Context: an optimization exercise on an open-source flow, tuned for small area. The choices shown serve that exercise and are no tape-out recipe. Where RTL was checked, it was by simulation tests only, not by an equivalence proof against the original. Not every run is shown, and edits may drop behaviour that the tests do not exercise. The RTL of runs 2 to 4 was laid out without a check of its function.

run_1/drive_strength.png
Scale bar: 100 um.
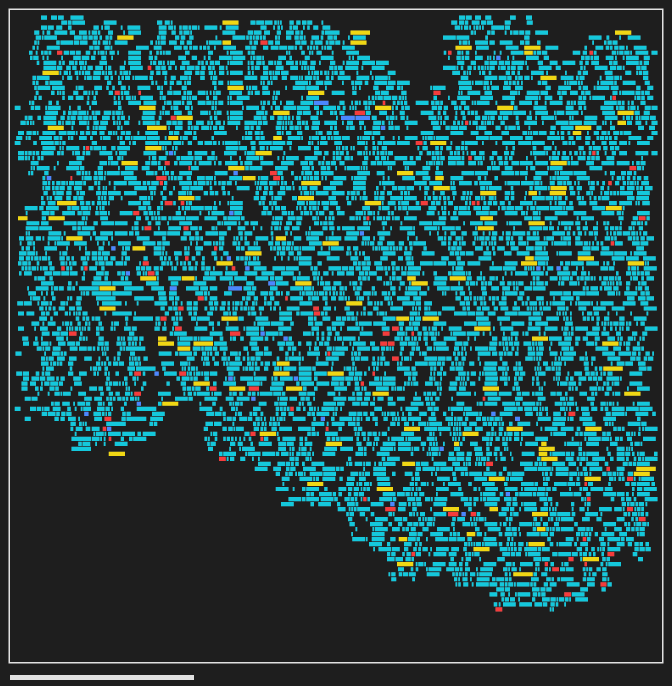
run_1/metal_stack.png
Two of the layers only.
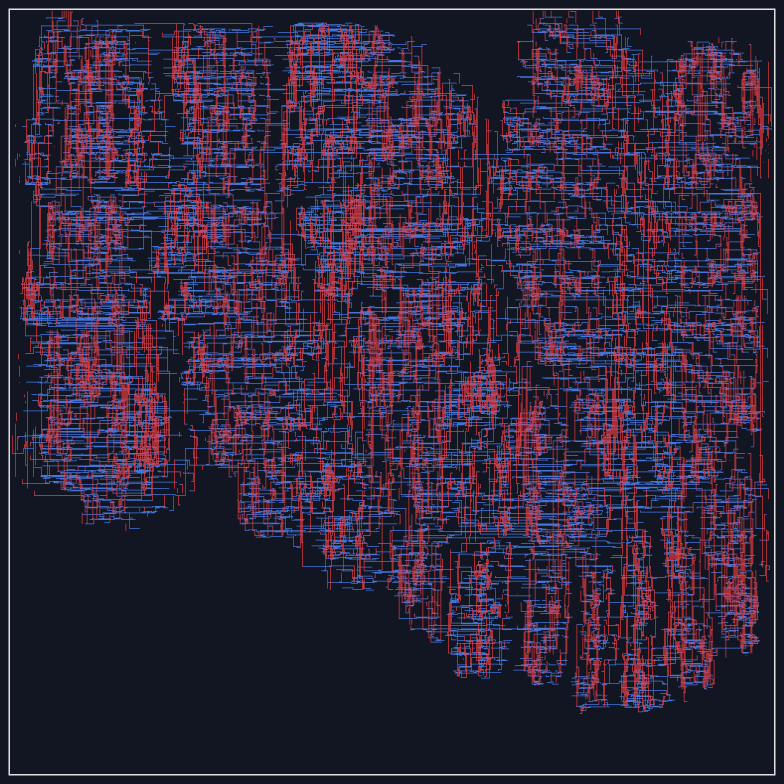
run_1/final_placement.png
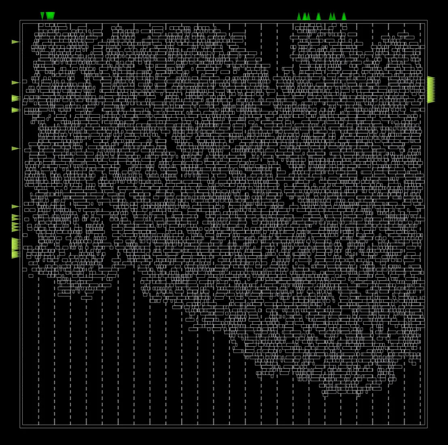
run_1/registers.png
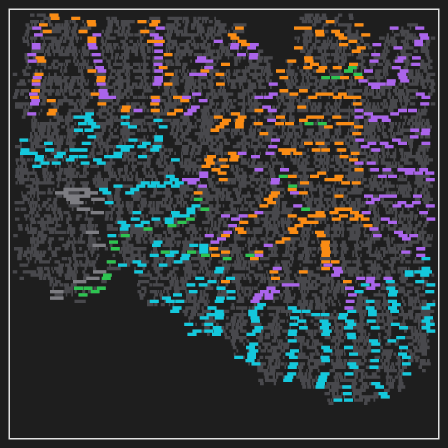
==> flow/design.v <==
`timescale 1ns / 1ps
module rotator
    #( 
    parameter DATA_WIDTH    = 12,
    parameter ANGLE_WIDTH   = 16,
    parameter ROTATOR_NUMBER = 1
    )(  
    input                                   clk,
    input                                   rst,
    input  wire signed [DATA_WIDTH:0]       x_i,
    input  wire signed [DATA_WIDTH:0]       y_i,
    input  wire signed [ANGLE_WIDTH:0]      z_i,
    input              [1:0]                quarter_in,
    input  wire        [ANGLE_WIDTH:0]      atan,
    output reg signed  [DATA_WIDTH:0]       x_o,
    output reg signed  [DATA_WIDTH:0]       y_o,
    output reg signed  [ANGLE_WIDTH:0]      z_o,
    output reg         [1:0]                quarter_out
);
wire signed [DATA_WIDTH:0] shifted_x;
wire signed [DATA_WIDTH:0] shifted_y;
assign shifted_x = x_i >>> ROTATOR_NUMBER;
assign shifted_y = y_i >>> ROTATOR_NUMBER;
always@(posedge clk)begin
    if (rst) begin
        x_o <= 0;
        y_o <= 0;
        z_o <= 0;
        quarter_out <=0;
    end else begin
        quarter_out <= quarter_in;
        if (z_i > 0) begin
            x_o <= x_i - shifted_y;
            y_o <= y_i + shifted_x;
            z_o <= z_i - atan;
        end else begin
            x_o <= x_i + shifted_y;
            y_o <= y_i - shifted_x;
            z_o <= z_i + atan;
        end
    end
end
endmodule
`timescale 1ns / 1ps
module cordic#(
    parameter DATA_WIDTH    = 12,
    parameter ANGLE_WIDTH   = 16
    )(
    input                           clk,
    input                           rst,
    input  signed [DATA_WIDTH:0]    x_i,
    input         [1:0]             quarter_in,
    input         [ANGLE_WIDTH-1:0]   theta_i,  
    output signed [DATA_WIDTH:0]    x_o,
    output signed [DATA_WIDTH:0]    y_o,
    output        [1:0]             quarter_out
    );
parameter ROTATORS_COUNT = 16;
genvar i;
wire signed   [DATA_WIDTH:0]  x_wire     [ROTATORS_COUNT:0]; 
wire signed   [DATA_WIDTH:0]  y_wire     [ROTATORS_COUNT:0]; 
wire signed   [ANGLE_WIDTH:0] z_wire     [ROTATORS_COUNT:0]; 
wire          [1:0]           quarter    [ROTATORS_COUNT:0]; 
assign x_wire[0][DATA_WIDTH:0] = x_i[DATA_WIDTH:0];
assign y_wire[0][DATA_WIDTH:0] = 0;
assign z_wire[0][ANGLE_WIDTH:0] = theta_i[ANGLE_WIDTH-1:0];
assign quarter[0][1:0] = quarter_in[1:0];
assign x_o[DATA_WIDTH:0] = x_wire[ROTATORS_COUNT][DATA_WIDTH:0];
assign y_o[DATA_WIDTH:0] = y_wire[ROTATORS_COUNT][DATA_WIDTH:0];
assign quarter_out[1:0] = quarter[ROTATORS_COUNT][1:0];
generate
    for(i=0; i < ROTATORS_COUNT; i = i + 1) begin
        rotator
        #( 
        .DATA_WIDTH    (DATA_WIDTH),
        .ANGLE_WIDTH   (ANGLE_WIDTH),
        .ROTATOR_NUMBER(i)
        ) rotator (  
        .clk        ( clk ),
        .rst        ( rst ),
        .x_i        ( x_wire[i][DATA_WIDTH:0]   ),
        .y_i        ( y_wire[i][DATA_WIDTH:0]   ),
        .z_i        ( z_wire[i][ANGLE_WIDTH:0]  ),
        .quarter_in (quarter[i]                 ),
        .atan       ( tanangle(i)               ),
        .x_o        ( x_wire[i+1][DATA_WIDTH:0] ),
        .y_o        ( y_wire[i+1][DATA_WIDTH:0] ),
        .z_o        ( z_wire[i+1][ANGLE_WIDTH:0]),
        .quarter_out( quarter[i+1]              )
        );
    end
endgenerate
function [ANGLE_WIDTH:0] tanangle;
    input [3:0] i;
begin
    case (i)
    4'b0000: tanangle = 25723;  
    4'b0001: tanangle = 15204;  
    4'b0010: tanangle = 8028;  
    4'b0011: tanangle = 4076;  
    4'b0100: tanangle = 2045;  
    4'b0101: tanangle = 1022;  
    4'b0110: tanangle = 511;  
    4'b0111: tanangle = 256;  
    4'b1000: tanangle = 128;  
    4'b1001: tanangle = 65;  
    4'b1010: tanangle = 32;  
    4'b1011: tanangle = 16;  
    4'b1100: tanangle = 8;  
    4'b1101: tanangle = 4;  
    4'b1110: tanangle = 2;  
    4'b1111: tanangle = 1;  
    endcase
    end
endfunction
endmodule
`timescale 1ns / 1ps
module Sine_wave
    #(
        parameter DATA_WIDTH    = 12,
        parameter ANGLE_WIDTH   = 16
    )(
    input                       clk,
    input                       reset,
    input                       ce,
    input  [DATA_WIDTH:0]       ampl,  
    input  [ANGLE_WIDTH-1:0]    step,  
    output [DATA_WIDTH:0]    sin_wave,
    output [DATA_WIDTH:0]    cos_wave   
);
localparam  MID_LVL = 2 << (DATA_WIDTH-1);
localparam angle_90 = 51315; 
wire signed [DATA_WIDTH:0] Xo_cordic, Yo_cordic;
reg [ANGLE_WIDTH-1:0] angle ;
wire [1:0] quarter;
localparam QUARTER_1 = 0;
localparam QUARTER_2 = 1;
localparam QUARTER_3 = 2;
localparam QUARTER_4 = 3;
reg [2:0] state;
cordic # (
    .DATA_WIDTH    (DATA_WIDTH),
    .ANGLE_WIDTH   (ANGLE_WIDTH)
    ) cordic ( 
    .clk        ( clk), 
    .rst        ( reset      ),
    .x_i        ( ampl       ), 
    .quarter_in ( state      ),
    .theta_i    ( angle      ),
    .x_o        ( Xo_cordic  ), 
    .y_o        ( Yo_cordic  ),
    .quarter_out( quarter    )
);
assign sin_wave = (quarter == QUARTER_1) | (quarter == QUARTER_2) ? MID_LVL + Yo_cordic : MID_LVL -Yo_cordic;
assign cos_wave = (quarter == QUARTER_1) | (quarter == QUARTER_4) ? MID_LVL + Xo_cordic : MID_LVL -Xo_cordic;
always@(posedge clk)begin
    if (!ce) begin
    end else if (reset) begin
        state <= QUARTER_1;
        angle <= 0;
    end else begin
        case (state)
            QUARTER_1: begin
                if (angle < angle_90 - step)
                    angle <= angle + step;
                else begin
                    state <= QUARTER_2;
                end
            end
            QUARTER_2: begin
                if (angle > step)
                    angle <= angle - step;
                else begin
                    state <= QUARTER_3;
                end
            end
            QUARTER_3: begin
                if (angle < angle_90 - step)
                    angle <= angle + step;
                else begin
                    state <= QUARTER_4;
                end
            end
            QUARTER_4: begin
                if (angle > step)
                    angle <= angle - step;
                else begin
                    state <= QUARTER_1;
                end
            end
        endcase
    end
end
endmodule
==> flow/run.sh <==
#!/bin/bash
# synth_recipe.tcl (not shown) runs the flow's synth.tcl, then flattens the netlist and writes it again
# the make line also repeats each setting of config.mk as NAME=value (left out here)
make -C /OpenROAD-flow-scripts/flow DESIGN_CONFIG=/design/flow/config.mk WORK_HOME=/design/flow/orfs CLKGATE_MAP_FILE= SYNTH_SCRIPT=/design/flow/synth_recipe.tcl finish
==> flow/config.mk <==
export PLATFORM = sky130hd
export DESIGN_NAME = Sine_wave
export DESIGN_NICKNAME = Sine_wave
export VERILOG_FILES = /design/flow/design.v
export SDC_FILE = /design/flow/constraint.sdc
export NUM_CORES = 4
export LEC_CHECK = 0
export CAP_MARGIN = 20
export CORE_MARGIN = 2
export CORE_UTILIZATION = 40
export SLEW_MARGIN = 20
==> flow/constraint.sdc <==
create_clock -name core_clock -period 5.0 [get_ports {clk}]
set_input_delay 1.0000 -clock core_clock [delete_from_list [all_inputs] [get_ports {clk}]]
set_output_delay 1.0000 -clock core_clock [all_outputs]
set_load 0.01 [all_outputs]
==> impl_metrics.json, run 1 <==
{
  "dp_slack_ns": 0.531,
  "clock.fmax_mhz": 237,
  "synthFlopType": "dfxtp_1",
  "hold_viol_final": 0,
  "grt_pass1_wl_mm": 182,
  "core_sq_um": 122000,
  "antenna_cells": 1,
  "nNonClkInverters": 269,
  "layout.nets": 6493,
  "die_w_um": 354,
  "cp_slowest_cell": "o41a_1",
  "worst-r2r-cell-count": 13,
  "hold-path-endpoint": "cordic.genblk1[8].rotator.quarter_out[1]",
  "multi_input_gates": 4618,
  "path_cells": "or4_1 > o41a_1 > inv_2 > a21oi_1 > xor2_1 > ha_1 > a21o_1 > a21o_1 > a2111oi_0 > a21boi_0 > a221oi_1 > xnor2_1 > nor2_1",
  "ys_seq_elements": 720,
  "track_usage_pct": 16.9,
  "fin_setup_tns_ns": 0,
  "vias_per_cell": 5.23,
  "synth_edf_count": 18,
  "crit_path_frequent_cell": "a21o_1",
  "multi_input_area_share_pct": 60.6,
  "fp.dieH_um": 354,
  "path_delay_family": "compound AO/OA/AOI/OAI gates",
  "cp-startpoint": "cordic.genblk1[0].rotator.z_o[9]",
  "largest_cell_class": "multi-input combinational cells",
  "placedCellCount": 7320,
  "cap_violations": 0,
  "yosys-top-cells-area": "dfxtp_1, ha_1, xnor2_1, nor2_1, a21oi_1",
  "cts_made_buffers": 83,
  "netlist_top_cells_count": "nor2_1, dfxtp_1, ha_1",
  "whs_ns": 0.418,
  "firstDrtPassIters": 7,
  "wl_mm": 107,
  "buffers": 88,
  "fin_worst_skew_ns": 0.0480,
  "cts_max_level": 3,
  "avgSynthCellArea_sq_um": 8.52,
  "critPathMaxFanout": 23,
  "holdBufCountCts": 0,
  "clockBufferDepth": 3,
  "clk_pin_slew_ns": 0.06,
  "yosys.cell_count.top_type": "nor2_1",
  "final_common_cell": "nor2_1",
  "ant_nets": 0,
  "first_global_vias": 37700,
  "postCtsSetupRepairBufs": 0,
  "multi_input_area_sq_um": 32800,
  "cp_num_cells": 13,
  "synth_area_sq_um": 48900,
  "cp_num_buf_inv": 1,
  "timing.slew.headroom_pct": 34.3,
  "drive_above_1_share_pct": 4.35,
  "r2r_end": "cordic.genblk1[1].rotator.x_o[12]",
  "holdPathStages": 1,
  "status": "no timing/DRC/antenna violations",
  "routabilityCongestion": 0.872,
  "port_buffers": 57,
  "nClkBuffers": 114,
  "synth_nets": 6455,
  "final_cell_count_no_fill": 7466,
  "grt_antenna_before_repair": 0,
  "startpoint_type": "register",
  "min_path_type": "reg2reg",
  "rsz0062_at_grt": "no",
  "finalMaxSlewViolations": 0,
  "ys_warn_count": 19,
  "yosysSeqAreaShare_pct": 29.8,
  "async_flop_share_pct": 0,
  "ff2ff_setup_slack_ns": 0.78,
  "place_area_sq_um": 51300,
  "cts_repair_resize_count": 0,
  "initial_core_util_pct": 40.2
}
About drive_strength.png:
colour	size	cells	share	most used
blue	drive 3 to 4	35	0.60%	buf_4
cyan	drive 1 or less	5586	96%	nor2_1
red	drive 2	98	1.7%	mux2_2
yellow	drive 6 and up	121	2.1%	clkbuf_16

About metal_stack.png:
colour	layer	wire length
red	met2	49.0 mm
blue	met1	52.5 mm

About final_placement.png:
Seq Cell Count: 720
row count: 128
Fill cells: 12000

About registers.png:
colour	netlist name	placed flops
purple	cordic.genblk1.rotator.y_o	207
orange	cordic.genblk1.rotator.x_o	208
green	cordic.genblk1.rotator.quarter_out	32
cyan	cordic.genblk1.rotator.z_o	255
not coloured	18

==> run 1: kinds of logic after synthesis <==
| logic type | count (synthesis) | synth area share, % |
|---|---|---|
| simple gates | 1938 | 19.0 |
| buf+inv | 404 | 3.17 |
| fa+ha+maj | 681 | 18.1 |
| compound gates | 1365 | 18.2 |
| mux | 48 | 1.11 |
| xor+xnor | 586 | 10.6 |
| flops | 720 | 29.8 |
==> run 1: layer usage <==
layer / vias to the layer above / track usage, % / part of all wire [%]
met5: - / 0 / 0
met4: 0 / 4.47 / 2.4
met3: 169 / 2.19 / 3.2
met2: 542 / 28.5 / 46
met1: 17900 / 22.6 / 49
li1: 20500 / - / -
==> run 1: registers in the layout (all words and copies together), names as in the netlist <==
signal,flops
cordic.genblk1.rotator.z_o,255
cordic.genblk1.rotator.x_o,208
cordic.genblk1.rotator.y_o,207
cordic.genblk1.rotator.quarter_out,32
angle,16
state,2
run_1/met3.png
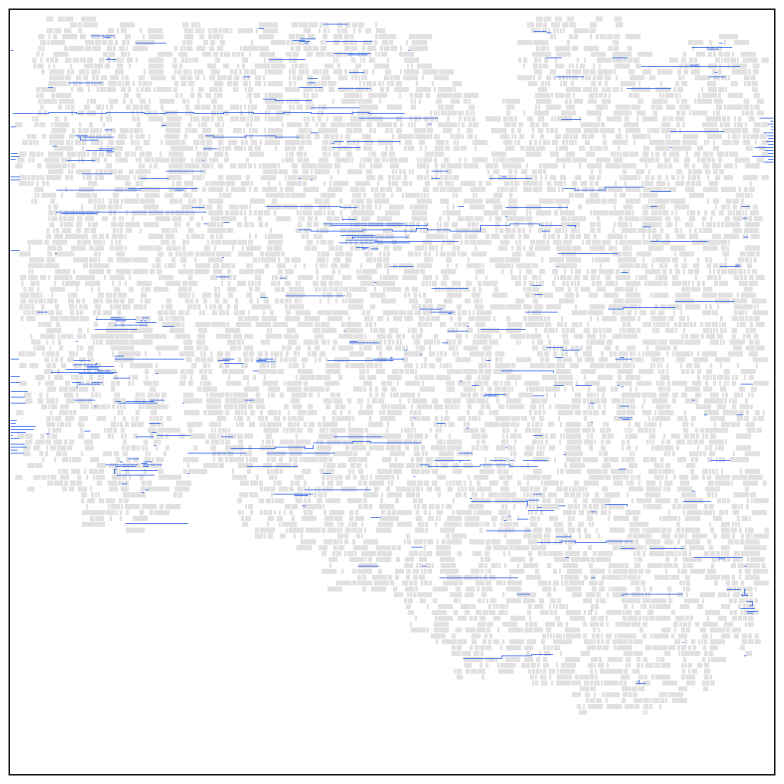

==> run 2: a larger rewrite; changed files in full <==
==> flow/design.v <==
module rotator_rca #(parameter W = 13) (
    input  [W-1:0] a,
    input  [W-1:0] b,
    input          ci,
    output [W-1:0] s
);
wire [W:0] c;
assign c[0] = ci;
genvar i;
generate
    for (i = 0; i < W; i = i + 1) begin : bit_
        assign s[i]   = ~(~a[i] ^ b[i] ^ c[i]);
        assign c[i+1] = ~((~a[i] & ~b[i]) | (~c[i] & (~a[i] | ~b[i])));
    end
endgenerate
endmodule
module rotator_incdec #(parameter W = 13) (
    input  [W-1:0] a,
    input          inc,
    input          dec,
    output [W-1:0] s
);
wire [W:0] pi, pd;
assign pi[0] = inc;
assign pd[0] = dec;
genvar i;
generate
    for (i = 0; i < W; i = i + 1) begin : bit_
        assign s[i]    = a[i] ^ (pi[i] | pd[i]);
        assign pi[i+1] = pi[i] & a[i];
        assign pd[i+1] = pd[i] & ~a[i];
    end
endgenerate
endmodule
module rotator #(parameter SH = 1) (
    input  [12:0] x_i,
    input  [12:0] y_i,
    input         d,
    output [12:0] x_o,
    output [12:0] y_o
);
wire [12:0] sx = {{SH{x_i[12]}}, x_i[12:SH]};
wire [12:0] sy = {{SH{y_i[12]}}, y_i[12:SH]};
rotator_rca #(13) ax (.a(x_i), .b(sy ^ {13{d}}),  .ci(d),  .s(x_o));
rotator_rca #(13) ay (.a(y_i), .b(sx ^ {13{~d}}), .ci(~d), .s(y_o));
endmodule
module rotator_tail (
    input  [12:0] x_i,
    input  [12:0] y_i,
    input         d,
    output [12:0] x_o,
    output [12:0] y_o
);
rotator_incdec #(13) ax (.a(x_i), .inc(y_i[12] & d),  .dec(y_i[12] & ~d), .s(x_o));
rotator_incdec #(13) ay (.a(y_i), .inc(x_i[12] & ~d), .dec(x_i[12] & d),  .s(y_o));
endmodule
module cordic (
    input         clk,
    input         rst,
    input  [12:0] x_i,
    input  [1:0]  quarter_in,
    input  [15:0] theta_i,
    output [12:0] sin_o,
    output [12:0] cos_o
);
reg  [12:0] a1;
reg         n1;       
reg  [15:0] z1;
reg  [1:0]  q1;
reg         f1;
wire        big = theta_i > 16'd57121;
wire [15:0] ang = big ? 16'd57121 : theta_i;
wire [15:0] z1_sub;
rotator_rca #(16) az0 (.a(ang), .b(16'd39812), .ci(1'b0), .s(z1_sub));  
wire        nz = |theta_i;
always @(posedge clk) begin
    a1 <= x_i;
    n1 <= nz | (x_i == 13'h1000);    
    z1 <= nz ? z1_sub : 16'd25722;
    q1 <= quarter_in;
    f1 <= rst;
end
wire        d1 = ~z1[15];
wire [12:0] sa = {a1[12], a1[12:1]};
wire        mx = n1 & d1;
wire [12:0] x2_n, y2_n;
rotator_rca #(13) ax1 (.a(a1), .b(sa ^ {13{mx}}), .ci(mx | (~n1 & a1[0])), .s(x2_n));
rotator_rca #(13) ay1 (.a(a1 ^ {13{~n1}}), .b(sa ^ {13{~d1}}), .ci(~d1 | ~n1), .s(y2_n));
wire [14:0] z2_n;
rotator_rca #(15) az1 (.a(z1[14:0]), .b(d1 ? -15'sd15204 : 15'sd15204), .ci(1'b0), .s(z2_n));
reg [12:0] x2, y2;
reg [14:0] z2;
reg [1:0]  q2;
reg        f2;
always @(posedge clk) begin
    x2 <= x2_n; y2 <= y2_n; z2 <= z2_n; q2 <= q1; f2 <= rst | f1;
end
wire        d2 = ~z2[14];
wire [12:0] x3_n, y3_n;
rotator #(2) r2 (.x_i(x2), .y_i(y2), .d(d2), .x_o(x3_n), .y_o(y3_n));
wire [13:0] z3_n;
rotator_rca #(14) az2 (.a(z2[13:0]), .b(d2 ? -14'sd8028 : 14'sd8028), .ci(1'b0), .s(z3_n));
reg [12:0] x3, y3;
reg [13:0] z3;
reg [1:0]  q3;
reg        f3;
always @(posedge clk) begin
    x3 <= x3_n; y3 <= y3_n; z3 <= z3_n; q3 <= q2; f3 <= rst | f2;
end
wire        d3 = ~z3[13];
wire [12:0] x4_n, y4_n;
rotator #(3) r3 (.x_i(x3), .y_i(y3), .d(d3), .x_o(x4_n), .y_o(y4_n));
wire [12:0] z4_n;
rotator_rca #(13) az3 (.a(z3[12:0]), .b(d3 ? -13'sd4076 : 13'sd4076), .ci(1'b0), .s(z4_n));
reg [12:0] x4, y4;
reg [12:0] z4;
reg [1:0]  q4;
reg        f4;
always @(posedge clk) begin
    x4 <= x4_n; y4 <= y4_n; z4 <= z4_n; q4 <= q3; f4 <= rst | f3;
end
wire        d4 = ~z4[12];
wire [12:0] x5_n, y5_n;
rotator #(4) r4 (.x_i(x4), .y_i(y4), .d(d4), .x_o(x5_n), .y_o(y5_n));
wire [11:0] z5_n;
rotator_rca #(12) az4 (.a(z4[11:0]), .b(d4 ? -12'sd2045 : 12'sd2045), .ci(1'b0), .s(z5_n));
reg [12:0] x5, y5;
reg [11:0] z5;
reg [1:0]  q5;
reg        f5;
always @(posedge clk) begin
    x5 <= x5_n; y5 <= y5_n; z5 <= z5_n; q5 <= q4; f5 <= rst | f4;
end
wire        d5 = ~z5[11];
wire [12:0] x6_n, y6_n;
rotator #(5) r5 (.x_i(x5), .y_i(y5), .d(d5), .x_o(x6_n), .y_o(y6_n));
wire [10:0] z6_n;
rotator_rca #(11) az5 (.a(z5[10:0]), .b(d5 ? -11'sd1022 : 11'sd1022), .ci(1'b0), .s(z6_n));
reg [12:0] x6, y6;
reg [10:0] z6;
reg [1:0]  q6;
reg        f6;
always @(posedge clk) begin
    x6 <= x6_n; y6 <= y6_n; z6 <= z6_n; q6 <= q5; f6 <= rst | f5;
end
wire        d6 = ~z6[10];
wire [12:0] x7_n, y7_n;
rotator #(6) r6 (.x_i(x6), .y_i(y6), .d(d6), .x_o(x7_n), .y_o(y7_n));
wire [9:0] z7_n;
rotator_rca #(10) az6 (.a(z6[9:0]), .b(d6 ? -10'sd511 : 10'sd511), .ci(1'b0), .s(z7_n));
reg [12:0] x7, y7;
reg [9:0]  z7;
reg [1:0]  q7;
reg        f7;
always @(posedge clk) begin
    x7 <= x7_n; y7 <= y7_n; z7 <= z7_n; q7 <= q6; f7 <= rst | f6;
end
wire        d7 = ~z7[9];
wire [12:0] x8_n, y8_n;
rotator #(7) r7 (.x_i(x7), .y_i(y7), .d(d7), .x_o(x8_n), .y_o(y8_n));
reg [12:0] x8, y8;
reg [8:0]  z8;
reg [1:0]  q8;
reg        f8;
always @(posedge clk) begin
    x8 <= x8_n; y8 <= y8_n; z8 <= {~z7[8], z7[7:0]}; q8 <= q7; f8 <= rst | f7;
end
wire        d8 = ~z8[8];
wire [12:0] x9_n, y9_n;
rotator #(8) r8 (.x_i(x8), .y_i(y8), .d(d8), .x_o(x9_n), .y_o(y9_n));
reg [12:0] x9, y9;
reg [7:0]  z9;
reg [1:0]  q9;
reg        f9;
always @(posedge clk) begin
    x9 <= x9_n; y9 <= y9_n; z9 <= {~z8[7], z8[6:0]}; q9 <= q8; f9 <= rst | f8;
end
wire        d9 = ~z9[7];
wire [12:0] x10_n, y10_n;
rotator #(9) r9 (.x_i(x9), .y_i(y9), .d(d9), .x_o(x10_n), .y_o(y10_n));
wire [6:0]  u9 = {~z9[6], z9[5:0]};
wire [6:0]  v9;
rotator_incdec #(7) az9 (.a(u9), .inc(~d9 & (u9 != 7'h3f)), .dec(d9 & (u9 != 7'h40)), .s(v9));
reg [12:0] x10, y10;
reg [5:0]  dd10;      
reg [1:0]  q10;
reg        f10;
always @(posedge clk) begin
    x10 <= x10_n; y10 <= y10_n; dd10 <= {~v9[6], v9[5:1]}; q10 <= q9; f10 <= rst | f9;
end
wire [12:0] x11_n, y11_n;
rotator #(10) r10 (.x_i(x10), .y_i(y10), .d(dd10[5]), .x_o(x11_n), .y_o(y11_n));
reg [12:0] x11, y11;
reg [4:0]  dd11;
reg [1:0]  q11;
reg        f11;
always @(posedge clk) begin
    x11 <= x11_n; y11 <= y11_n; dd11 <= dd10[4:0]; q11 <= q10; f11 <= rst | f10;
end
wire [12:0] x12_n, y12_n;
rotator #(11) r11 (.x_i(x11), .y_i(y11), .d(dd11[4]), .x_o(x12_n), .y_o(y12_n));
reg [12:0] x12, y12;
reg [3:0]  dd12;
reg [1:0]  q12;
reg        f12;
always @(posedge clk) begin
    x12 <= x12_n; y12 <= y12_n; dd12 <= dd11[3:0]; q12 <= q11; f12 <= rst | f11;
end
wire [12:0] x13_n, y13_n;
rotator_tail r12 (.x_i(x12), .y_i(y12), .d(dd12[3]), .x_o(x13_n), .y_o(y13_n));
reg [12:0] x13, y13;
reg [2:0]  dd13;
reg [1:0]  q13;
reg        f13;
always @(posedge clk) begin
    x13 <= x13_n; y13 <= y13_n; dd13 <= dd12[2:0]; q13 <= q12; f13 <= rst | f12;
end
wire [12:0] x14_n, y14_n;
rotator_tail r13 (.x_i(x13), .y_i(y13), .d(dd13[2]), .x_o(x14_n), .y_o(y14_n));
reg [12:0] x14, y14;
reg [1:0]  dd14;
reg [1:0]  q14;
reg        f14;
always @(posedge clk) begin
    x14 <= x14_n; y14 <= y14_n; dd14 <= dd13[1:0]; q14 <= q13; f14 <= rst | f13;
end
wire [12:0] x15_n, y15_n;
rotator_tail r14 (.x_i(x14), .y_i(y14), .d(dd14[1]), .x_o(x15_n), .y_o(y15_n));
reg [12:0] x15, y15;
reg        dd15;
reg [1:0]  q15;
reg        f15;
always @(posedge clk) begin
    x15 <= x15_n; y15 <= y15_n; dd15 <= dd14[0]; q15 <= q14; f15 <= rst | f14;
end
wire [12:0] x16, y16;
rotator_tail r15 (.x_i(x15), .y_i(y15), .d(dd15), .x_o(x16), .y_o(y16));
wire        ns = q15[1];             
wire        nc = q15[1] ^ q15[0];    
wire [12:0] s_n, c_n;
rotator_rca #(13) as (.a(y16 ^ {13{ns}}), .b(13'd0), .ci(ns), .s(s_n));
rotator_rca #(13) ac (.a(x16 ^ {13{nc}}), .b(13'd0), .ci(nc), .s(c_n));
wire        clr = rst | f15;
reg [12:0] sin_r, cos_r;
always @(posedge clk) begin
    sin_r <= clr ? 13'h1000 : {~s_n[12], s_n[11:0]};
    cos_r <= clr ? 13'h1000 : {~c_n[12], c_n[11:0]};
end
assign sin_o = sin_r;
assign cos_o = cos_r;
endmodule
module Sine_wave
    #(
        parameter DATA_WIDTH    = 12,
        parameter ANGLE_WIDTH   = 16
    )(
    input                       clk,
    input                       reset,
    input                       ce,
    input  [DATA_WIDTH:0]       ampl,
    input  [ANGLE_WIDTH-1:0]    step,
    output [DATA_WIDTH:0]    sin_wave,
    output [DATA_WIDTH:0]    cos_wave
);
reg [15:0] angle;
reg [1:0]  state;
wire        up    = ~state[0];    
wire [15:0] nxt   = up ? angle + step : angle - step;
wire        up_ok = (step > 16'd51315) | (({1'b0, angle} + {1'b0, step}) < 17'd51315);
wire        dn_ok = angle > step;
wire        ok    = up ? up_ok : dn_ok;
always @(posedge clk) begin
    if (ce) begin
        if (reset) begin
            state <= 2'd0;
            angle <= 16'd0;
        end else if (ok) begin
            angle <= nxt;
        end else begin
            state <= state + 2'd1;
        end
    end
end
cordic cordic (
    .clk        (clk),
    .rst        (reset),
    .x_i        (ampl),
    .quarter_in (state),
    .theta_i    (angle),
    .sin_o      (sin_wave),
    .cos_o      (cos_wave)
);
endmodule
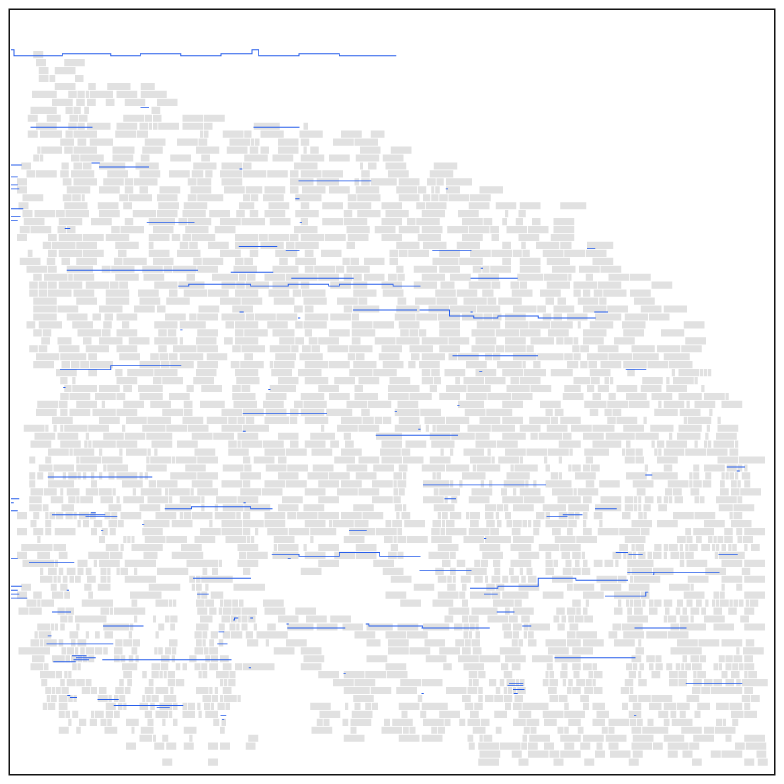
run_2/met3.png
longest straight run	44.6 um
share of all routed wire	3.3%
main direction	horizontal
wire length on this layer	1460 um

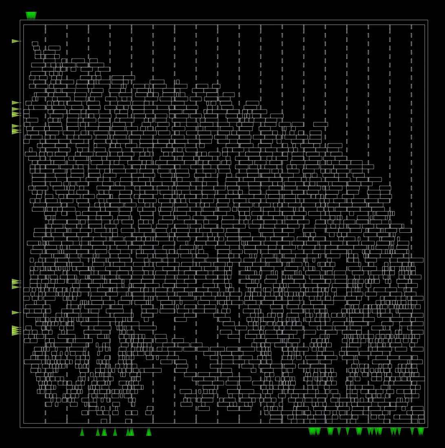
run_2/final_placement.png
sequential cell area share: 38.7%
Non-Filler Instances: 3173

==> impl_metrics.json, run 2 <==
{
  "critPathMaxFanout": 5,
  "vias_per_cell": 4.53,
  "fin_setup_tns_ns": -0.369,
  "clock.fmax_mhz": 194,
  "track_usage_pct": 13.3,
  "clk_pin_slew_ns": 0.06,
  "so_faults": "negative setup slack",
  "cp-startpoint": "cordic.z1[15]",
  "synth_nets": 2516,
  "drive_above_1_share_pct": 19.9,
  "min_path_type": "reg2reg",
  "wl_mm": 43.9,
  "setup_viol": 3,
  "yosys.cell_count.top_type": "dfxtp_1",
  "port_buffers": 57,
  "final_common_cell": "dfxtp_1",
  "holdBufCountCts": 0,
  "layout.nets": 2656,
  "synth_top_family_by_area": "adder cells",
  "dr.max_layer_used": "met4",
  "synth_area_sq_um": 26500,
  "ys_seq_elements": 596,
  "startpoint_type": "register",
  "ys_warn_count": 2,
  "row_count": 94,
  "fp.dieH_um": 261,
  "r2r_end": "cordic.y2[12]",
  "timing.slew.headroom_pct": 28.1,
  "rsz0062_at_grt": "yes",
  "cts_max_level": 3,
  "routabilityCongestion": 0.838,
  "worst-r2r-cell-count": 15,
  "yosys-mux-area-fraction_pct": 0.873,
  "ff2ff_setup_slack_ns": -0.16,
  "grtUsageMet1_pct": 15.2,
  "clockBufferDepth": 3,
  "antenna_cells": 0,
  "grtUsageMet2_pct": 24.0,
  "synth_fa_ha_area_share_pct": 25.9,
  "status": "complete, but fails checks",
  "cap_violations": 0,
  "met3_length_mm": 1.46,
  "worst_slack_ns": -0.162,
  "grt-busiest-layer": "met2",
  "holdPathStages": 0,
  "top_regs": "angle: 16 flops, cordic.z1: 16 flops, cordic.z2: 15 flops",
  "first_global_vias": 15300,
  "drt-met1-wl_mm": 18.1,
  "grt.met3_usage_pct": 3.00,
  "postCtsSetupRepairBufs": 2,
  "yosys-top-cells-area": "dfxtp_1, fa_1, xnor2_1, xor2_1, ha_1",
  "synth_xor_area_share_pct": 12.7,
  "firstDrtPassIters": 4
}
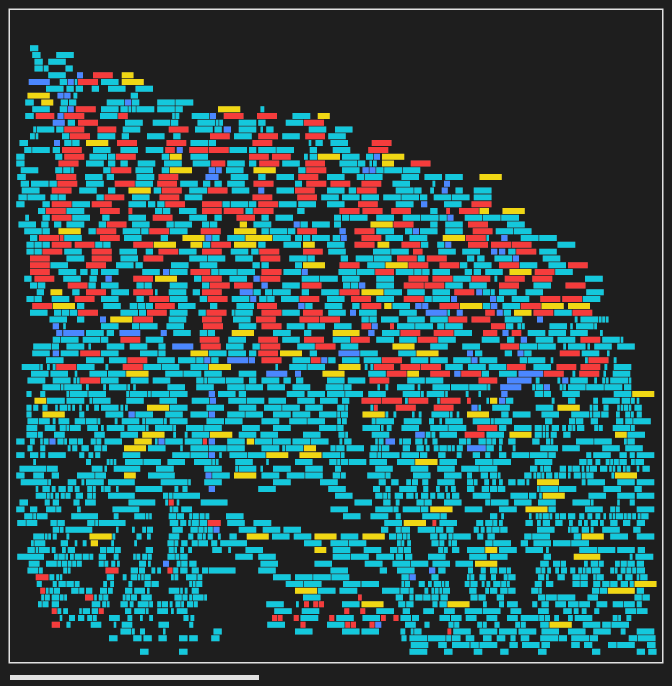
run_2/drive_strength.png
Scale bar: 100 um.
colour	size	cells	share	most used
yellow	drive 6 and up	96	4.2%	clkbuf_16
cyan	drive 1 or less	1850	80%	dfxtp_1
red	drive 2	260	11%	fa_2
blue	drive 3 to 4	103	4.5%	buf_4

## run 2: area by class of cell
cell class,count,area (sq um)
Fill cell,5827,34300
Clock inverter,24,273
Timing Repair Buffer,143,1230
Sequential cell,596,12200
Tap cell,864,1080
Multi-Input combinational cell,1324,14200
Inverter,125,474
Clock buffer,97,1950
## run 2: metrics by stage
step | hold slack [ns] | area [sq um]
3_5_place_dp | 0.312 | 28900
4_1_cts | 0.317 | 31200
5_1_grt | 0.322 | 31400
2_1_floorplan | 0.309 | 27100
6_report | 0.310 | 31400
3_3_place_gp | 0.310 | 28900
## run 2: critical path, cell delays in order (launching register included)
cell	delay, ns
dfxtp_4	0.36
nand2b_4	0.17
fa_2	0.40
fa_2	0.37
fa_2	0.35
fa_2	0.35
fa_2	0.35
fa_2	0.35
fa_2	0.35
fa_2	0.35
fa_2	0.35
fa_2	0.35
fa_2	0.34
fa_2	0.34
xor2_1	0.16
xnor2_1	0.13
run_2/metal_stack.png
Two of the layers only.
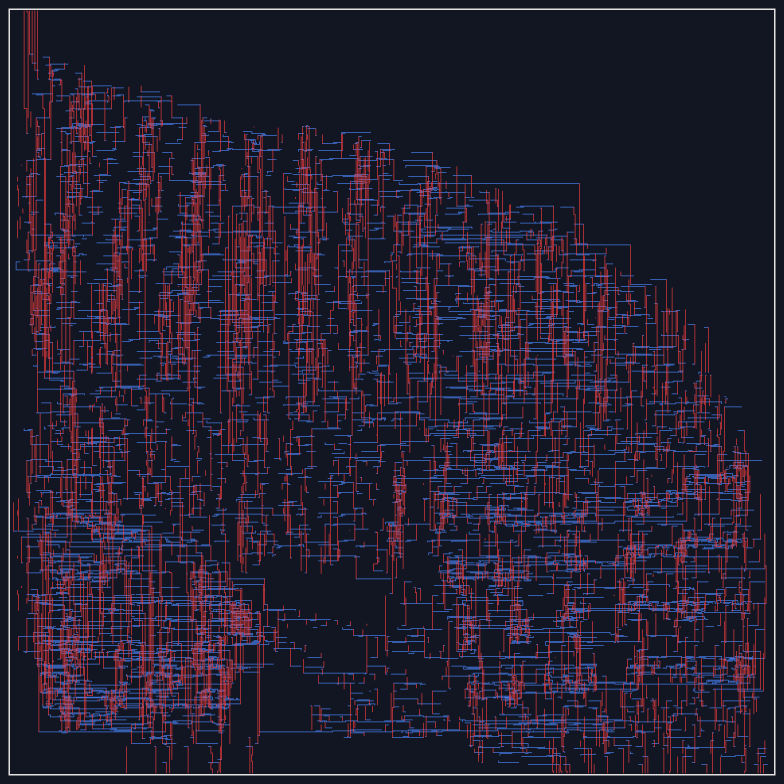

## Run 3: what changed since run 2
--- a/flow/config.mk
+++ b/flow/config.mk
@@ -9,3 +9,5 @@
 export CORE_MARGIN = 2
-export CORE_UTILIZATION = 40
+export CORE_UTILIZATION = 60
+export CTS_BUF_LIST = sky130_fd_sc_hd__clkbuf_4
+export CTS_CLUSTER_SIZE = 30
 export SLEW_MARGIN = 20
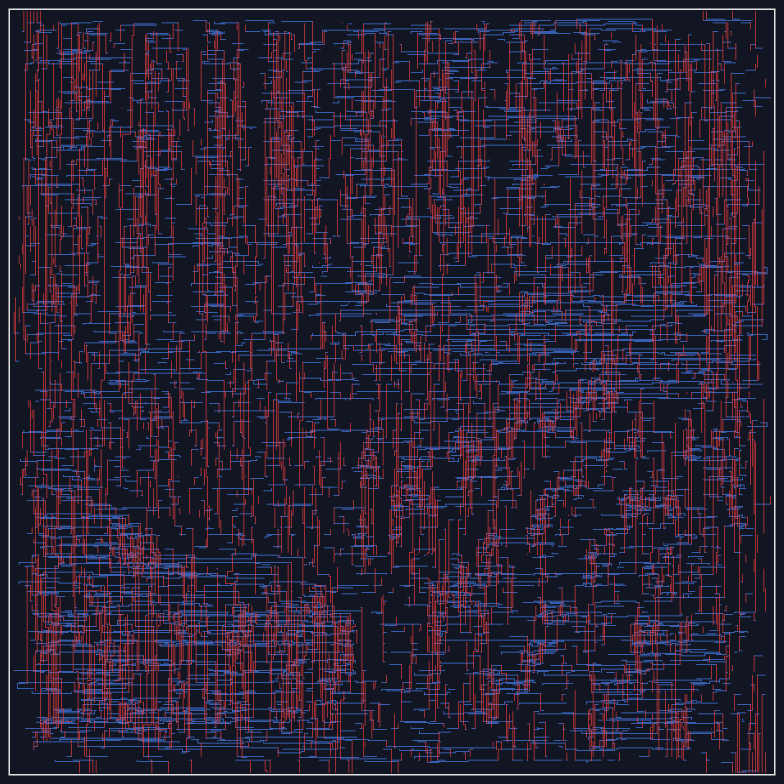
run_3/metal_stack.png
Two of the layers only.
colour	layer	wire length
blue	met1	18900 um
red	met2	23.5 mm

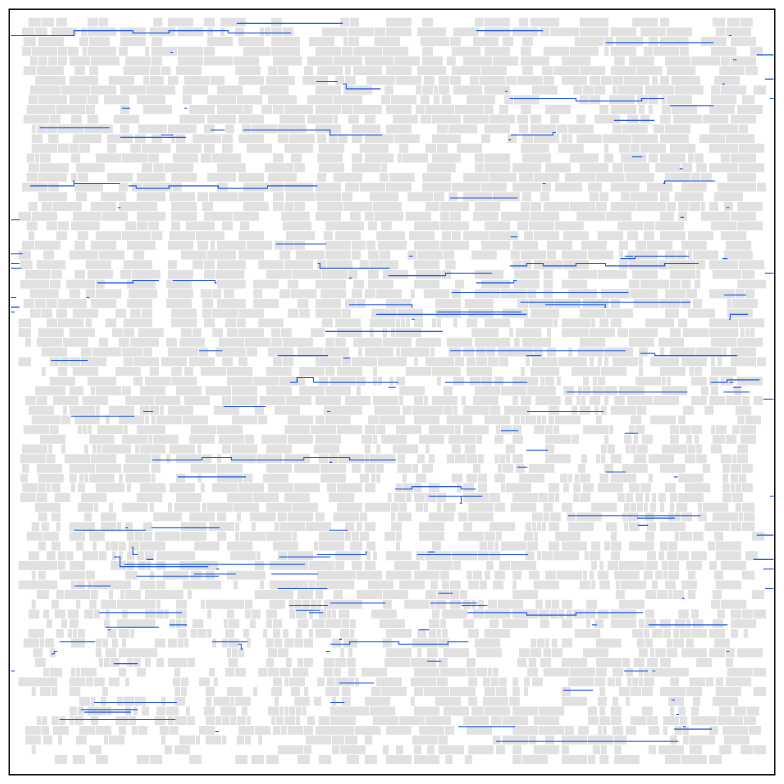
run_3/met3.png
wire length on this layer	2120 um
nets with wire on the layer	74

==> impl_metrics.json, run 3 <==
{
  "seq_share_pct": 39.4,
  "yosys.cell_count.top_type": "dfxtp_1",
  "clk_share_pct": 6.60,
  "critPathMaxFanout": 4,
  "layout.nets": 2731,
  "whs_ns": 0.301,
  "fin_setup_tns_ns": -0.370,
  "first_global_vias": 16200,
  "holdBufCountCts": 0,
  "synth_fa_ha_area_share_pct": 25.9,
  "status": "complete, but fails checks",
  "nNonClkInverters": 125,
  "firstDrtPassIters": 4,
  "crit_path_frequent_cell": "fa_2",
  "final_cell_area_sq_um": 30800,
  "multi_input_area_share_pct": 46.3,
  "synth_top_family_by_area": "adder cells",
  "synth_nets": 2516,
  "cap_violations": 0,
  "startpoint_type": "register",
  "top_regs": "angle: 16 flops, cordic.z1: 16 flops, cordic.z2: 15 flops",
  "nWellTaps": 592,
  "wl_mm": 45.8,
  "final_common_cell": "dfxtp_1",
  "buffers": 132,
  "port_buffers": 57,
  "synth_area_sq_um": 26500,
  "cts_made_buffers": 152,
  "multi_input_gates": 1324,
  "ant_nets": 0,
  "cts_max_level": 4,
  "cpPeakStageDelay_ns": 0.39,
  "clock.fmax_mhz": 194,
  "nClkBuffers": 216,
  "track_usage_pct": 21.2,
  "antenna_cells": 4,
  "endpoint_kind": "register",
  "drive_above_1_share_pct": 24.3,
  "synth_compound_area_share_pct": 4.08,
  "setup_viol": 4,
  "path_cells": "xor2_2 > fa_2 > fa_2 > fa_2 > fa_2 > fa_2 > fa_2 > fa_2 > fa_2 > fa_2 > fa_2 > fa_2 > fa_2 > xor2_1 > xnor2_1",
  "yosys-top-cells-area": "dfxtp_1, fa_1, xnor2_1, xor2_1, ha_1",
  "place_area_sq_um": 28500,
  "regArea_sq_um": 12200,
  "rsz0062_at_grt": "yes",
  "yosysSeqAreaShare_pct": 45.7,
  "non_clock_buffer_area_share_pct": 3.74,
  "path_delay_family": "adder cells",
  "postCtsSetupRepairBufs": 4,
  "r2r_end": "cordic.y2[12]",
  "multi_input_area_sq_um": 14300,
  "yosys-mux-area-fraction_pct": 0.873,
  "fp.dieH_um": 214,
  "worst-r2r-cell-count": 15,
  "vias_per_cell": 4.92,
  "final_cell_count_no_fill": 3037,
  "routabilityCongestion": 0.860,
  "row_count": 77,
  "largest_cell_class": "multi-input combinational cells",
  "cp_slowest_cell": "fa_2",
  "clk_pin_slew_ns": 0.06,
  "ff2ff_setup_slack_ns": -0.15,
  "timing.slew.headroom_pct": 28.3,
  "clockBufferDepth": 3,
  "worst_slack_ns": -0.154,
  "ys_seq_elements": 596,
  "so_faults": "negative setup slack",
  "synth_xor_area_share_pct": 12.7,
  "fill_cells": 3268
}
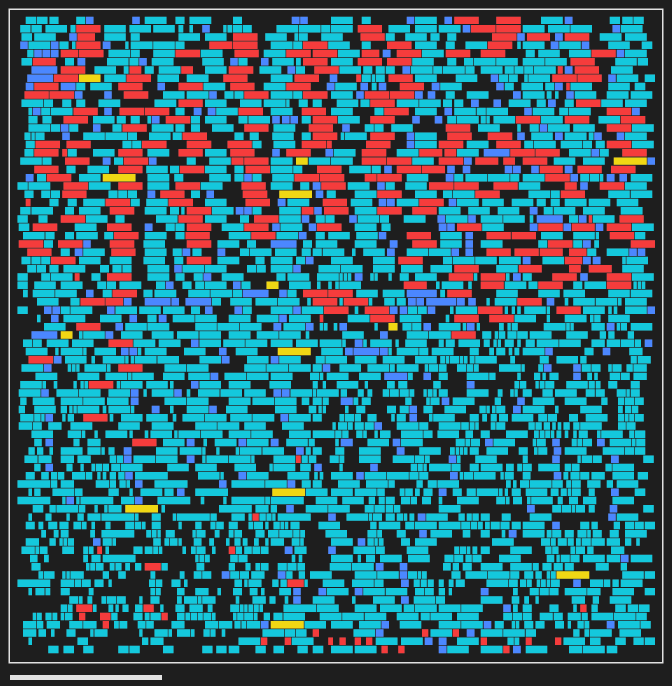
run_3/drive_strength.png
Scale bar: 50 um.
colour	size	cells	share	most used
cyan	drive 1 or less	1849	76%	dfxtp_1
red	drive 2	272	11%	fa_2
yellow	drive 6 and up	13	0.53%	bufinv_16
blue	drive 3 to 4	307	13%	clkbuf_4

[run 3: cell types whose count changed in the layout (fill, tap and decap cells not counted), moves of 7 or more]
cell | previous run | this run
clkbuf_16 | 67 | 0
fa_1 | 102 | 95
clkinv_1 | 3 | 27
clkbuf_1 | 14 | 0
buf_4 | 85 | 71
clkbuf_8 | 16 | 0
fa_2 | 200 | 207
clkbuf_4 | 0 | 216
[run 3: routing by layer]
layer  global-route usage [%]  vias to the layer above  part of all wire (%)
met5                        0                        -                     0
met4                     10.7                        0                   2.9
met3                     5.52                      106                   4.6
met2                     36.6                      253                    51
met1                     24.5                     7200                    41
li1                         -                     7370                     -
[run 3: worst max path at each step]
stage	cells past startpoint	end	from
CTS	15	cordic.y2[12]	cordic.z1[15]
global placement	15	cordic.y2[12]	cordic.n1
floorplan	18	cordic.y2[12]	cordic.z1[15]
global route	15	cordic.y2[12]	cordic.z1[15]
finish	15	cordic.y2[12]	cordic.z1[15]
detailed placement	15	cordic.y2[12]	cordic.n1
run_3/clock_map.png
Scale bar: 50 um.
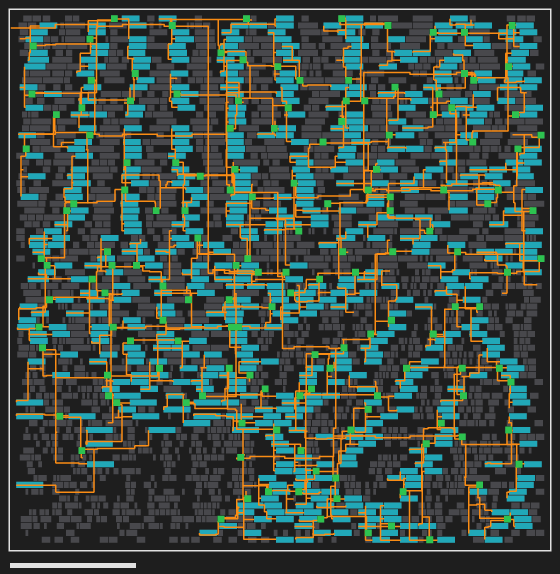

## Run 4: what changed since run 3
--- a/flow/design.v
+++ b/flow/design.v
@@ -86,4 +86,4 @@
 wire [12:0] x2_n, y2_n;
-rotator_rca #(13) ax1 (.a(a1), .b(sa ^ {13{mx}}), .ci(mx | (~n1 & a1[0])), .s(x2_n));
-rotator_rca #(13) ay1 (.a(a1 ^ {13{~n1}}), .b(sa ^ {13{~d1}}), .ci(~d1 | ~n1), .s(y2_n));
+assign x2_n = a1 + (sa ^ {13{mx}}) + {12'd0, mx | (~n1 & a1[0])};
+assign y2_n = (a1 ^ {13{~n1}}) + (sa ^ {13{~d1}}) + {12'd0, ~d1 | ~n1};
 wire [14:0] z2_n;
--- a/flow/config.mk
+++ b/flow/config.mk
@@ -10,4 +10,2 @@
 export CORE_UTILIZATION = 60
-export CTS_BUF_LIST = sky130_fd_sc_hd__clkbuf_4
-export CTS_CLUSTER_SIZE = 30
 export SLEW_MARGIN = 20
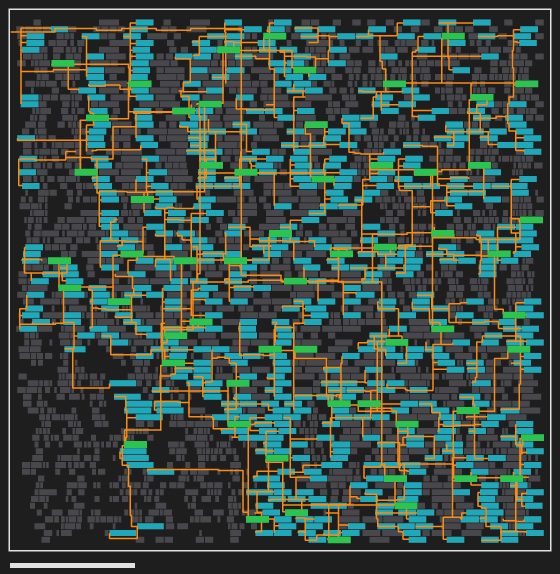
run_4/clock_map.png
Scale bar: 50 um.
[orange] clock wires | length: 6630 um
[green] cells driving clock nets | count: 59
[cyan] flip-flops | count: 596
routed clock nets	60
flops lie	all over the die

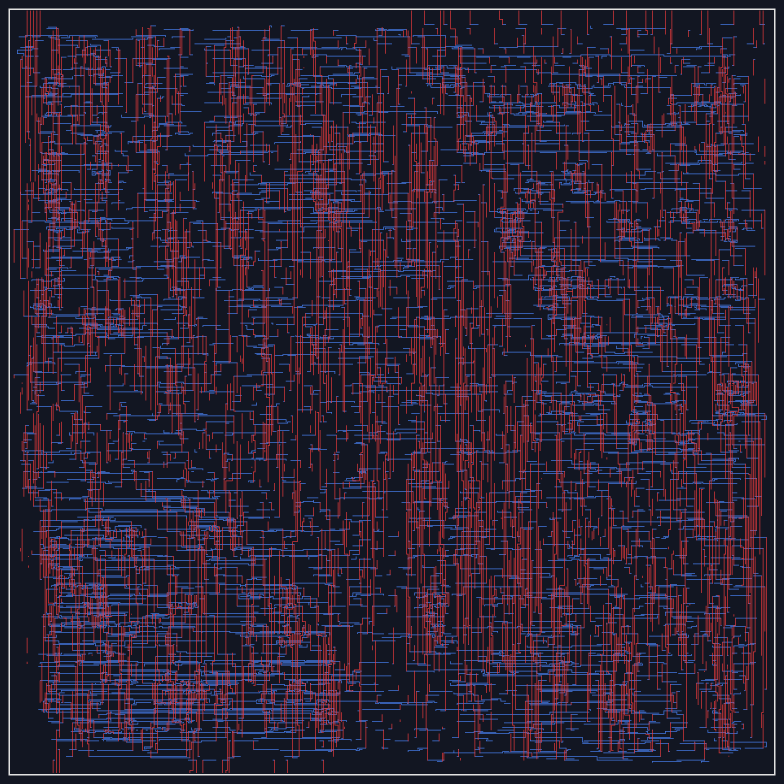
run_4/metal_stack.png
Two of the layers only.
colour	layer	wire length
red	met2	26.7 mm
blue	met1	19500 um

==> impl_metrics.json, run 4 <==
{
  "postCtsSetupRepairBufs": 2,
  "first_global_vias": 16800,
  "vias_per_cell": 5.10,
  "grt.met3_usage_pct": 2.83,
  "firstDrtPassIters": 5,
  "timing.slew.headroom_pct": 28.6,
  "track_usage_pct": 22.2,
  "status": "no timing/DRC/antenna violations",
  "startpoint_type": "register",
  "layout.nets": 2740,
  "crit_path_frequent_cell": "fa_2",
  "grtUsageMet2_pct": 42.6,
  "ys_seq_elements": 596,
  "clk_pin_slew_ns": 0.07,
  "endpoint_kind": "register",
  "cp-endpoint": "cordic.x5[12]",
  "cts_made_buffers": 59,
  "path_delay_family": "adder cells",
  "worst-r2r-cell-count": 13,
  "cts_max_level": 2,
  "yosys-top-cells-area": "dfxtp_1, fa_1, xnor2_1, xor2_1, ha_1",
  "synth_area_sq_um": 26900,
  "met3_length_mm": 1.33,
  "cap_violations": 0,
  "cpPeakStageDelay_ns": 0.41,
  "dr.max_layer_used": "met4",
  "fp.dieH_um": 216,
  "row_count": 77,
  "antenna_cells": 0,
  "cp_num_cells": 13,
  "r2r_end": "cordic.x5[12]",
  "grtUsageMet1_pct": 25.7,
  "drive_above_1_share_pct": 17.6,
  "setup_viol": 0,
  "drt-met1-wl_mm": 19.5,
  "min_path_type": "reg2reg",
  "synth_nets": 2623,
  "dr_wl_met2_mm": 26.7,
  "cp_slowest_cell": "dfxtp_1",
  "path_cells": "o21ai_0 > fa_1 > fa_2 > fa_2 > fa_2 > fa_2 > fa_2 > fa_2 > fa_2 > fa_2 > fa_1 > fa_2 > xor2_2",
  "top_regs": "angle: 16 flops, cordic.z1: 16 flops, cordic.z2: 15 flops",
  "wl_mm": 48.7,
  "port_buffers": 57,
  "ff2ff_setup_slack_ns": 0.10,
  "grt-busiest-layer": "met2",
  "yosys.cell_count.top_type": "dfxtp_1",
  "netlist_top_cells_count": "dfxtp_1, fa_1, xnor2_1",
  "syn2layout_area_growth_pct": 15.5,
  "final_cell_area_sq_um": 31100,
  "holdBufCountCts": 0,
  "yosysSeqAreaShare_pct": 45.0,
  "final_cell_count_no_fill": 2979,
  "post-route-min-period_ns": 4.90,
  "critPathMaxFanout": 4,
  "rsz0062_at_grt": "no",
  "whs_ns": 0.310,
  "clock.fmax_mhz": 204,
  "place_area_sq_um": 28800
}
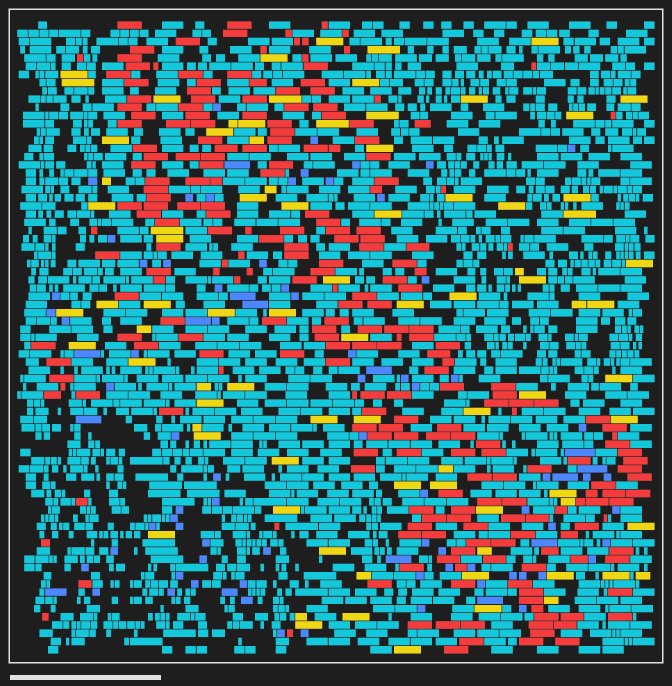
run_4/drive_strength.png
Scale bar: 50 um.
colour	size	cells	share	most used
red	drive 2	248	10%	fa_2
blue	drive 3 to 4	88	3.7%	buf_4
cyan	drive 1 or less	1968	82%	dfxtp_1
yellow	drive 6 and up	83	3.5%	clkbuf_16

run 4: cell types whose count changed in the layout (fill, tap and decap cells not counted), moves of 22 or more:
cell	delta
ha_1	+22
fa_2	-25
clkinv_1	-26
nor2_1	+27
clkbuf_16	+59
clkbuf_4	-216
run 4: worst reg2reg max path, stage by stage, from the launching register on:
cell,delay [ns]
dfxtp_1,0.41
o21ai_0,0.14
fa_1,0.41
fa_2,0.37
fa_2,0.36
fa_2,0.35
fa_2,0.37
fa_2,0.35
fa_2,0.34
fa_2,0.35
fa_2,0.34
fa_1,0.39
fa_2,0.37
xor2_2,0.20
run 4: cell type report:
class | count | area (sq um)
clock inverters | 31 | 368
flip-flops and latches | 596 | 12200
well taps | 592 | 741
clock buffers | 79 | 1650
multi-input cells | 1417 | 14500
inverters | 139 | 522
fillers | 3173 | 13100
repair buffers | 125 | 1100
run 4: cells by family after synthesis:
logic type	share of synthesized area [%]
adder cells (fa/ha/maj)	25.1
multiplexers	0.981
flip-flops	45.0
AND/OR/NAND/NOR	8.35
AO/OA/AOI/OAI	4.79
buffers and inverters	2.97
XOR/XNOR	12.9
run_4/met3.png
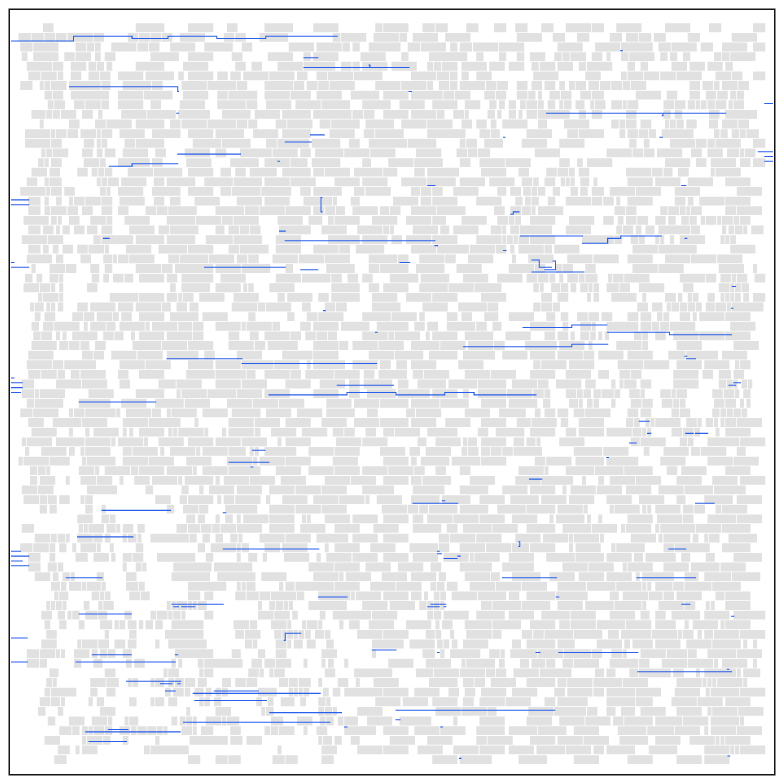

## Run 5: what changed since run 4
--- a/flow/design.v
+++ b/flow/design.v
@@ -11,4 +11,4 @@
     for (i = 0; i < W; i = i + 1) begin : bit_
-        assign s[i]   = ~(~a[i] ^ b[i] ^ c[i]);
-        assign c[i+1] = ~((~a[i] & ~b[i]) | (~c[i] & (~a[i] | ~b[i])));
+        assign s[i]   = a[i] ^ b[i] ^ c[i];
+        assign c[i+1] = (a[i] & b[i]) | (c[i] & (a[i] ^ b[i]));
     end
@@ -66,3 +66,3 @@
 reg  [12:0] a1;
-reg         n1;       
+reg         n1;
 reg  [15:0] z1;
@@ -77,3 +77,3 @@
     a1 <= x_i;
-    n1 <= nz | (x_i == 13'h1000);    
+    n1 <= nz;
     z1 <= nz ? z1_sub : 16'd25722;
@@ -82,8 +82,8 @@
 end
+wire [12:0] neg_a;
+rotator_rca #(13) aneg (.a(~a1), .b(13'd0), .ci(1'b1), .s(neg_a));
+wire [12:0] y1 = n1 ? a1 : neg_a;
 wire        d1 = ~z1[15];
-wire [12:0] sa = {a1[12], a1[12:1]};
-wire        mx = n1 & d1;
 wire [12:0] x2_n, y2_n;
-assign x2_n = a1 + (sa ^ {13{mx}}) + {12'd0, mx | (~n1 & a1[0])};
-assign y2_n = (a1 ^ {13{~n1}}) + (sa ^ {13{~d1}}) + {12'd0, ~d1 | ~n1};
+rotator #(1) r1 (.x_i(a1), .y_i(y1), .d(d1), .x_o(x2_n), .y_o(y2_n));
 wire [14:0] z2_n;
@@ -266,7 +266,8 @@
 reg [1:0]  state;
-wire        up    = ~state[0];    
-wire [15:0] nxt   = up ? angle + step : angle - step;
-wire        up_ok = (step > 16'd51315) | (({1'b0, angle} + {1'b0, step}) < 17'd51315);
-wire        dn_ok = angle > step;
-wire        ok    = up ? up_ok : dn_ok;
+wire        up = ~state[0];
+wire [16:0] sum;
+rotator_rca #(17) aseq (.a({1'b0, angle}), .b({~up, up ? step : ~step}), .ci(~up), .s(sum));
+wire        up_ok = (step > 16'd51315) | (sum < 17'd51315);
+wire        dn_ok = ~sum[16] & (|sum[15:0]);
+wire        ok = up ? up_ok : dn_ok;
 always @(posedge clk) begin
@@ -277,3 +278,3 @@
         end else if (ok) begin
-            angle <= nxt;
+            angle <= sum[15:0];
         end else begin
--- a/flow/config.mk
+++ b/flow/config.mk
@@ -9,3 +9,3 @@
 export CORE_MARGIN = 2
-export CORE_UTILIZATION = 60
+export CORE_UTILIZATION = 40
 export SLEW_MARGIN = 20
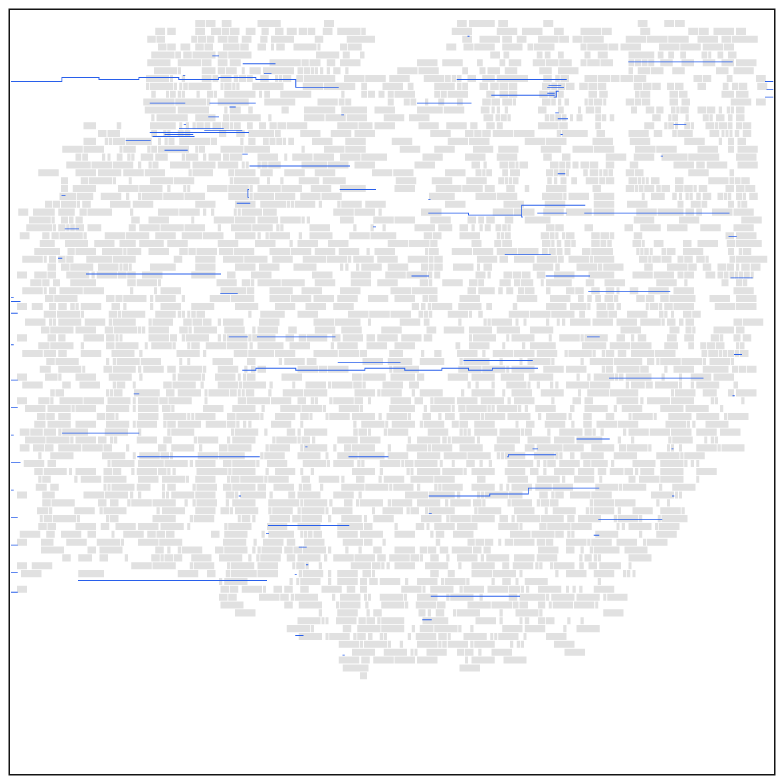
run_5/met3.png
longest straight run	65.1 um
nets with wire on the layer	51
main direction	horizontal
share of all routed wire	3.2%
wire length on this layer	1310 um

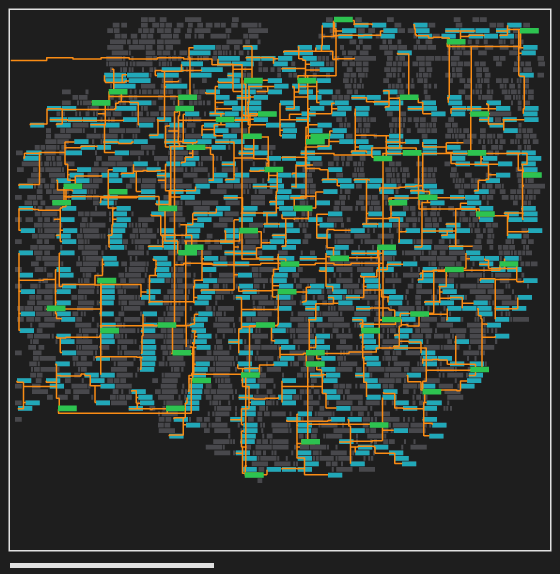
run_5/clock_map.png
Scale bar: 100 um.
[cyan] flip-flops | count: 596
[orange] clock wires | length: 6980 um
[green] cells driving clock nets | count: 59
routed clock nets	60

==> impl_metrics.json, run 5 <==
{
  "startpoint_type": "register",
  "cpPeakStageDelay_ns": 0.51,
  "holdPathStages": 0,
  "yosys-mux-area-fraction_pct": 1.49,
  "synth_fa_ha_area_share_pct": 25.3,
  "synth_area_sq_um": 27100,
  "ys_seq_elements": 596,
  "clk_pin_slew_ns": 0.06,
  "port_buffers": 57,
  "whs_ns": 0.307,
  "firstDrtPassIters": 5,
  "synth-simple-area-share_pct": 6.70,
  "critPathMaxFanout": 8,
  "critical_path_required_ns": 5.36,
  "multi_input_area_share_pct": 42.3,
  "path_delay_family": "adder cells",
  "multi_input_gates": 1172,
  "endpoint_kind": "register",
  "setup_viol": 26,
  "buffers": 142,
  "fp.dieH_um": 264,
  "ff2ff_setup_slack_ns": -2.05,
  "synth_top_family_by_area": "adder cells",
  "wl_mm": 40.4,
  "synthFlopType": "dfxtp_1",
  "synth_xor_area_share_pct": 11.6,
  "die_w_um": 264,
  "vias_per_cell": 4.25,
  "hold_viol_final": 0,
  "worst_slack_ns": -2.05,
  "status": "complete, but fails checks",
  "r2r_end": "angle[11]",
  "antenna_cells": 0,
  "so_faults": "negative setup slack",
  "seq_share_pct": 37.8,
  "nNonClkInverters": 539,
  "post-route-min-period_ns": 7.05,
  "worstHoldStart": "cordic.z8[0]",
  "nClkBuffers": 87,
  "final_cell_area_sq_um": 32100,
  "timing.slew.headroom_pct": 34.5,
  "syn2layout_area_growth_pct": 18.4,
  "track_usage_pct": 12.3,
  "avgSynthCellArea_sq_um": 11.5,
  "postCtsSetupRepairBufs": 0,
  "largest_cell_class": "multi-input combinational cells",
  "clk_share_pct": 6.31,
  "min_path_type": "reg2reg",
  "synth_compound_area_share_pct": 2.00,
  "top_regs": "angle: 16 flops, cordic.z1: 16 flops, cordic.z2: 15 flops",
  "cap_violations": 0,
  "yosys-top-cells-area": "dfxtp_1, fa_1, inv_1, xnor2_1, xor2_1",
  "first_global_vias": 16200,
  "synth_edf_count": 18,
  "yosys.cell_count.top_type": "dfxtp_1",
  "layout.nets": 2902,
  "rsz0062_at_grt": "yes",
  "regArea_sq_um": 12200,
  "cp_num_buf_inv": 5,
  "yosysSeqAreaShare_pct": 44.6,
  "non_clock_buffer_area_share_pct": 3.80,
  "synth_nets": 2750,
  "cp_slowest_cell": "edfxtp_1",
  "clock.fmax_mhz": 142,
  "netlist_top_cells_count": "dfxtp_1, inv_1, fa_1",
  "hold-path-endpoint": "cordic.z9[0]",
  "crit_path_frequent_cell": "fa_2",
  "cts_max_level": 2,
  "multi_input_area_sq_um": 13600,
  "nWellTaps": 873,
  "cts_made_buffers": 59,
  "final_cell_count_no_fill": 3434,
  "ant_nets": 0,
  "place_area_sq_um": 29800,
  "worst-r2r-cell-count": 25,
  "drive_above_1_share_pct": 20.9
}
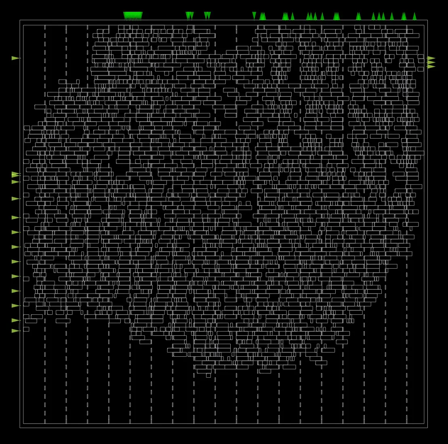
run_5/final_placement.png
Core Footprint: 67200 sq um
row count: 95
Seq Cell Count: 596
final core area utilization: 47.8%

-- run 5: cell count changes in the layout (fill, tap and decap cells not counted), moves of 19 or more --
cell,before,now
inv_1,137,527
fa_2,182,252
ha_1,88,45
xnor2_1,237,194
a21oi_1,60,18
fa_1,100,61
nor2_1,98,62
o21ai_0,50,21
nor2b_1,33,8
nor3_1,36,17
-- run 5: how the worst max path moves through the flow --
stage / start / to / slack (ns) / cells past startpoint
floorplan: step[1] / angle[0] / -2.25 / 25
global placement: step[1] / angle[10] / -2.95 / 26
detailed placement: step[1] / angle[9] / -3.06 / 26
CTS: state[0] / angle[0] / -2.06 / 25
global route: state[0] / angle[9] / -2.25 / 25
finish: state[0] / angle[11] / -2.05 / 25
-- run 5: per-layer routing --
| layer | global-route usage (%) | wire length [um] | part of all wire, % | up-vias |
|---|---|---|---|---|
| li1 | - | - | - | 7288 |
| met2 | 23.1 | 21700 | 54 | 153 |
| met4 | 4.21 | 963 | 2.4 | 0 |
| met3 | 2.06 | 1310 | 3.2 | 67 |
| met1 | 14.2 | 16400 | 41 | 7088 |
| met5 | 0 | 0 | 0 | - |
run_5/metal_stack.png
Two of the layers only.
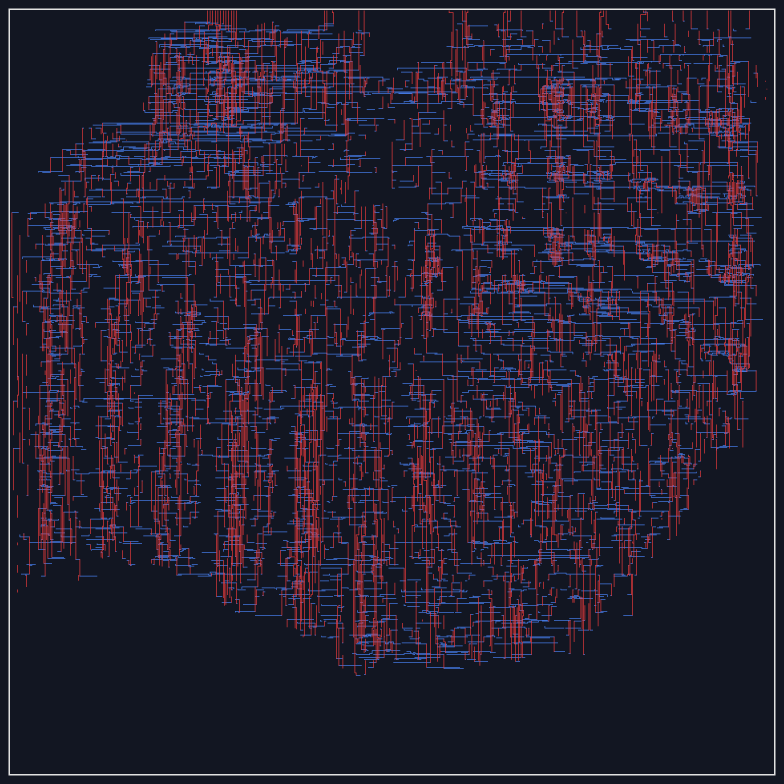

## Run 6: what changed since run 5
--- a/flow/design.v
+++ b/flow/design.v
@@ -11,4 +11,4 @@
     for (i = 0; i < W; i = i + 1) begin : bit_
-        assign s[i]   = a[i] ^ b[i] ^ c[i];
-        assign c[i+1] = (a[i] & b[i]) | (c[i] & (a[i] ^ b[i]));
+        assign s[i]   = ~(~a[i] ^ b[i] ^ c[i]);
+        assign c[i+1] = ~((~a[i] & ~b[i]) | (~c[i] & (~a[i] | ~b[i])));
     end
@@ -49,8 +49,36 @@
     input  [12:0] y_i,
-    input         d,
-    output [12:0] x_o,
-    output [12:0] y_o
+    input  [3:0]  d,       
+    input         nc,
+    input         ns,
+    output [3:0]  kc,
+    output [3:0]  ks
 );
-rotator_incdec #(13) ax (.a(x_i), .inc(y_i[12] & d),  .dec(y_i[12] & ~d), .s(x_o));
-rotator_incdec #(13) ay (.a(y_i), .inc(x_i[12] & ~d), .dec(x_i[12] & d),  .s(y_o));
+wire xa1 = &x_i[11:2], xa0 = ~|x_i[11:2];
+wire ya1 = &y_i[11:2], ya0 = ~|y_i[11:2];
+function sgn;
+    input       s, a1, a0;
+    input [1:0] lo;
+    input [3:0] e;
+    reg   [3:0] t;
+begin
+    t   = {2'b00, lo} + e;
+    sgn = s ^ (~t[3] & t[2] & a1) ^ (t[3] & a0);
+end
+endfunction
+wire [3:0] ex1 = y_i[12] ? (d[3] ? 4'd1 : 4'hf) : 4'd0;
+wire [3:0] ey1 = x_i[12] ? (d[3] ? 4'hf : 4'd1) : 4'd0;
+wire sx1 = sgn(x_i[12], xa1, xa0, x_i[1:0], ex1);
+wire sy1 = sgn(y_i[12], ya1, ya0, y_i[1:0], ey1);
+wire [3:0] ex2 = ex1 + (sy1 ? (d[2] ? 4'd1 : 4'hf) : 4'd0);
+wire [3:0] ey2 = ey1 + (sx1 ? (d[2] ? 4'hf : 4'd1) : 4'd0);
+wire sx2 = sgn(x_i[12], xa1, xa0, x_i[1:0], ex2);
+wire sy2 = sgn(y_i[12], ya1, ya0, y_i[1:0], ey2);
+wire [3:0] ex3 = ex2 + (sy2 ? (d[1] ? 4'd1 : 4'hf) : 4'd0);
+wire [3:0] ey3 = ey2 + (sx2 ? (d[1] ? 4'hf : 4'd1) : 4'd0);
+wire sx3 = sgn(x_i[12], xa1, xa0, x_i[1:0], ex3);
+wire sy3 = sgn(y_i[12], ya1, ya0, y_i[1:0], ey3);
+wire [3:0] ex4 = ex3 + (sy3 ? (d[0] ? 4'd1 : 4'hf) : 4'd0);
+wire [3:0] ey4 = ey3 + (sx3 ? (d[0] ? 4'hf : 4'd1) : 4'd0);
+assign kc = nc ? 4'd1 - ex4 : ex4;
+assign ks = ns ? 4'd1 - ey4 : ey4;
 endmodule
@@ -66,3 +94,3 @@
 reg  [12:0] a1;
-reg         n1;
+reg         n1;       
 reg  [15:0] z1;
@@ -77,3 +105,3 @@
     a1 <= x_i;
-    n1 <= nz;
+    n1 <= nz | (x_i == 13'h1000);    
     z1 <= nz ? z1_sub : 16'd25722;
@@ -82,8 +110,8 @@
 end
-wire [12:0] neg_a;
-rotator_rca #(13) aneg (.a(~a1), .b(13'd0), .ci(1'b1), .s(neg_a));
-wire [12:0] y1 = n1 ? a1 : neg_a;
 wire        d1 = ~z1[15];
+wire [12:0] sa = {a1[12], a1[12:1]};
+wire        mx = n1 & d1;
 wire [12:0] x2_n, y2_n;
-rotator #(1) r1 (.x_i(a1), .y_i(y1), .d(d1), .x_o(x2_n), .y_o(y2_n));
+assign x2_n = a1 + (sa ^ {13{mx}}) + {12'd0, mx | (~n1 & a1[0])};
+assign y2_n = (a1 ^ {13{~n1}}) + (sa ^ {13{~d1}}) + {12'd0, ~d1 | ~n1};
 wire [14:0] z2_n;
@@ -208,36 +236,28 @@
 end
-wire [12:0] x13_n, y13_n;
-rotator_tail r12 (.x_i(x12), .y_i(y12), .d(dd12[3]), .x_o(x13_n), .y_o(y13_n));
-reg [12:0] x13, y13;
-reg [2:0]  dd13;
-reg [1:0]  q13;
+wire        ns = q12[1];             
+wire        nc = q12[1] ^ q12[0];    
+wire [3:0]  kc_n, ks_n;
+rotator_tail tail (
+    .x_i(x12), .y_i(y12), .d(dd12), .nc(nc), .ns(ns), .kc(kc_n), .ks(ks_n)
+);
+reg [12:0] xs13, ys13;
+reg [3:0]  kc13, ks13;
 reg        f13;
 always @(posedge clk) begin
-    x13 <= x13_n; y13 <= y13_n; dd13 <= dd12[2:0]; q13 <= q12; f13 <= rst | f12;
+    xs13 <= x12 ^ {13{nc}}; ys13 <= y12 ^ {13{ns}};
+    kc13 <= kc_n; ks13 <= ks_n; f13 <= rst | f12;
 end
-wire [12:0] x14_n, y14_n;
-rotator_tail r13 (.x_i(x13), .y_i(y13), .d(dd13[2]), .x_o(x14_n), .y_o(y14_n));
-reg [12:0] x14, y14;
-reg [1:0]  dd14;
-reg [1:0]  q14;
+wire [12:0] c_n, s_n;
+rotator_rca #(13) ac (.a(xs13), .b({{9{kc13[3]}}, kc13}), .ci(1'b0), .s(c_n));
+rotator_rca #(13) as (.a(ys13), .b({{9{ks13[3]}}, ks13}), .ci(1'b0), .s(s_n));
+reg [12:0] cos14, sin14;
 reg        f14;
 always @(posedge clk) begin
-    x14 <= x14_n; y14 <= y14_n; dd14 <= dd13[1:0]; q14 <= q13; f14 <= rst | f13;
+    cos14 <= {~c_n[12], c_n[11:0]}; sin14 <= {~s_n[12], s_n[11:0]}; f14 <= rst | f13;
 end
-wire [12:0] x15_n, y15_n;
-rotator_tail r14 (.x_i(x14), .y_i(y14), .d(dd14[1]), .x_o(x15_n), .y_o(y15_n));
-reg [12:0] x15, y15;
-reg        dd15;
-reg [1:0]  q15;
+reg [12:0] cos15, sin15;
 reg        f15;
 always @(posedge clk) begin
-    x15 <= x15_n; y15 <= y15_n; dd15 <= dd14[0]; q15 <= q14; f15 <= rst | f14;
+    cos15 <= cos14; sin15 <= sin14; f15 <= rst | f14;
 end
-wire [12:0] x16, y16;
-rotator_tail r15 (.x_i(x15), .y_i(y15), .d(dd15), .x_o(x16), .y_o(y16));
-wire        ns = q15[1];             
-wire        nc = q15[1] ^ q15[0];    
-wire [12:0] s_n, c_n;
-rotator_rca #(13) as (.a(y16 ^ {13{ns}}), .b(13'd0), .ci(ns), .s(s_n));
-rotator_rca #(13) ac (.a(x16 ^ {13{nc}}), .b(13'd0), .ci(nc), .s(c_n));
 wire        clr = rst | f15;
@@ -245,4 +265,4 @@
 always @(posedge clk) begin
-    sin_r <= clr ? 13'h1000 : {~s_n[12], s_n[11:0]};
-    cos_r <= clr ? 13'h1000 : {~c_n[12], c_n[11:0]};
+    sin_r <= clr ? 13'h1000 : sin15;
+    cos_r <= clr ? 13'h1000 : cos15;
 end
@@ -266,8 +286,7 @@
 reg [1:0]  state;
-wire        up = ~state[0];
-wire [16:0] sum;
-rotator_rca #(17) aseq (.a({1'b0, angle}), .b({~up, up ? step : ~step}), .ci(~up), .s(sum));
-wire        up_ok = (step > 16'd51315) | (sum < 17'd51315);
-wire        dn_ok = ~sum[16] & (|sum[15:0]);
-wire        ok = up ? up_ok : dn_ok;
+wire        up    = ~state[0];    
+wire [15:0] nxt   = up ? angle + step : angle - step;
+wire        up_ok = (step > 16'd51315) | (({1'b0, angle} + {1'b0, step}) < 17'd51315);
+wire        dn_ok = angle > step;
+wire        ok    = up ? up_ok : dn_ok;
 always @(posedge clk) begin
@@ -278,3 +297,3 @@
         end else if (ok) begin
-            angle <= sum[15:0];
+            angle <= nxt;
         end else begin
--- a/flow/config.mk
+++ b/flow/config.mk
@@ -9,3 +9,6 @@
 export CORE_MARGIN = 2
-export CORE_UTILIZATION = 40
+export CORE_UTILIZATION = 65
+export CTS_BUF_LIST = sky130_fd_sc_hd__clkbuf_8
+export CTS_CLUSTER_DIAMETER = 50
+export CTS_CLUSTER_SIZE = 20
 export SLEW_MARGIN = 20
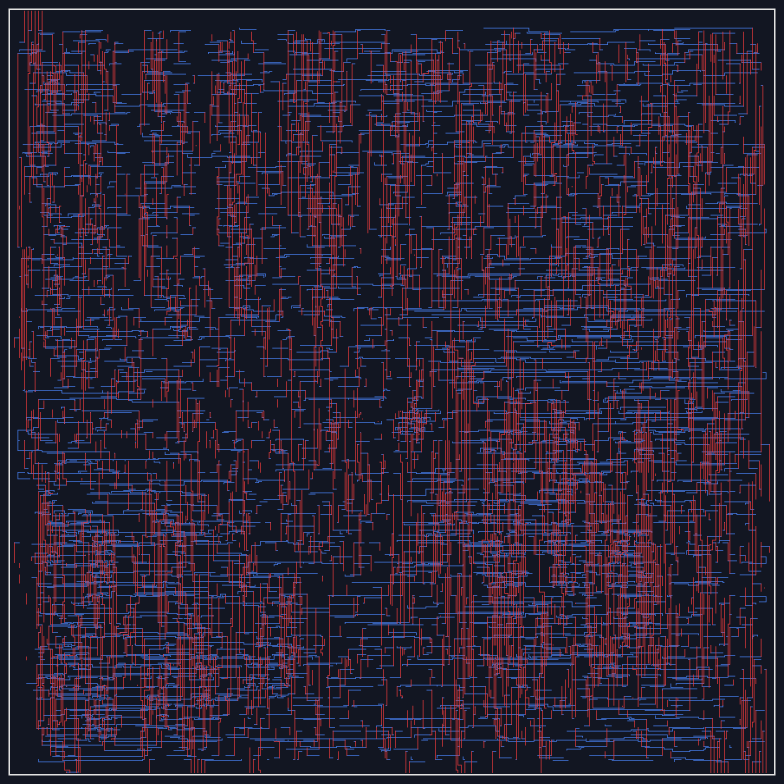
run_6/metal_stack.png
Two of the layers only.
colour	layer	wire length
blue	met1	18200 um
red	met2	22.8 mm

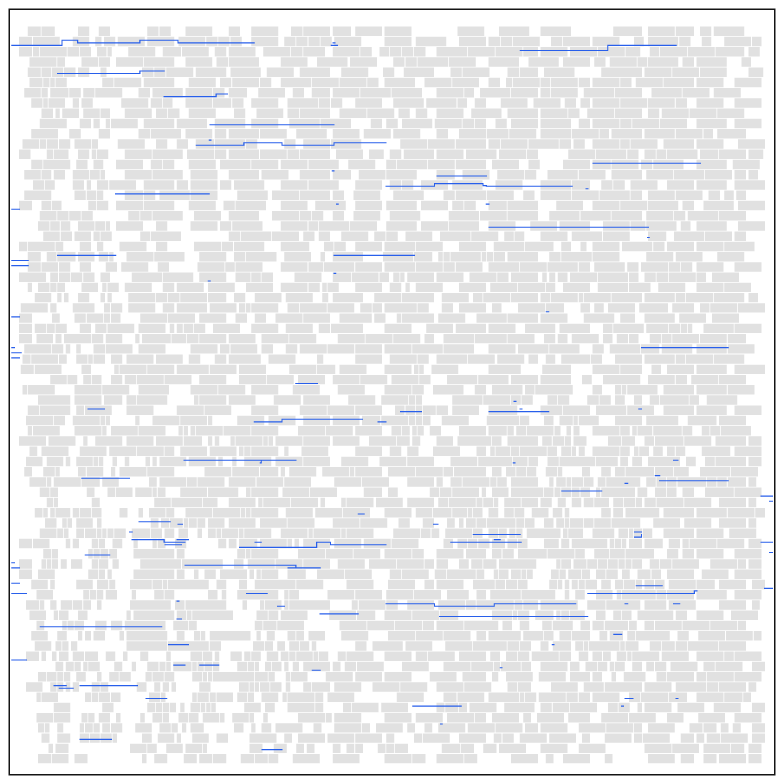
run_6/met3.png
longest straight run	42.3 um
nets with wire on the layer	51
wire length on this layer	1060 um
main direction	horizontal
share of all routed wire	2.5%

==> impl_metrics.json, run 6 <==
{
  "synth_nets": 2388,
  "status": "complete, but fails checks",
  "regArea_sq_um": 12100,
  "hold-path-endpoint": "cordic.sin15[8]",
  "final_cell_area_sq_um": 30600,
  "cp_num_cells": 32,
  "critical_path_required_ns": 5.58,
  "setup_viol": 8,
  "final_cell_count_no_fill": 2768,
  "grtUsageMet1_pct": 26.7,
  "grtUsageMet2_pct": 39.7,
  "worst-r2r-cell-count": 32,
  "yosys.cell_count.top_type": "dfxtp_1",
  "worstHoldStart": "cordic.sin14[8]",
  "core_sq_um": 38800,
  "multi_input_area_share_pct": 46.7,
  "ant_nets": 0,
  "r2r_end": "cordic.kc13[3]",
  "cpPeakStageDelay_ns": 0.39,
  "hold_viol_final": 0,
  "cp-endpoint": "cordic.kc13[3]",
  "avgSynthCellArea_sq_um": 13.1,
  "met3_length_mm": 1.06,
  "worst_slack_ns": -1.65,
  "nNonClkInverters": 102,
  "post-route-min-period_ns": 6.65,
  "die_w_um": 203,
  "yosysSeqAreaShare_pct": 46.8,
  "drive_above_1_share_pct": 27.7,
  "buffers": 260,
  "cp-startpoint": "cordic.dd12[3]",
  "grt.met3_usage_pct": 3.24,
  "nWellTaps": 518,
  "clk_share_pct": 3.21,
  "cp_num_buf_inv": 2,
  "whs_ns": 0.329,
  "drt-met1-wl_mm": 18.2,
  "netlist_top_cells_count": "dfxtp_1, fa_1, xnor2_1",
  "seq_cell_count": 592,
  "cts_max_level": 2,
  "firstDrtPassIters": 4,
  "nClkBuffers": 48,
  "yosys-top-cells-area": "dfxtp_1, fa_1, xnor2_1, xor2_1, ha_1",
  "crit_path_frequent_cell": "ha_4",
  "top_regs": "angle: 16 flops, cordic.z1: 16 flops, cordic.z2: 15 flops",
  "antenna_cells": 0,
  "so_faults": "negative setup slack",
  "synthFlopType": "dfxtp_1",
  "startpoint_type": "register",
  "ys_seq_elements": 592,
  "endpoint_kind": "register",
  "timing.slew.headroom_pct": 34.6,
  "min_path_type": "reg2reg",
  "place_area_sq_um": 28500
}
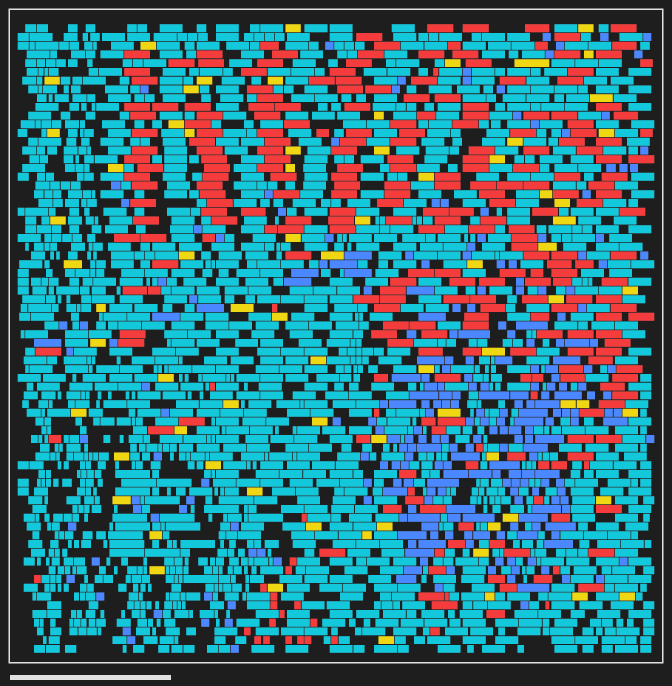
run_6/drive_strength.png
Scale bar: 50 um.
colour	size	cells	share	most used
red	drive 2	284	13%	fa_2
yellow	drive 6 and up	72	3.2%	clkbuf_8
blue	drive 3 to 4	268	12%	buf_4
cyan	drive 1 or less	1626	72%	dfxtp_1

==> run 6: cell families (layout without fill, tap and decap cells) <==
| logic type | Yosys count | count (layout) | synth area share, % |
|---|---|---|---|
| multiplexers | 27 | 27 | 1.22 |
| buffers and inverters | 159 | 446 | 2.33 |
| adder cells (fa/ha/maj) | 393 | 393 | 28.0 |
| AO/OA/AOI/OAI | 181 | 181 | 4.57 |
| XOR/XNOR | 313 | 313 | 10.7 |
| flip-flops | 592 | 592 | 46.8 |
| AND/OR/NAND/NOR | 298 | 298 | 6.31 |
==> run 6: repair_timing <==
item                       CTS  global route
resized for setup           73           139
hold buffers                 0             0
pin swaps                   21            59
buffers inserted             7            19
setup endpoints to repair   33            38
run_6/final_placement.png
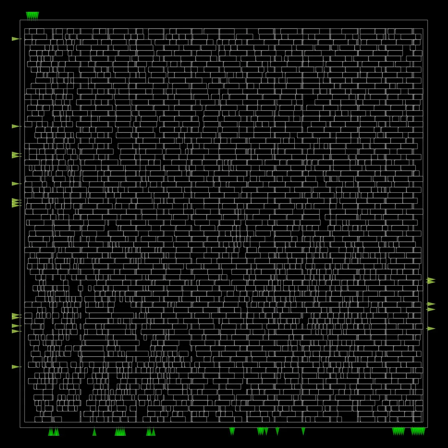

## Run 7: what changed since run 6
--- a/flow/config.mk
+++ b/flow/config.mk
@@ -9,6 +9,3 @@
 export CORE_MARGIN = 2
-export CORE_UTILIZATION = 65
-export CTS_BUF_LIST = sky130_fd_sc_hd__clkbuf_8
-export CTS_CLUSTER_DIAMETER = 50
-export CTS_CLUSTER_SIZE = 20
+export CORE_UTILIZATION = 60
 export SLEW_MARGIN = 20
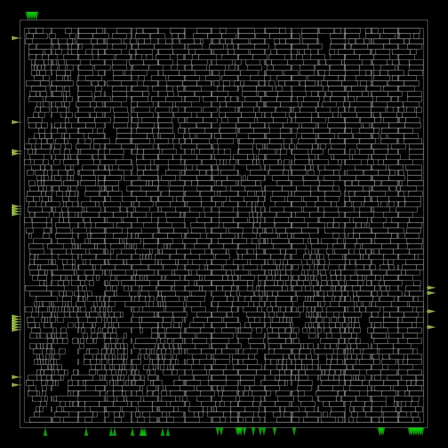
run_7/final_placement.png
sequential cell area share: 38.5%
final core area utilization: 74.5%
Seq Cell Count: 592
Fill cells: 2763

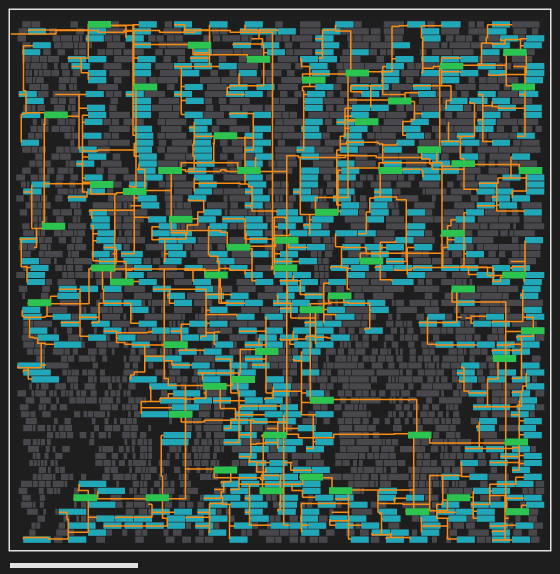
run_7/clock_map.png
Scale bar: 50 um.
[cyan] flip-flops | count: 592
[orange] clock wires | length: 6420 um
[green] cells driving clock nets | count: 57
routed clock nets	58

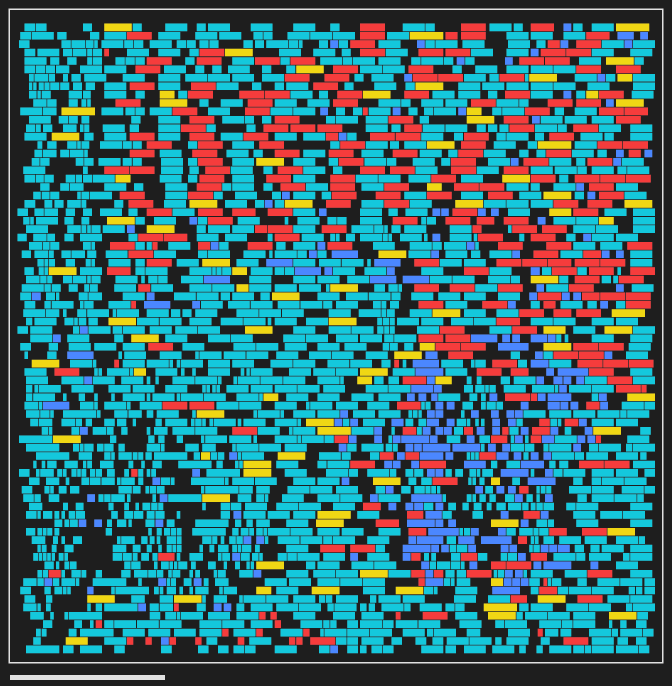
run_7/drive_strength.png
Scale bar: 50 um.
colour	size	cells	share	most used
red	drive 2	295	13%	fa_2
blue	drive 3 to 4	241	11%	buf_4
cyan	drive 1 or less	1639	72%	dfxtp_1
yellow	drive 6 and up	88	3.9%	clkbuf_16

==> impl_metrics.json, run 7 <==
{
  "cp_num_buf_inv": 1,
  "post-route-min-period_ns": 6.69,
  "core_sq_um": 42100,
  "rsz0062_at_grt": "yes",
  "drtIter0Drc": 473,
  "antenna_cells": 0,
  "final_cell_area_sq_um": 31400,
  "postCtsSetupRepairBufs": 12,
  "cp_num_cells": 31,
  "ys_seq_elements": 592,
  "cp-startpoint": "cordic.dd12[3]",
  "setup_viol": 8,
  "status": "complete, but fails checks",
  "endpoint_kind": "register",
  "startpoint_type": "register",
  "whs_ns": 0.313,
  "ff2ff_setup_slack_ns": -1.69,
  "cp-endpoint": "cordic.kc13[3]",
  "drive_above_1_share_pct": 27.6,
  "cp.arrival_ns": 7.18,
  "yosys.cell_count.top_type": "dfxtp_1",
  "avgSynthCellArea_sq_um": 13.1,
  "holdBufCountCts": 0,
  "cpPeakStageDelay_ns": 0.37,
  "min_path_type": "reg2reg",
  "hold_viol_final": 0,
  "synthFlopType": "dfxtp_1",
  "place_area_sq_um": 28500,
  "worstHoldStart": "cordic.q11[0]",
  "top_regs": "angle: 16 flops, cordic.z1: 16 flops, cordic.z2: 15 flops",
  "worst_slack_ns": -1.69,
  "syn_inst": 1963,
  "dp_slack_ns": -1.97,
  "yosys-top-cells-area": "dfxtp_1, fa_1, xnor2_1, xor2_1, ha_1",
  "r2r_end": "cordic.kc13[3]",
  "crit_path_frequent_cell": "ha_4",
  "grt_overflow_total": 0,
  "hold-path-endpoint": "cordic.q12[0]",
  "critical_path_required_ns": 5.49,
  "final_cell_count_no_fill": 2802,
  "so_faults": "negative setup slack",
  "die_w_um": 211,
  "cap_violations": 0,
  "firstDrtPassIters": 4,
  "worst-r2r-cell-count": 31,
  "cts_max_level": 2,
  "ant_nets": 0
}
[run 7: cell count changes in the layout (fill, tap and decap cells not counted), sizes merged]
| cell | previous run | this run |
|---|---|---|
| clkinv | 12 | 14 |
| clkbuf | 48 | 78 |
| inv | 119 | 105 |
| buf | 203 | 195 |
| bufinv | 1 | 8 |
| clkinvlp | 6 | 2 |
[run 7: cell type report]
cell class / instances / area, sq um
Sequential cell: 592 / 12100
Inverter: 102 / 385
Timing Repair Buffer: 252 / 2090
Clock inverter: 27 / 360
Clock buffer: 78 / 1660
Tap cell: 539 / 674
Multi-Input combinational cell: 1212 / 14100
Fill cell: 2763 / 10700
[run 7: routing by layer]
metal	wire length (um)	vias to the layer above	part of all wire [%]	GRT usage [%]
met4	1070	0	2.4	5.85
met1	18000	6958	40	25.1
met2	24300	172	54	39.8
met5	0	-	0	0
li1	-	6856	-	-
met3	1460	77	3.3	3.48
[run 7: kinds of logic after synthesis]
logic type	Yosys count	synth area share, %
DFF	592	46.8
adders and majority gates	393	28.0
xor gates and xnor gates	313	10.7
and+or+nand+nor	298	6.31
AOI/OAI and AO/OA	181	4.57
buffers and inverters	159	2.33
muxes	27	1.22
run_7/met3.png
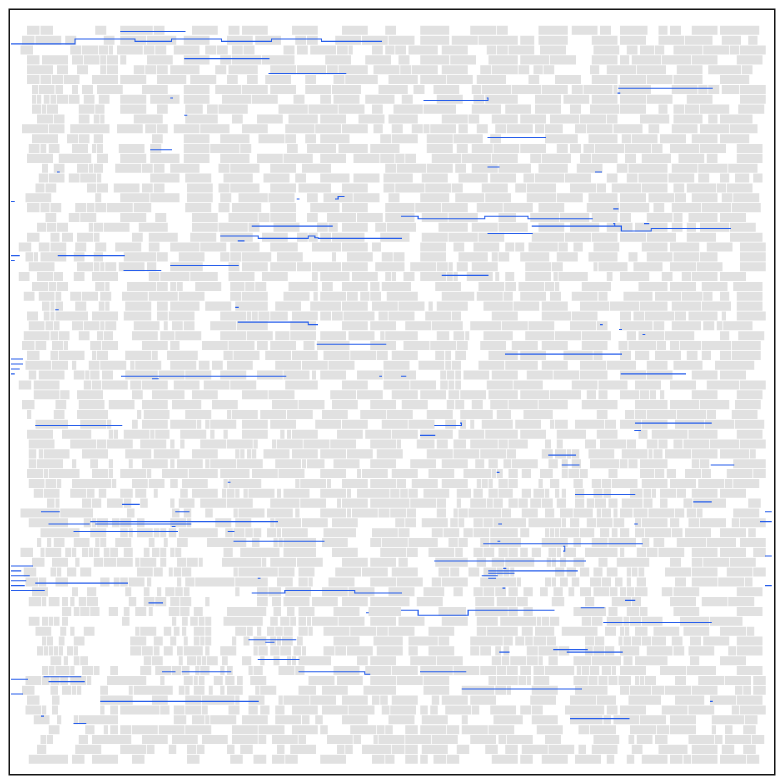

## Run 8: what changed since run 7
--- a/flow/design.v
+++ b/flow/design.v
@@ -52,4 +52,4 @@
     input         ns,
-    output [3:0]  kc,
-    output [3:0]  ks
+    output [4:0]  kc,
+    output [4:0]  ks
 );
@@ -59,26 +59,28 @@
     input       s, a1, a0;
-    input [1:0] lo;
-    input [3:0] e;
-    reg   [3:0] t;
+    input [3:0] w;
 begin
-    t   = {2'b00, lo} + e;
-    sgn = s ^ (~t[3] & t[2] & a1) ^ (t[3] & a0);
+    sgn = s ^ (~w[3] & w[2] & a1) ^ (w[3] & a0);
 end
 endfunction
-wire [3:0] ex1 = y_i[12] ? (d[3] ? 4'd1 : 4'hf) : 4'd0;
-wire [3:0] ey1 = x_i[12] ? (d[3] ? 4'hf : 4'd1) : 4'd0;
-wire sx1 = sgn(x_i[12], xa1, xa0, x_i[1:0], ex1);
-wire sy1 = sgn(y_i[12], ya1, ya0, y_i[1:0], ey1);
-wire [3:0] ex2 = ex1 + (sy1 ? (d[2] ? 4'd1 : 4'hf) : 4'd0);
-wire [3:0] ey2 = ey1 + (sx1 ? (d[2] ? 4'hf : 4'd1) : 4'd0);
-wire sx2 = sgn(x_i[12], xa1, xa0, x_i[1:0], ex2);
-wire sy2 = sgn(y_i[12], ya1, ya0, y_i[1:0], ey2);
-wire [3:0] ex3 = ex2 + (sy2 ? (d[1] ? 4'd1 : 4'hf) : 4'd0);
-wire [3:0] ey3 = ey2 + (sx2 ? (d[1] ? 4'hf : 4'd1) : 4'd0);
-wire sx3 = sgn(x_i[12], xa1, xa0, x_i[1:0], ex3);
-wire sy3 = sgn(y_i[12], ya1, ya0, y_i[1:0], ey3);
-wire [3:0] ex4 = ex3 + (sy3 ? (d[0] ? 4'd1 : 4'hf) : 4'd0);
-wire [3:0] ey4 = ey3 + (sx3 ? (d[0] ? 4'hf : 4'd1) : 4'd0);
-assign kc = nc ? 4'd1 - ex4 : ex4;
-assign ks = ns ? 4'd1 - ey4 : ey4;
+function [3:0] step;
+    input [3:0] w;
+    input       s, up;
+begin
+    step = s ? (up ? w + 4'd1 : w - 4'd1) : w;
+end
+endfunction
+wire [3:0] wx0 = {2'b00, x_i[1:0]}, wy0 = {2'b00, y_i[1:0]};
+wire [3:0] wx1 = step(wx0, y_i[12],  d[3]);
+wire [3:0] wy1 = step(wy0, x_i[12], ~d[3]);
+wire sx1 = sgn(x_i[12], xa1, xa0, wx1), sy1 = sgn(y_i[12], ya1, ya0, wy1);
+wire [3:0] wx2 = step(wx1, sy1,  d[2]);
+wire [3:0] wy2 = step(wy1, sx1, ~d[2]);
+wire sx2 = sgn(x_i[12], xa1, xa0, wx2), sy2 = sgn(y_i[12], ya1, ya0, wy2);
+wire [3:0] wx3 = step(wx2, sy2,  d[1]);
+wire [3:0] wy3 = step(wy2, sx2, ~d[1]);
+wire sx3 = sgn(x_i[12], xa1, xa0, wx3), sy3 = sgn(y_i[12], ya1, ya0, wy3);
+wire [3:0] wx4 = step(wx3, sy3,  d[0]);
+wire [3:0] wy4 = step(wy3, sx3, ~d[0]);
+assign kc = nc ? 5'd4 - {wx4[3], wx4} : {wx4[3], wx4};
+assign ks = ns ? 5'd4 - {wy4[3], wy4} : {wy4[3], wy4};
 endmodule
@@ -93,7 +95,2 @@
 );
-reg  [12:0] a1;
-reg         n1;       
-reg  [15:0] z1;
-reg  [1:0]  q1;
-reg         f1;
 wire        big = theta_i > 16'd57121;
@@ -102,16 +99,34 @@
 rotator_rca #(16) az0 (.a(ang), .b(16'd39812), .ci(1'b0), .s(z1_sub));  
-wire        nz = |theta_i;
+wire        nz  = |theta_i;
+wire        n1v = nz | (x_i == 13'h1000);
+wire        d1v = ~nz | (theta_i >= 16'd25724);    
+wire [12:0] sa0 = {x_i[12], x_i[12:1]};
+wire        mx0 = n1v & d1v;
+wire [3:0]  x2lo_n = {1'b0, x_i[2:0]} + {1'b0, sa0[2:0] ^ {3{mx0}}}
+                     + {3'd0, mx0 | (~n1v & x_i[0])};
+wire [3:0]  y2lo_n = {1'b0, x_i[2:0] ^ {3{~n1v}}} + {1'b0, sa0[2:0] ^ {3{~d1v}}}
+                     + {3'd0, ~d1v | ~n1v};
+reg  [9:0]  ah1;      
+reg  [3:0]  x2lo1, y2lo1;    
+reg         n1;
+reg  [15:0] z1;
+reg  [1:0]  q1;
+reg         f1;
 always @(posedge clk) begin
-    a1 <= x_i;
-    n1 <= nz | (x_i == 13'h1000);    
-    z1 <= nz ? z1_sub : 16'd25722;
-    q1 <= quarter_in;
-    f1 <= rst;
+    ah1   <= x_i[12:3];
+    x2lo1 <= x2lo_n;
+    y2lo1 <= y2lo_n;
+    n1    <= n1v;
+    z1    <= nz ? z1_sub : 16'd25722;
+    q1    <= quarter_in;
+    f1    <= rst;
 end
 wire        d1 = ~z1[15];
-wire [12:0] sa = {a1[12], a1[12:1]};
+wire [9:0]  sah = {ah1[9], ah1[9:1]};    
 wire        mx = n1 & d1;
 wire [12:0] x2_n, y2_n;
-assign x2_n = a1 + (sa ^ {13{mx}}) + {12'd0, mx | (~n1 & a1[0])};
-assign y2_n = (a1 ^ {13{~n1}}) + (sa ^ {13{~d1}}) + {12'd0, ~d1 | ~n1};
+assign x2_n[2:0] = x2lo1[2:0];
+assign y2_n[2:0] = y2lo1[2:0];
+rotator_rca #(10) ax1 (.a(ah1), .b(sah ^ {10{mx}}), .ci(x2lo1[3]), .s(x2_n[12:3]));
+rotator_rca #(10) ay1 (.a(ah1 ^ {10{~n1}}), .b(sah ^ {10{~d1}}), .ci(y2lo1[3]), .s(y2_n[12:3]));
 wire [14:0] z2_n;
@@ -238,3 +253,3 @@
 wire        nc = q12[1] ^ q12[0];    
-wire [3:0]  kc_n, ks_n;
+wire [4:0]  kc_n, ks_n;
 rotator_tail tail (
@@ -243,6 +258,6 @@
 reg [12:0] xs13, ys13;
-reg [3:0]  kc13, ks13;
+reg [4:0]  kc13, ks13;
 reg        f13;
 always @(posedge clk) begin
-    xs13 <= x12 ^ {13{nc}}; ys13 <= y12 ^ {13{ns}};
+    xs13 <= {x12[12:2] ^ {11{nc}}, 2'b00}; ys13 <= {y12[12:2] ^ {11{ns}}, 2'b00};
     kc13 <= kc_n; ks13 <= ks_n; f13 <= rst | f12;
@@ -250,4 +265,6 @@
 wire [12:0] c_n, s_n;
-rotator_rca #(13) ac (.a(xs13), .b({{9{kc13[3]}}, kc13}), .ci(1'b0), .s(c_n));
-rotator_rca #(13) as (.a(ys13), .b({{9{ks13[3]}}, ks13}), .ci(1'b0), .s(s_n));
+assign c_n[1:0] = kc13[1:0];
+assign s_n[1:0] = ks13[1:0];
+rotator_rca #(11) ac (.a(xs13[12:2]), .b({{8{kc13[4]}}, kc13[4:2]}), .ci(1'b0), .s(c_n[12:2]));
+rotator_rca #(11) as (.a(ys13[12:2]), .b({{8{ks13[4]}}, ks13[4:2]}), .ci(1'b0), .s(s_n[12:2]));
 reg [12:0] cos14, sin14;
@@ -286,6 +303,6 @@
 reg [1:0]  state;
-wire        up    = ~state[0];    
-wire [15:0] nxt   = up ? angle + step : angle - step;
-wire        up_ok = (step > 16'd51315) | (({1'b0, angle} + {1'b0, step}) < 17'd51315);
-wire        dn_ok = angle > step;
+wire        up  = ~state[0];    
+wire [16:0] sum = {1'b0, angle} + {~up, step ^ {16{~up}}} + {16'd0, ~up};
+wire        up_ok = (step > 16'd51315) | (sum < 17'd51315);
+wire        dn_ok = ~sum[16] & (|sum[15:0]);
 wire        ok    = up ? up_ok : dn_ok;
@@ -297,3 +314,3 @@
         end else if (ok) begin
-            angle <= nxt;
+            angle <= sum[15:0];
         end else begin
--- a/flow/config.mk
+++ b/flow/config.mk
@@ -9,3 +9,3 @@
 export CORE_MARGIN = 2
-export CORE_UTILIZATION = 60
+export CORE_UTILIZATION = 65
 export SLEW_MARGIN = 20
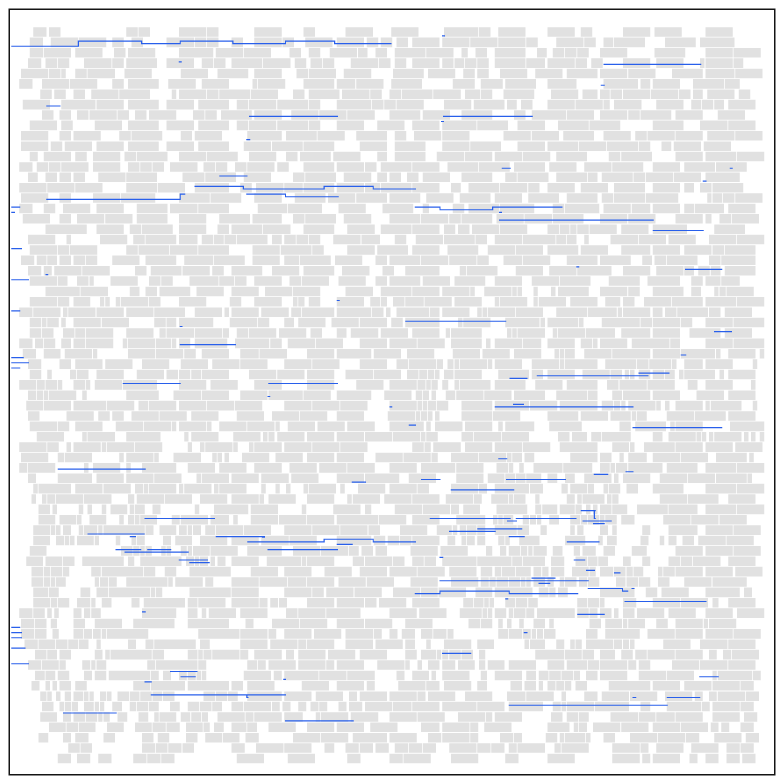
run_8/met3.png
wire length on this layer	1240 um
longest straight run	41.4 um

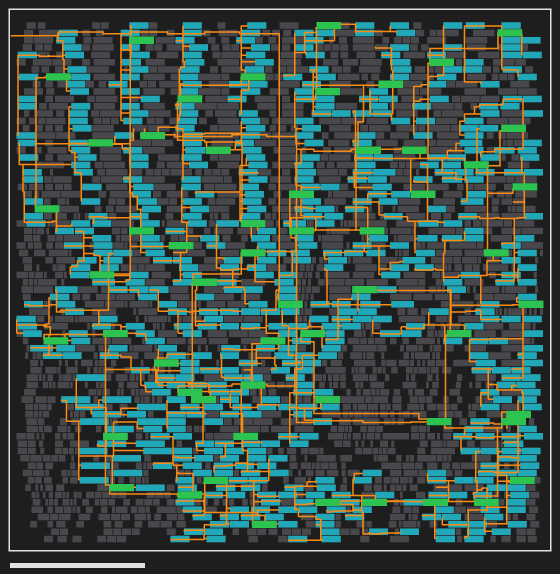
run_8/clock_map.png
Scale bar: 50 um.
[green] cells driving clock nets | count: 56
[cyan] flip-flops | count: 595
[orange] clock wires | length: 5990 um
routed clock nets	57

==> impl_metrics.json, run 8 <==
{
  "status": "no timing/DRC/antenna violations",
  "fin_crit_sh_pct": 98.7,
  "drt-met1-wl_mm": 16.8,
  "rsz0062_at_grt": "yes",
  "min_path_type": "reg2reg",
  "avgSynthCellArea_sq_um": 13.5,
  "cp-endpoint": "cordic.x8[12]",
  "grtUsageMet2_pct": 37.8,
  "seq_cell_count": 595,
  "grt-busiest-layer": "met2",
  "post-route-min-period_ns": 4.93,
  "postCtsSetupRepairBufs": 0,
  "clockBufferDepth": 3,
  "non_clock_buffer_area_share_pct": 4.33,
  "clk_share_pct": 6.56,
  "cts_max_level": 2,
  "seq_share_pct": 41.2,
  "multi_input_gates": 1086,
  "firstDrtPassIters": 4,
  "whs_ns": 0.318,
  "dr_wl_met2_mm": 21.1,
  "holdBufCountCts": 0,
  "dp_slack_ns": -0.202,
  "worst-r2r-cell-count": 13,
  "die_w_um": 200,
  "buffers": 148,
  "nWellTaps": 511,
  "clock-sinks": 595,
  "drive_above_1_share_pct": 23.0,
  "holdPathStages": 0,
  "cp-startpoint": "cordic.z7[9]",
  "cp.arrival_ns": 5.40,
  "endpoint_kind": "register",
  "core_sq_um": 37800,
  "multi_input_area_share_pct": 44.1,
  "antenna_cells": 0,
  "critical_path_required_ns": 5.46,
  "worstHoldStart": "cordic.dd11[2]",
  "r2r_end": "cordic.x8[12]",
  "final_core_util_pct": 78.2,
  "initial_core_util_pct": 66.3,
  "multi_input_area_sq_um": 13000,
  "ant_nets": 0,
  "dr.max_layer_used": "met4",
  "synth_top_area_share_pct": 46.1,
  "ys_warn_count": 3,
  "yosys-top-cells-area": "dfxtp_1, fa_1, xor2_1, xnor2_1, ha_1",
  "grt_overflow_total": 0,
  "port_buffers": 57,
  "nNonClkInverters": 129,
  "regArea_sq_um": 12200,
  "nClkBuffers": 87,
  "drtIter0Drc": 446,
  "synthFlopType": "dfxtp_1",
  "async_flop_share_pct": 0,
  "hold-path-endpoint": "cordic.dd12[2]",
  "cap_violations": 0,
  "fin_worst_skew_ns": 0.0106,
  "syn2layout_area_growth_pct": 17.9,
  "layout.nets": 2421,
  "fill_cells": 2273,
  "dp_hpwl_mm": 30.2,
  "drc": 0,
  "netlist_top_cells_count": "dfxtp_1, fa_1, xor2_1",
  "top_regs": "angle: 16 flops, cordic.z1: 16 flops, cordic.z2: 15 flops",
  "ff2ff_setup_slack_ns": 0.07,
  "insertion_delay_ns": 0.60,
  "yosys.cell_count.top_type": "dfxtp_1",
  "startpoint_type": "register",
  "setup_viol": 0,
  "met3_length_mm": 1.24,
  "ys_seq_elements": 595,
  "cts_tree": "done",
  "worst_slack_ns": 0.0655,
  "clock.fmax_mhz": 203,
  "cts_root_buffer": "clkbuf_16",
  "grtUsageMet1_pct": 26.3,
  "largest_cell_class": "multi-input combinational cells",
  "final_cell_mix": "dfxtp_1, fa_2, fa_1, xor2_1, xnor2_1",
  "vias_per_cell": 4.97,
  "syn_inst": 1850,
  "grt.met3_usage_pct": 3.73,
  "synth_cell_types": 68,
  "hold_viol_final": 0,
  "yosysSeqAreaShare_pct": 48.3
}
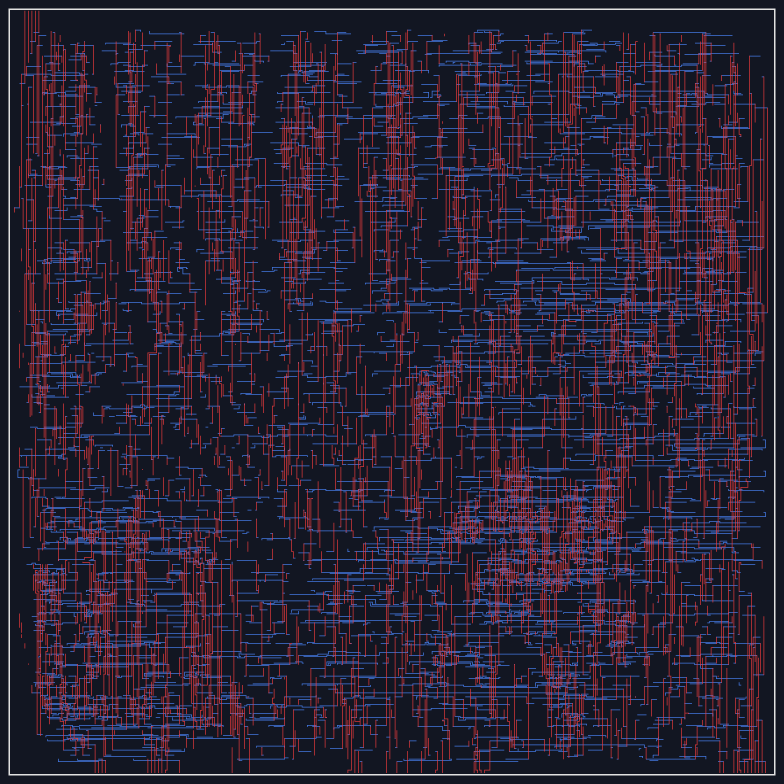
run_8/metal_stack.png
Two of the layers only.
colour	layer	wire length
blue	met1	16800 um
red	met2	21.1 mm

-- run 8: cell families after synthesis --
kind of cell    share of synthesized area, %
xor+xnor                                10.8
fa+ha+maj                               28.3
compound gates                          3.31
buf+inv                                 2.54
simple gates                            5.47
mux                                     1.21
flops                                   48.3
-- run 8: critical path, stage by stage, from the launching register on --
cell and delay, ns:
dfxtp_4 0.37, xnor2_1 0.16, fa_2 0.38, fa_2 0.35, fa_2 0.35, fa_2 0.39, fa_2 0.35, fa_2 0.34
fa_1 0.41, fa_1 0.42, fa_1 0.40, fa_2 0.35, fa_1 0.38, xor2_1 0.16
-- run 8: metrics by stage --
stage                     instance area, sq um  std cells  TNS (ns)
after floorplan                          25600       1850   -0.0914
after global placement                   27200       2469     -1.63
after detailed placement                 27200       2469     -4.43
after CTS                                29200       2572         0
after global routing                     29500       2572    -0.104
final                                    29500       2572         0
run_8/final_placement.png
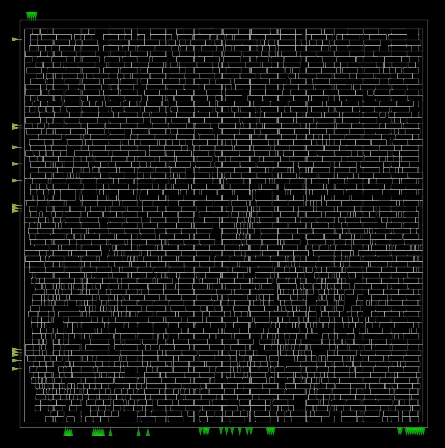

## Run 9: what changed since run 8
--- a/flow/config.mk
+++ b/flow/config.mk
@@ -10,2 +10,5 @@
 export CORE_UTILIZATION = 65
+export CTS_BUF_LIST = sky130_fd_sc_hd__clkbuf_8
+export CTS_CLUSTER_DIAMETER = 50
+export CTS_CLUSTER_SIZE = 20
 export SLEW_MARGIN = 20
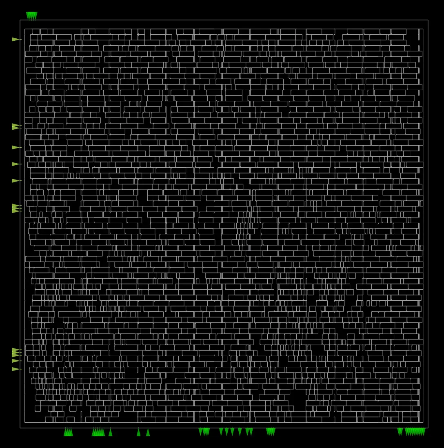
run_9/final_placement.png
sequential cell area share: 42.4%
final core area utilization: 75.9%

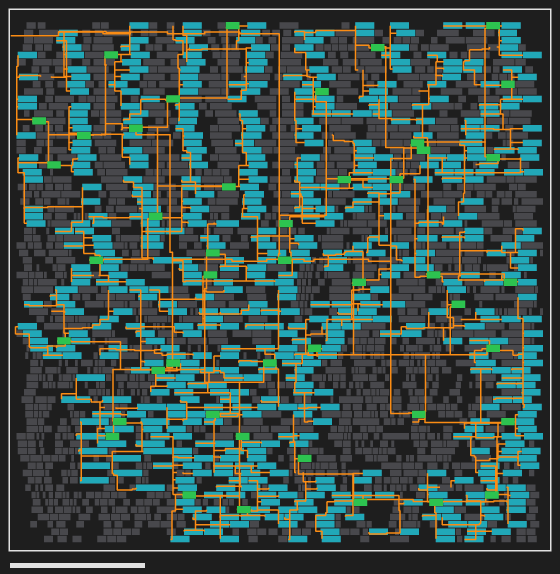
run_9/clock_map.png
Scale bar: 50 um.
[orange] clock wires | length: 5670 um
[green] cells driving clock nets | count: 45
[cyan] flip-flops | count: 595
flops lie	all over the die

==> impl_metrics.json, run 9 <==
{
  "status": "no timing/DRC/antenna violations",
  "die_w_um": 200,
  "drc": 0,
  "cp.arrival_ns": 5.41,
  "dp_hpwl_mm": 30.2,
  "whs_ns": 0.326,
  "critPathMaxFanout": 2,
  "first_global_vias": 13800,
  "synth_compound_area_share_pct": 3.31,
  "synth_edf_count": 18,
  "yosys-top-cells-area": "dfxtp_1, fa_1, xor2_1, xnor2_1, ha_1",
  "final_cell_mix": "dfxtp_1, fa_2, fa_1, xor2_1, xnor2_1",
  "top_regs": "angle: 16 flops, cordic.z1: 16 flops, cordic.z2: 15 flops",
  "path_delay_family": "adder cells",
  "dp_slack_ns": -0.202,
  "cts_root_buffer": "clkbuf_8",
  "fin_worst_skew_ns": 0.0276,
  "clock.fmax_mhz": 205,
  "placedCellCount": 2469,
  "grt_antenna_before_repair": 0,
  "synth_cell_types": 68,
  "synth_top_area_share_pct": 46.1,
  "vias_per_cell": 4.97,
  "post-route-min-period_ns": 4.89,
  "largest_cell_class": "multi-input combinational cells",
  "fill_cells": 2396,
  "holdPathStages": 0,
  "netlist_top_cells_count": "dfxtp_1, fa_1, xor2_1",
  "yosys.cell_count.top_type": "dfxtp_1",
  "multi_input_area_sq_um": 13100,
  "min_path_type": "reg2reg",
  "clk_pin_slew_ns": 0.11,
  "yosysSeqAreaShare_pct": 48.3,
  "wl_per_cell_um": 15.1,
  "clk_share_pct": 3.43,
  "crit_path_frequent_cell": "fa_2",
  "finalMaxSlewViolations": 0,
  "rsz0062_at_grt": "yes",
  "regArea_sq_um": 12200,
  "cp_slowest_cell": "fa_1",
  "multi_input_gates": 1086,
  "hold_viol_final": 0,
  "port_buffers": 57,
  "worst-r2r-cell-count": 13,
  "ioPinCount": 58,
  "synth_top_family_by_area": "adder cells",
  "routabilityCongestion": 0.833,
  "ant_nets": 0,
  "drtIter0Drc": 396,
  "seq_cell_count": 595,
  "cp_num_buf_inv": 0,
  "cpPeakStageDelay_ns": 0.39,
  "async_flop_share_pct": 0,
  "worst_pin_slew_ns": 0.884,
  "antenna_cells": 0,
  "fin_crit_sh_pct": 97.7,
  "worst_slack_ns": 0.114,
  "nWellTaps": 511,
  "synth_nets": 2255,
  "non_clock_buffer_area_share_pct": 4.64,
  "buffers": 153,
  "clock-sinks": 595,
  "ys_warn_count": 3,
  "ys_seq_elements": 595,
  "holdBufCountCts": 0,
  "final_cell_area_sq_um": 28600,
  "cap_violations": 0,
  "grt_pass1_wl_mm": 66.5,
  "avgSynthCellArea_sq_um": 13.5,
  "die_area_sq_um": 40100,
  "path_cells": "mux2_2 > fa_2 > fa_2 > fa_2 > fa_2 > fa_2 > fa_2 > fa_2 > fa_1 > fa_2 > fa_2 > fa_2 > xnor2_2",
  "endpoint_kind": "register",
  "nNonClkInverters": 129,
  "layout.nets": 2415,
  "nClkBuffers": 47,
  "clockBufferDepth": 3,
  "grt_overflow_total": 0,
  "cts_max_level": 2,
  "cts_made_buffers": 45,
  "syn2layout_area_growth_pct": 14.4,
  "firstDrtPassIters": 4,
  "drive_above_1_share_pct": 22.9,
  "wl_mm": 38.6,
  "place_area_sq_um": 27200,
  "setup_viol": 0,
  "critical_path_required_ns": 5.53,
  "syn_inst": 1850,
  "row_count": 71,
  "post-synth-top-area-cell": "dfxtp_1",
  "multi_input_area_share_pct": 45.6,
  "synth_fa_ha_area_share_pct": 28.3,
  "startpoint_type": "register",
  "core_sq_um": 37800,
  "synth_xor_area_share_pct": 10.8,
  "fin_setup_tns_ns": 0,
  "final_cell_count_no_fill": 2554,
  "track_usage_pct": 20.4,
  "yosys-mux-area-fraction_pct": 1.21,
  "cts_tree": "done",
  "initial_core_util_pct": 66.3,
  "fp.dieH_um": 200,
  "insertion_delay_ns": 0.64,
  "synth-simple-area-share_pct": 5.47,
  "cp_num_cells": 13,
  "synthFlopType": "dfxtp_1"
}
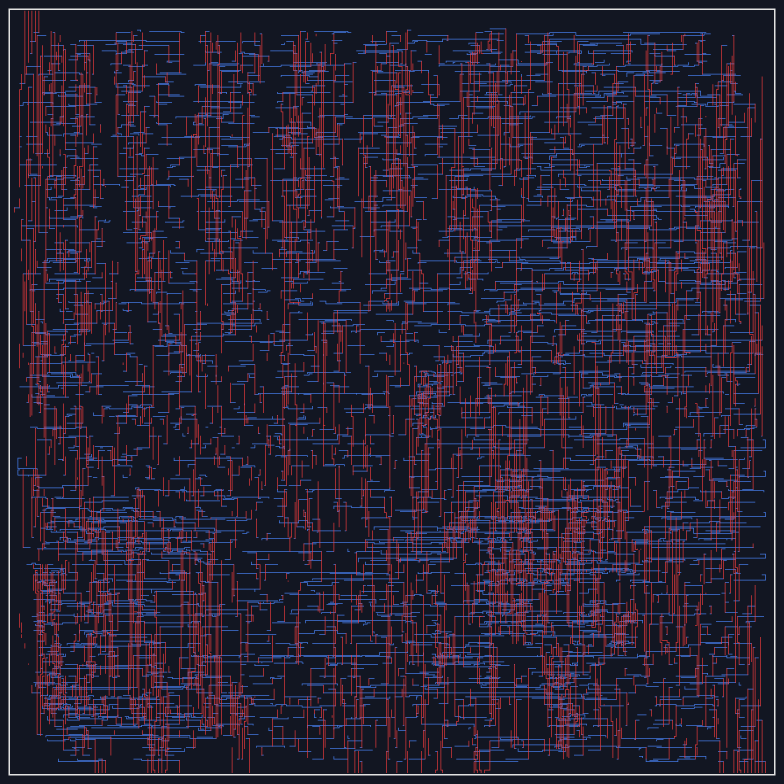
run_9/metal_stack.png
Two of the layers only.
colour	layer	wire length
red	met2	20.1 mm
blue	met1	16500 um

-- run 9: cell counts after synthesis --
Identical to the previous run, type by type.
-- run 9: routing by layer --
layer | routed length, um | global-route usage, % | vias to the layer above
met5 | 0 | 0 | -
met2 | 20100 | 36.3 | 128
li1 | - | - | 6179
met4 | 918 | 6.27 | 0
met1 | 16500 | 26.2 | 6304
met3 | 1090 | 2.75 | 70
-- run 9: worst paths after layout --
| check | slack (ns) | end | start |
|---|---|---|---|
| worst max register to register | 0.11 | cordic.y7[12] | cordic.x6[6] |
| worst max-delay path | 0.11 | cordic.y7[12] | cordic.x6[6] |
| worst min-delay path | 0.33 | cordic.dd12[2] | cordic.dd11[2] |
| worst min register to register | 0.33 | cordic.dd12[2] | cordic.dd11[2] |
-- run 9: what timing repair did --
item	CTS	global route
resized for setup	33	98
setup buffers	1	4
pin swaps	3	20
setup endpoints to repair	20	35

==> notes/layouts.md <==
Pictures saved along the way, in no particular order.

Cell sizes after repair.
Plate I
Scale bar: 100 um.
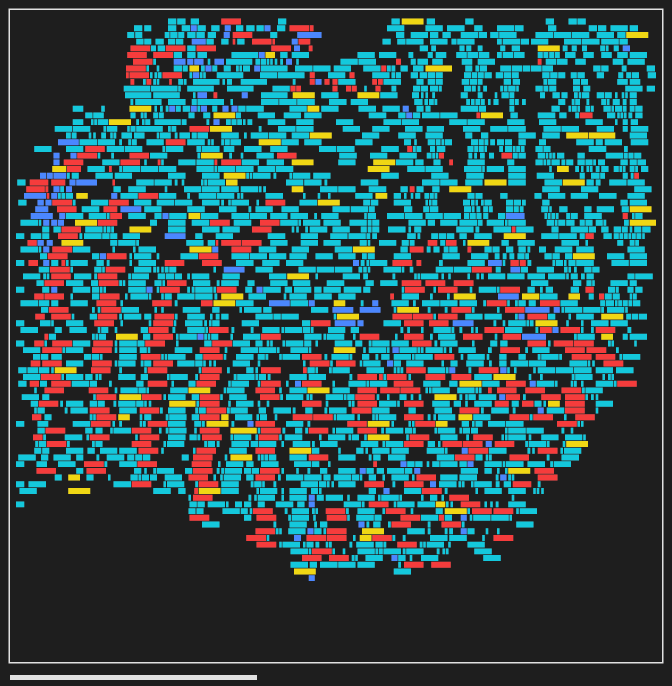
Plate II
Scale bar: 50 um.
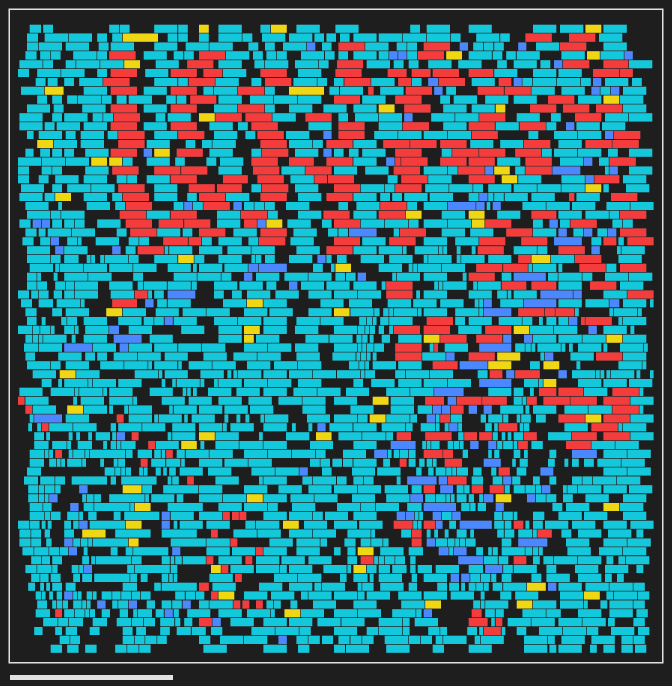
Plate II: run 9
Plate I: run 5

Key to Plate I:
colour	size	cells	share	most used
yellow	drive 6 and up	87	3.4%	clkbuf_16
blue	drive 3 to 4	110	4.3%	buf_4
cyan	drive 1 or less	2027	79%	dfxtp_1
red	drive 2	337	13%	fa_2

[separate check: timing with driven ports]
How much do the figures lean on ideal ports? The routed layouts below were timed once more, with nothing changed but the port constraints.
Step 1: set_driving_cell puts a clkbuf_16 on clk and a buf_2 on each other input, an assumption about the parent block.
Step 2 times the ports against the registers' clock, not the clock port: input delays grow and output delays shrink by t, the midpoint of the rising clock arrivals with the driver on.
Three values: ideal ports, drivers, drivers and shift; two values: the first two.
run | t, ns | setup WS [ns] | worst register clock-pin slew, ns | cell pins on the clock port's net
run 1 | 0.733 | 0.781 / 0.781 / 0.527 | 0.06 / 0.06 | 1
run 2 | 0.642 | -0.162 / -0.162 / -0.162 | 0.06 / 0.06 | 1
run 3 | 0.975 | -0.154 / -0.154 / -0.154 | 0.08 / 0.08 | 1
run 4 | 0.657 | 0.103 / 0.103 / 0.103 | 0.07 / 0.07 | 1
run 5 | 0.665 | -2.046 / -2.046 / -2.659 | 0.06 / 0.06 | 1
run 6 | 0.691 | -1.648 / -1.648 / -1.648 | 0.11 / 0.11 | 1
run 7 | 0.648 | -1.686 / -1.686 / -1.686 | 0.07 / 0.07 | 1
run 8 | 0.649 | 0.065 / 0.065 / -0.196 | 0.07 / 0.07 | 1
run 9 | 0.678 | 0.114 / 0.114 / -0.188 | 0.11 / 0.11 | 1
Met with ideal ports but missed after step 2: setup timing in run 8 and run 9. For run 5, which loses most, drivers alone change the setup slack by 0.000 ns; drivers and shift together by -0.613 ns.
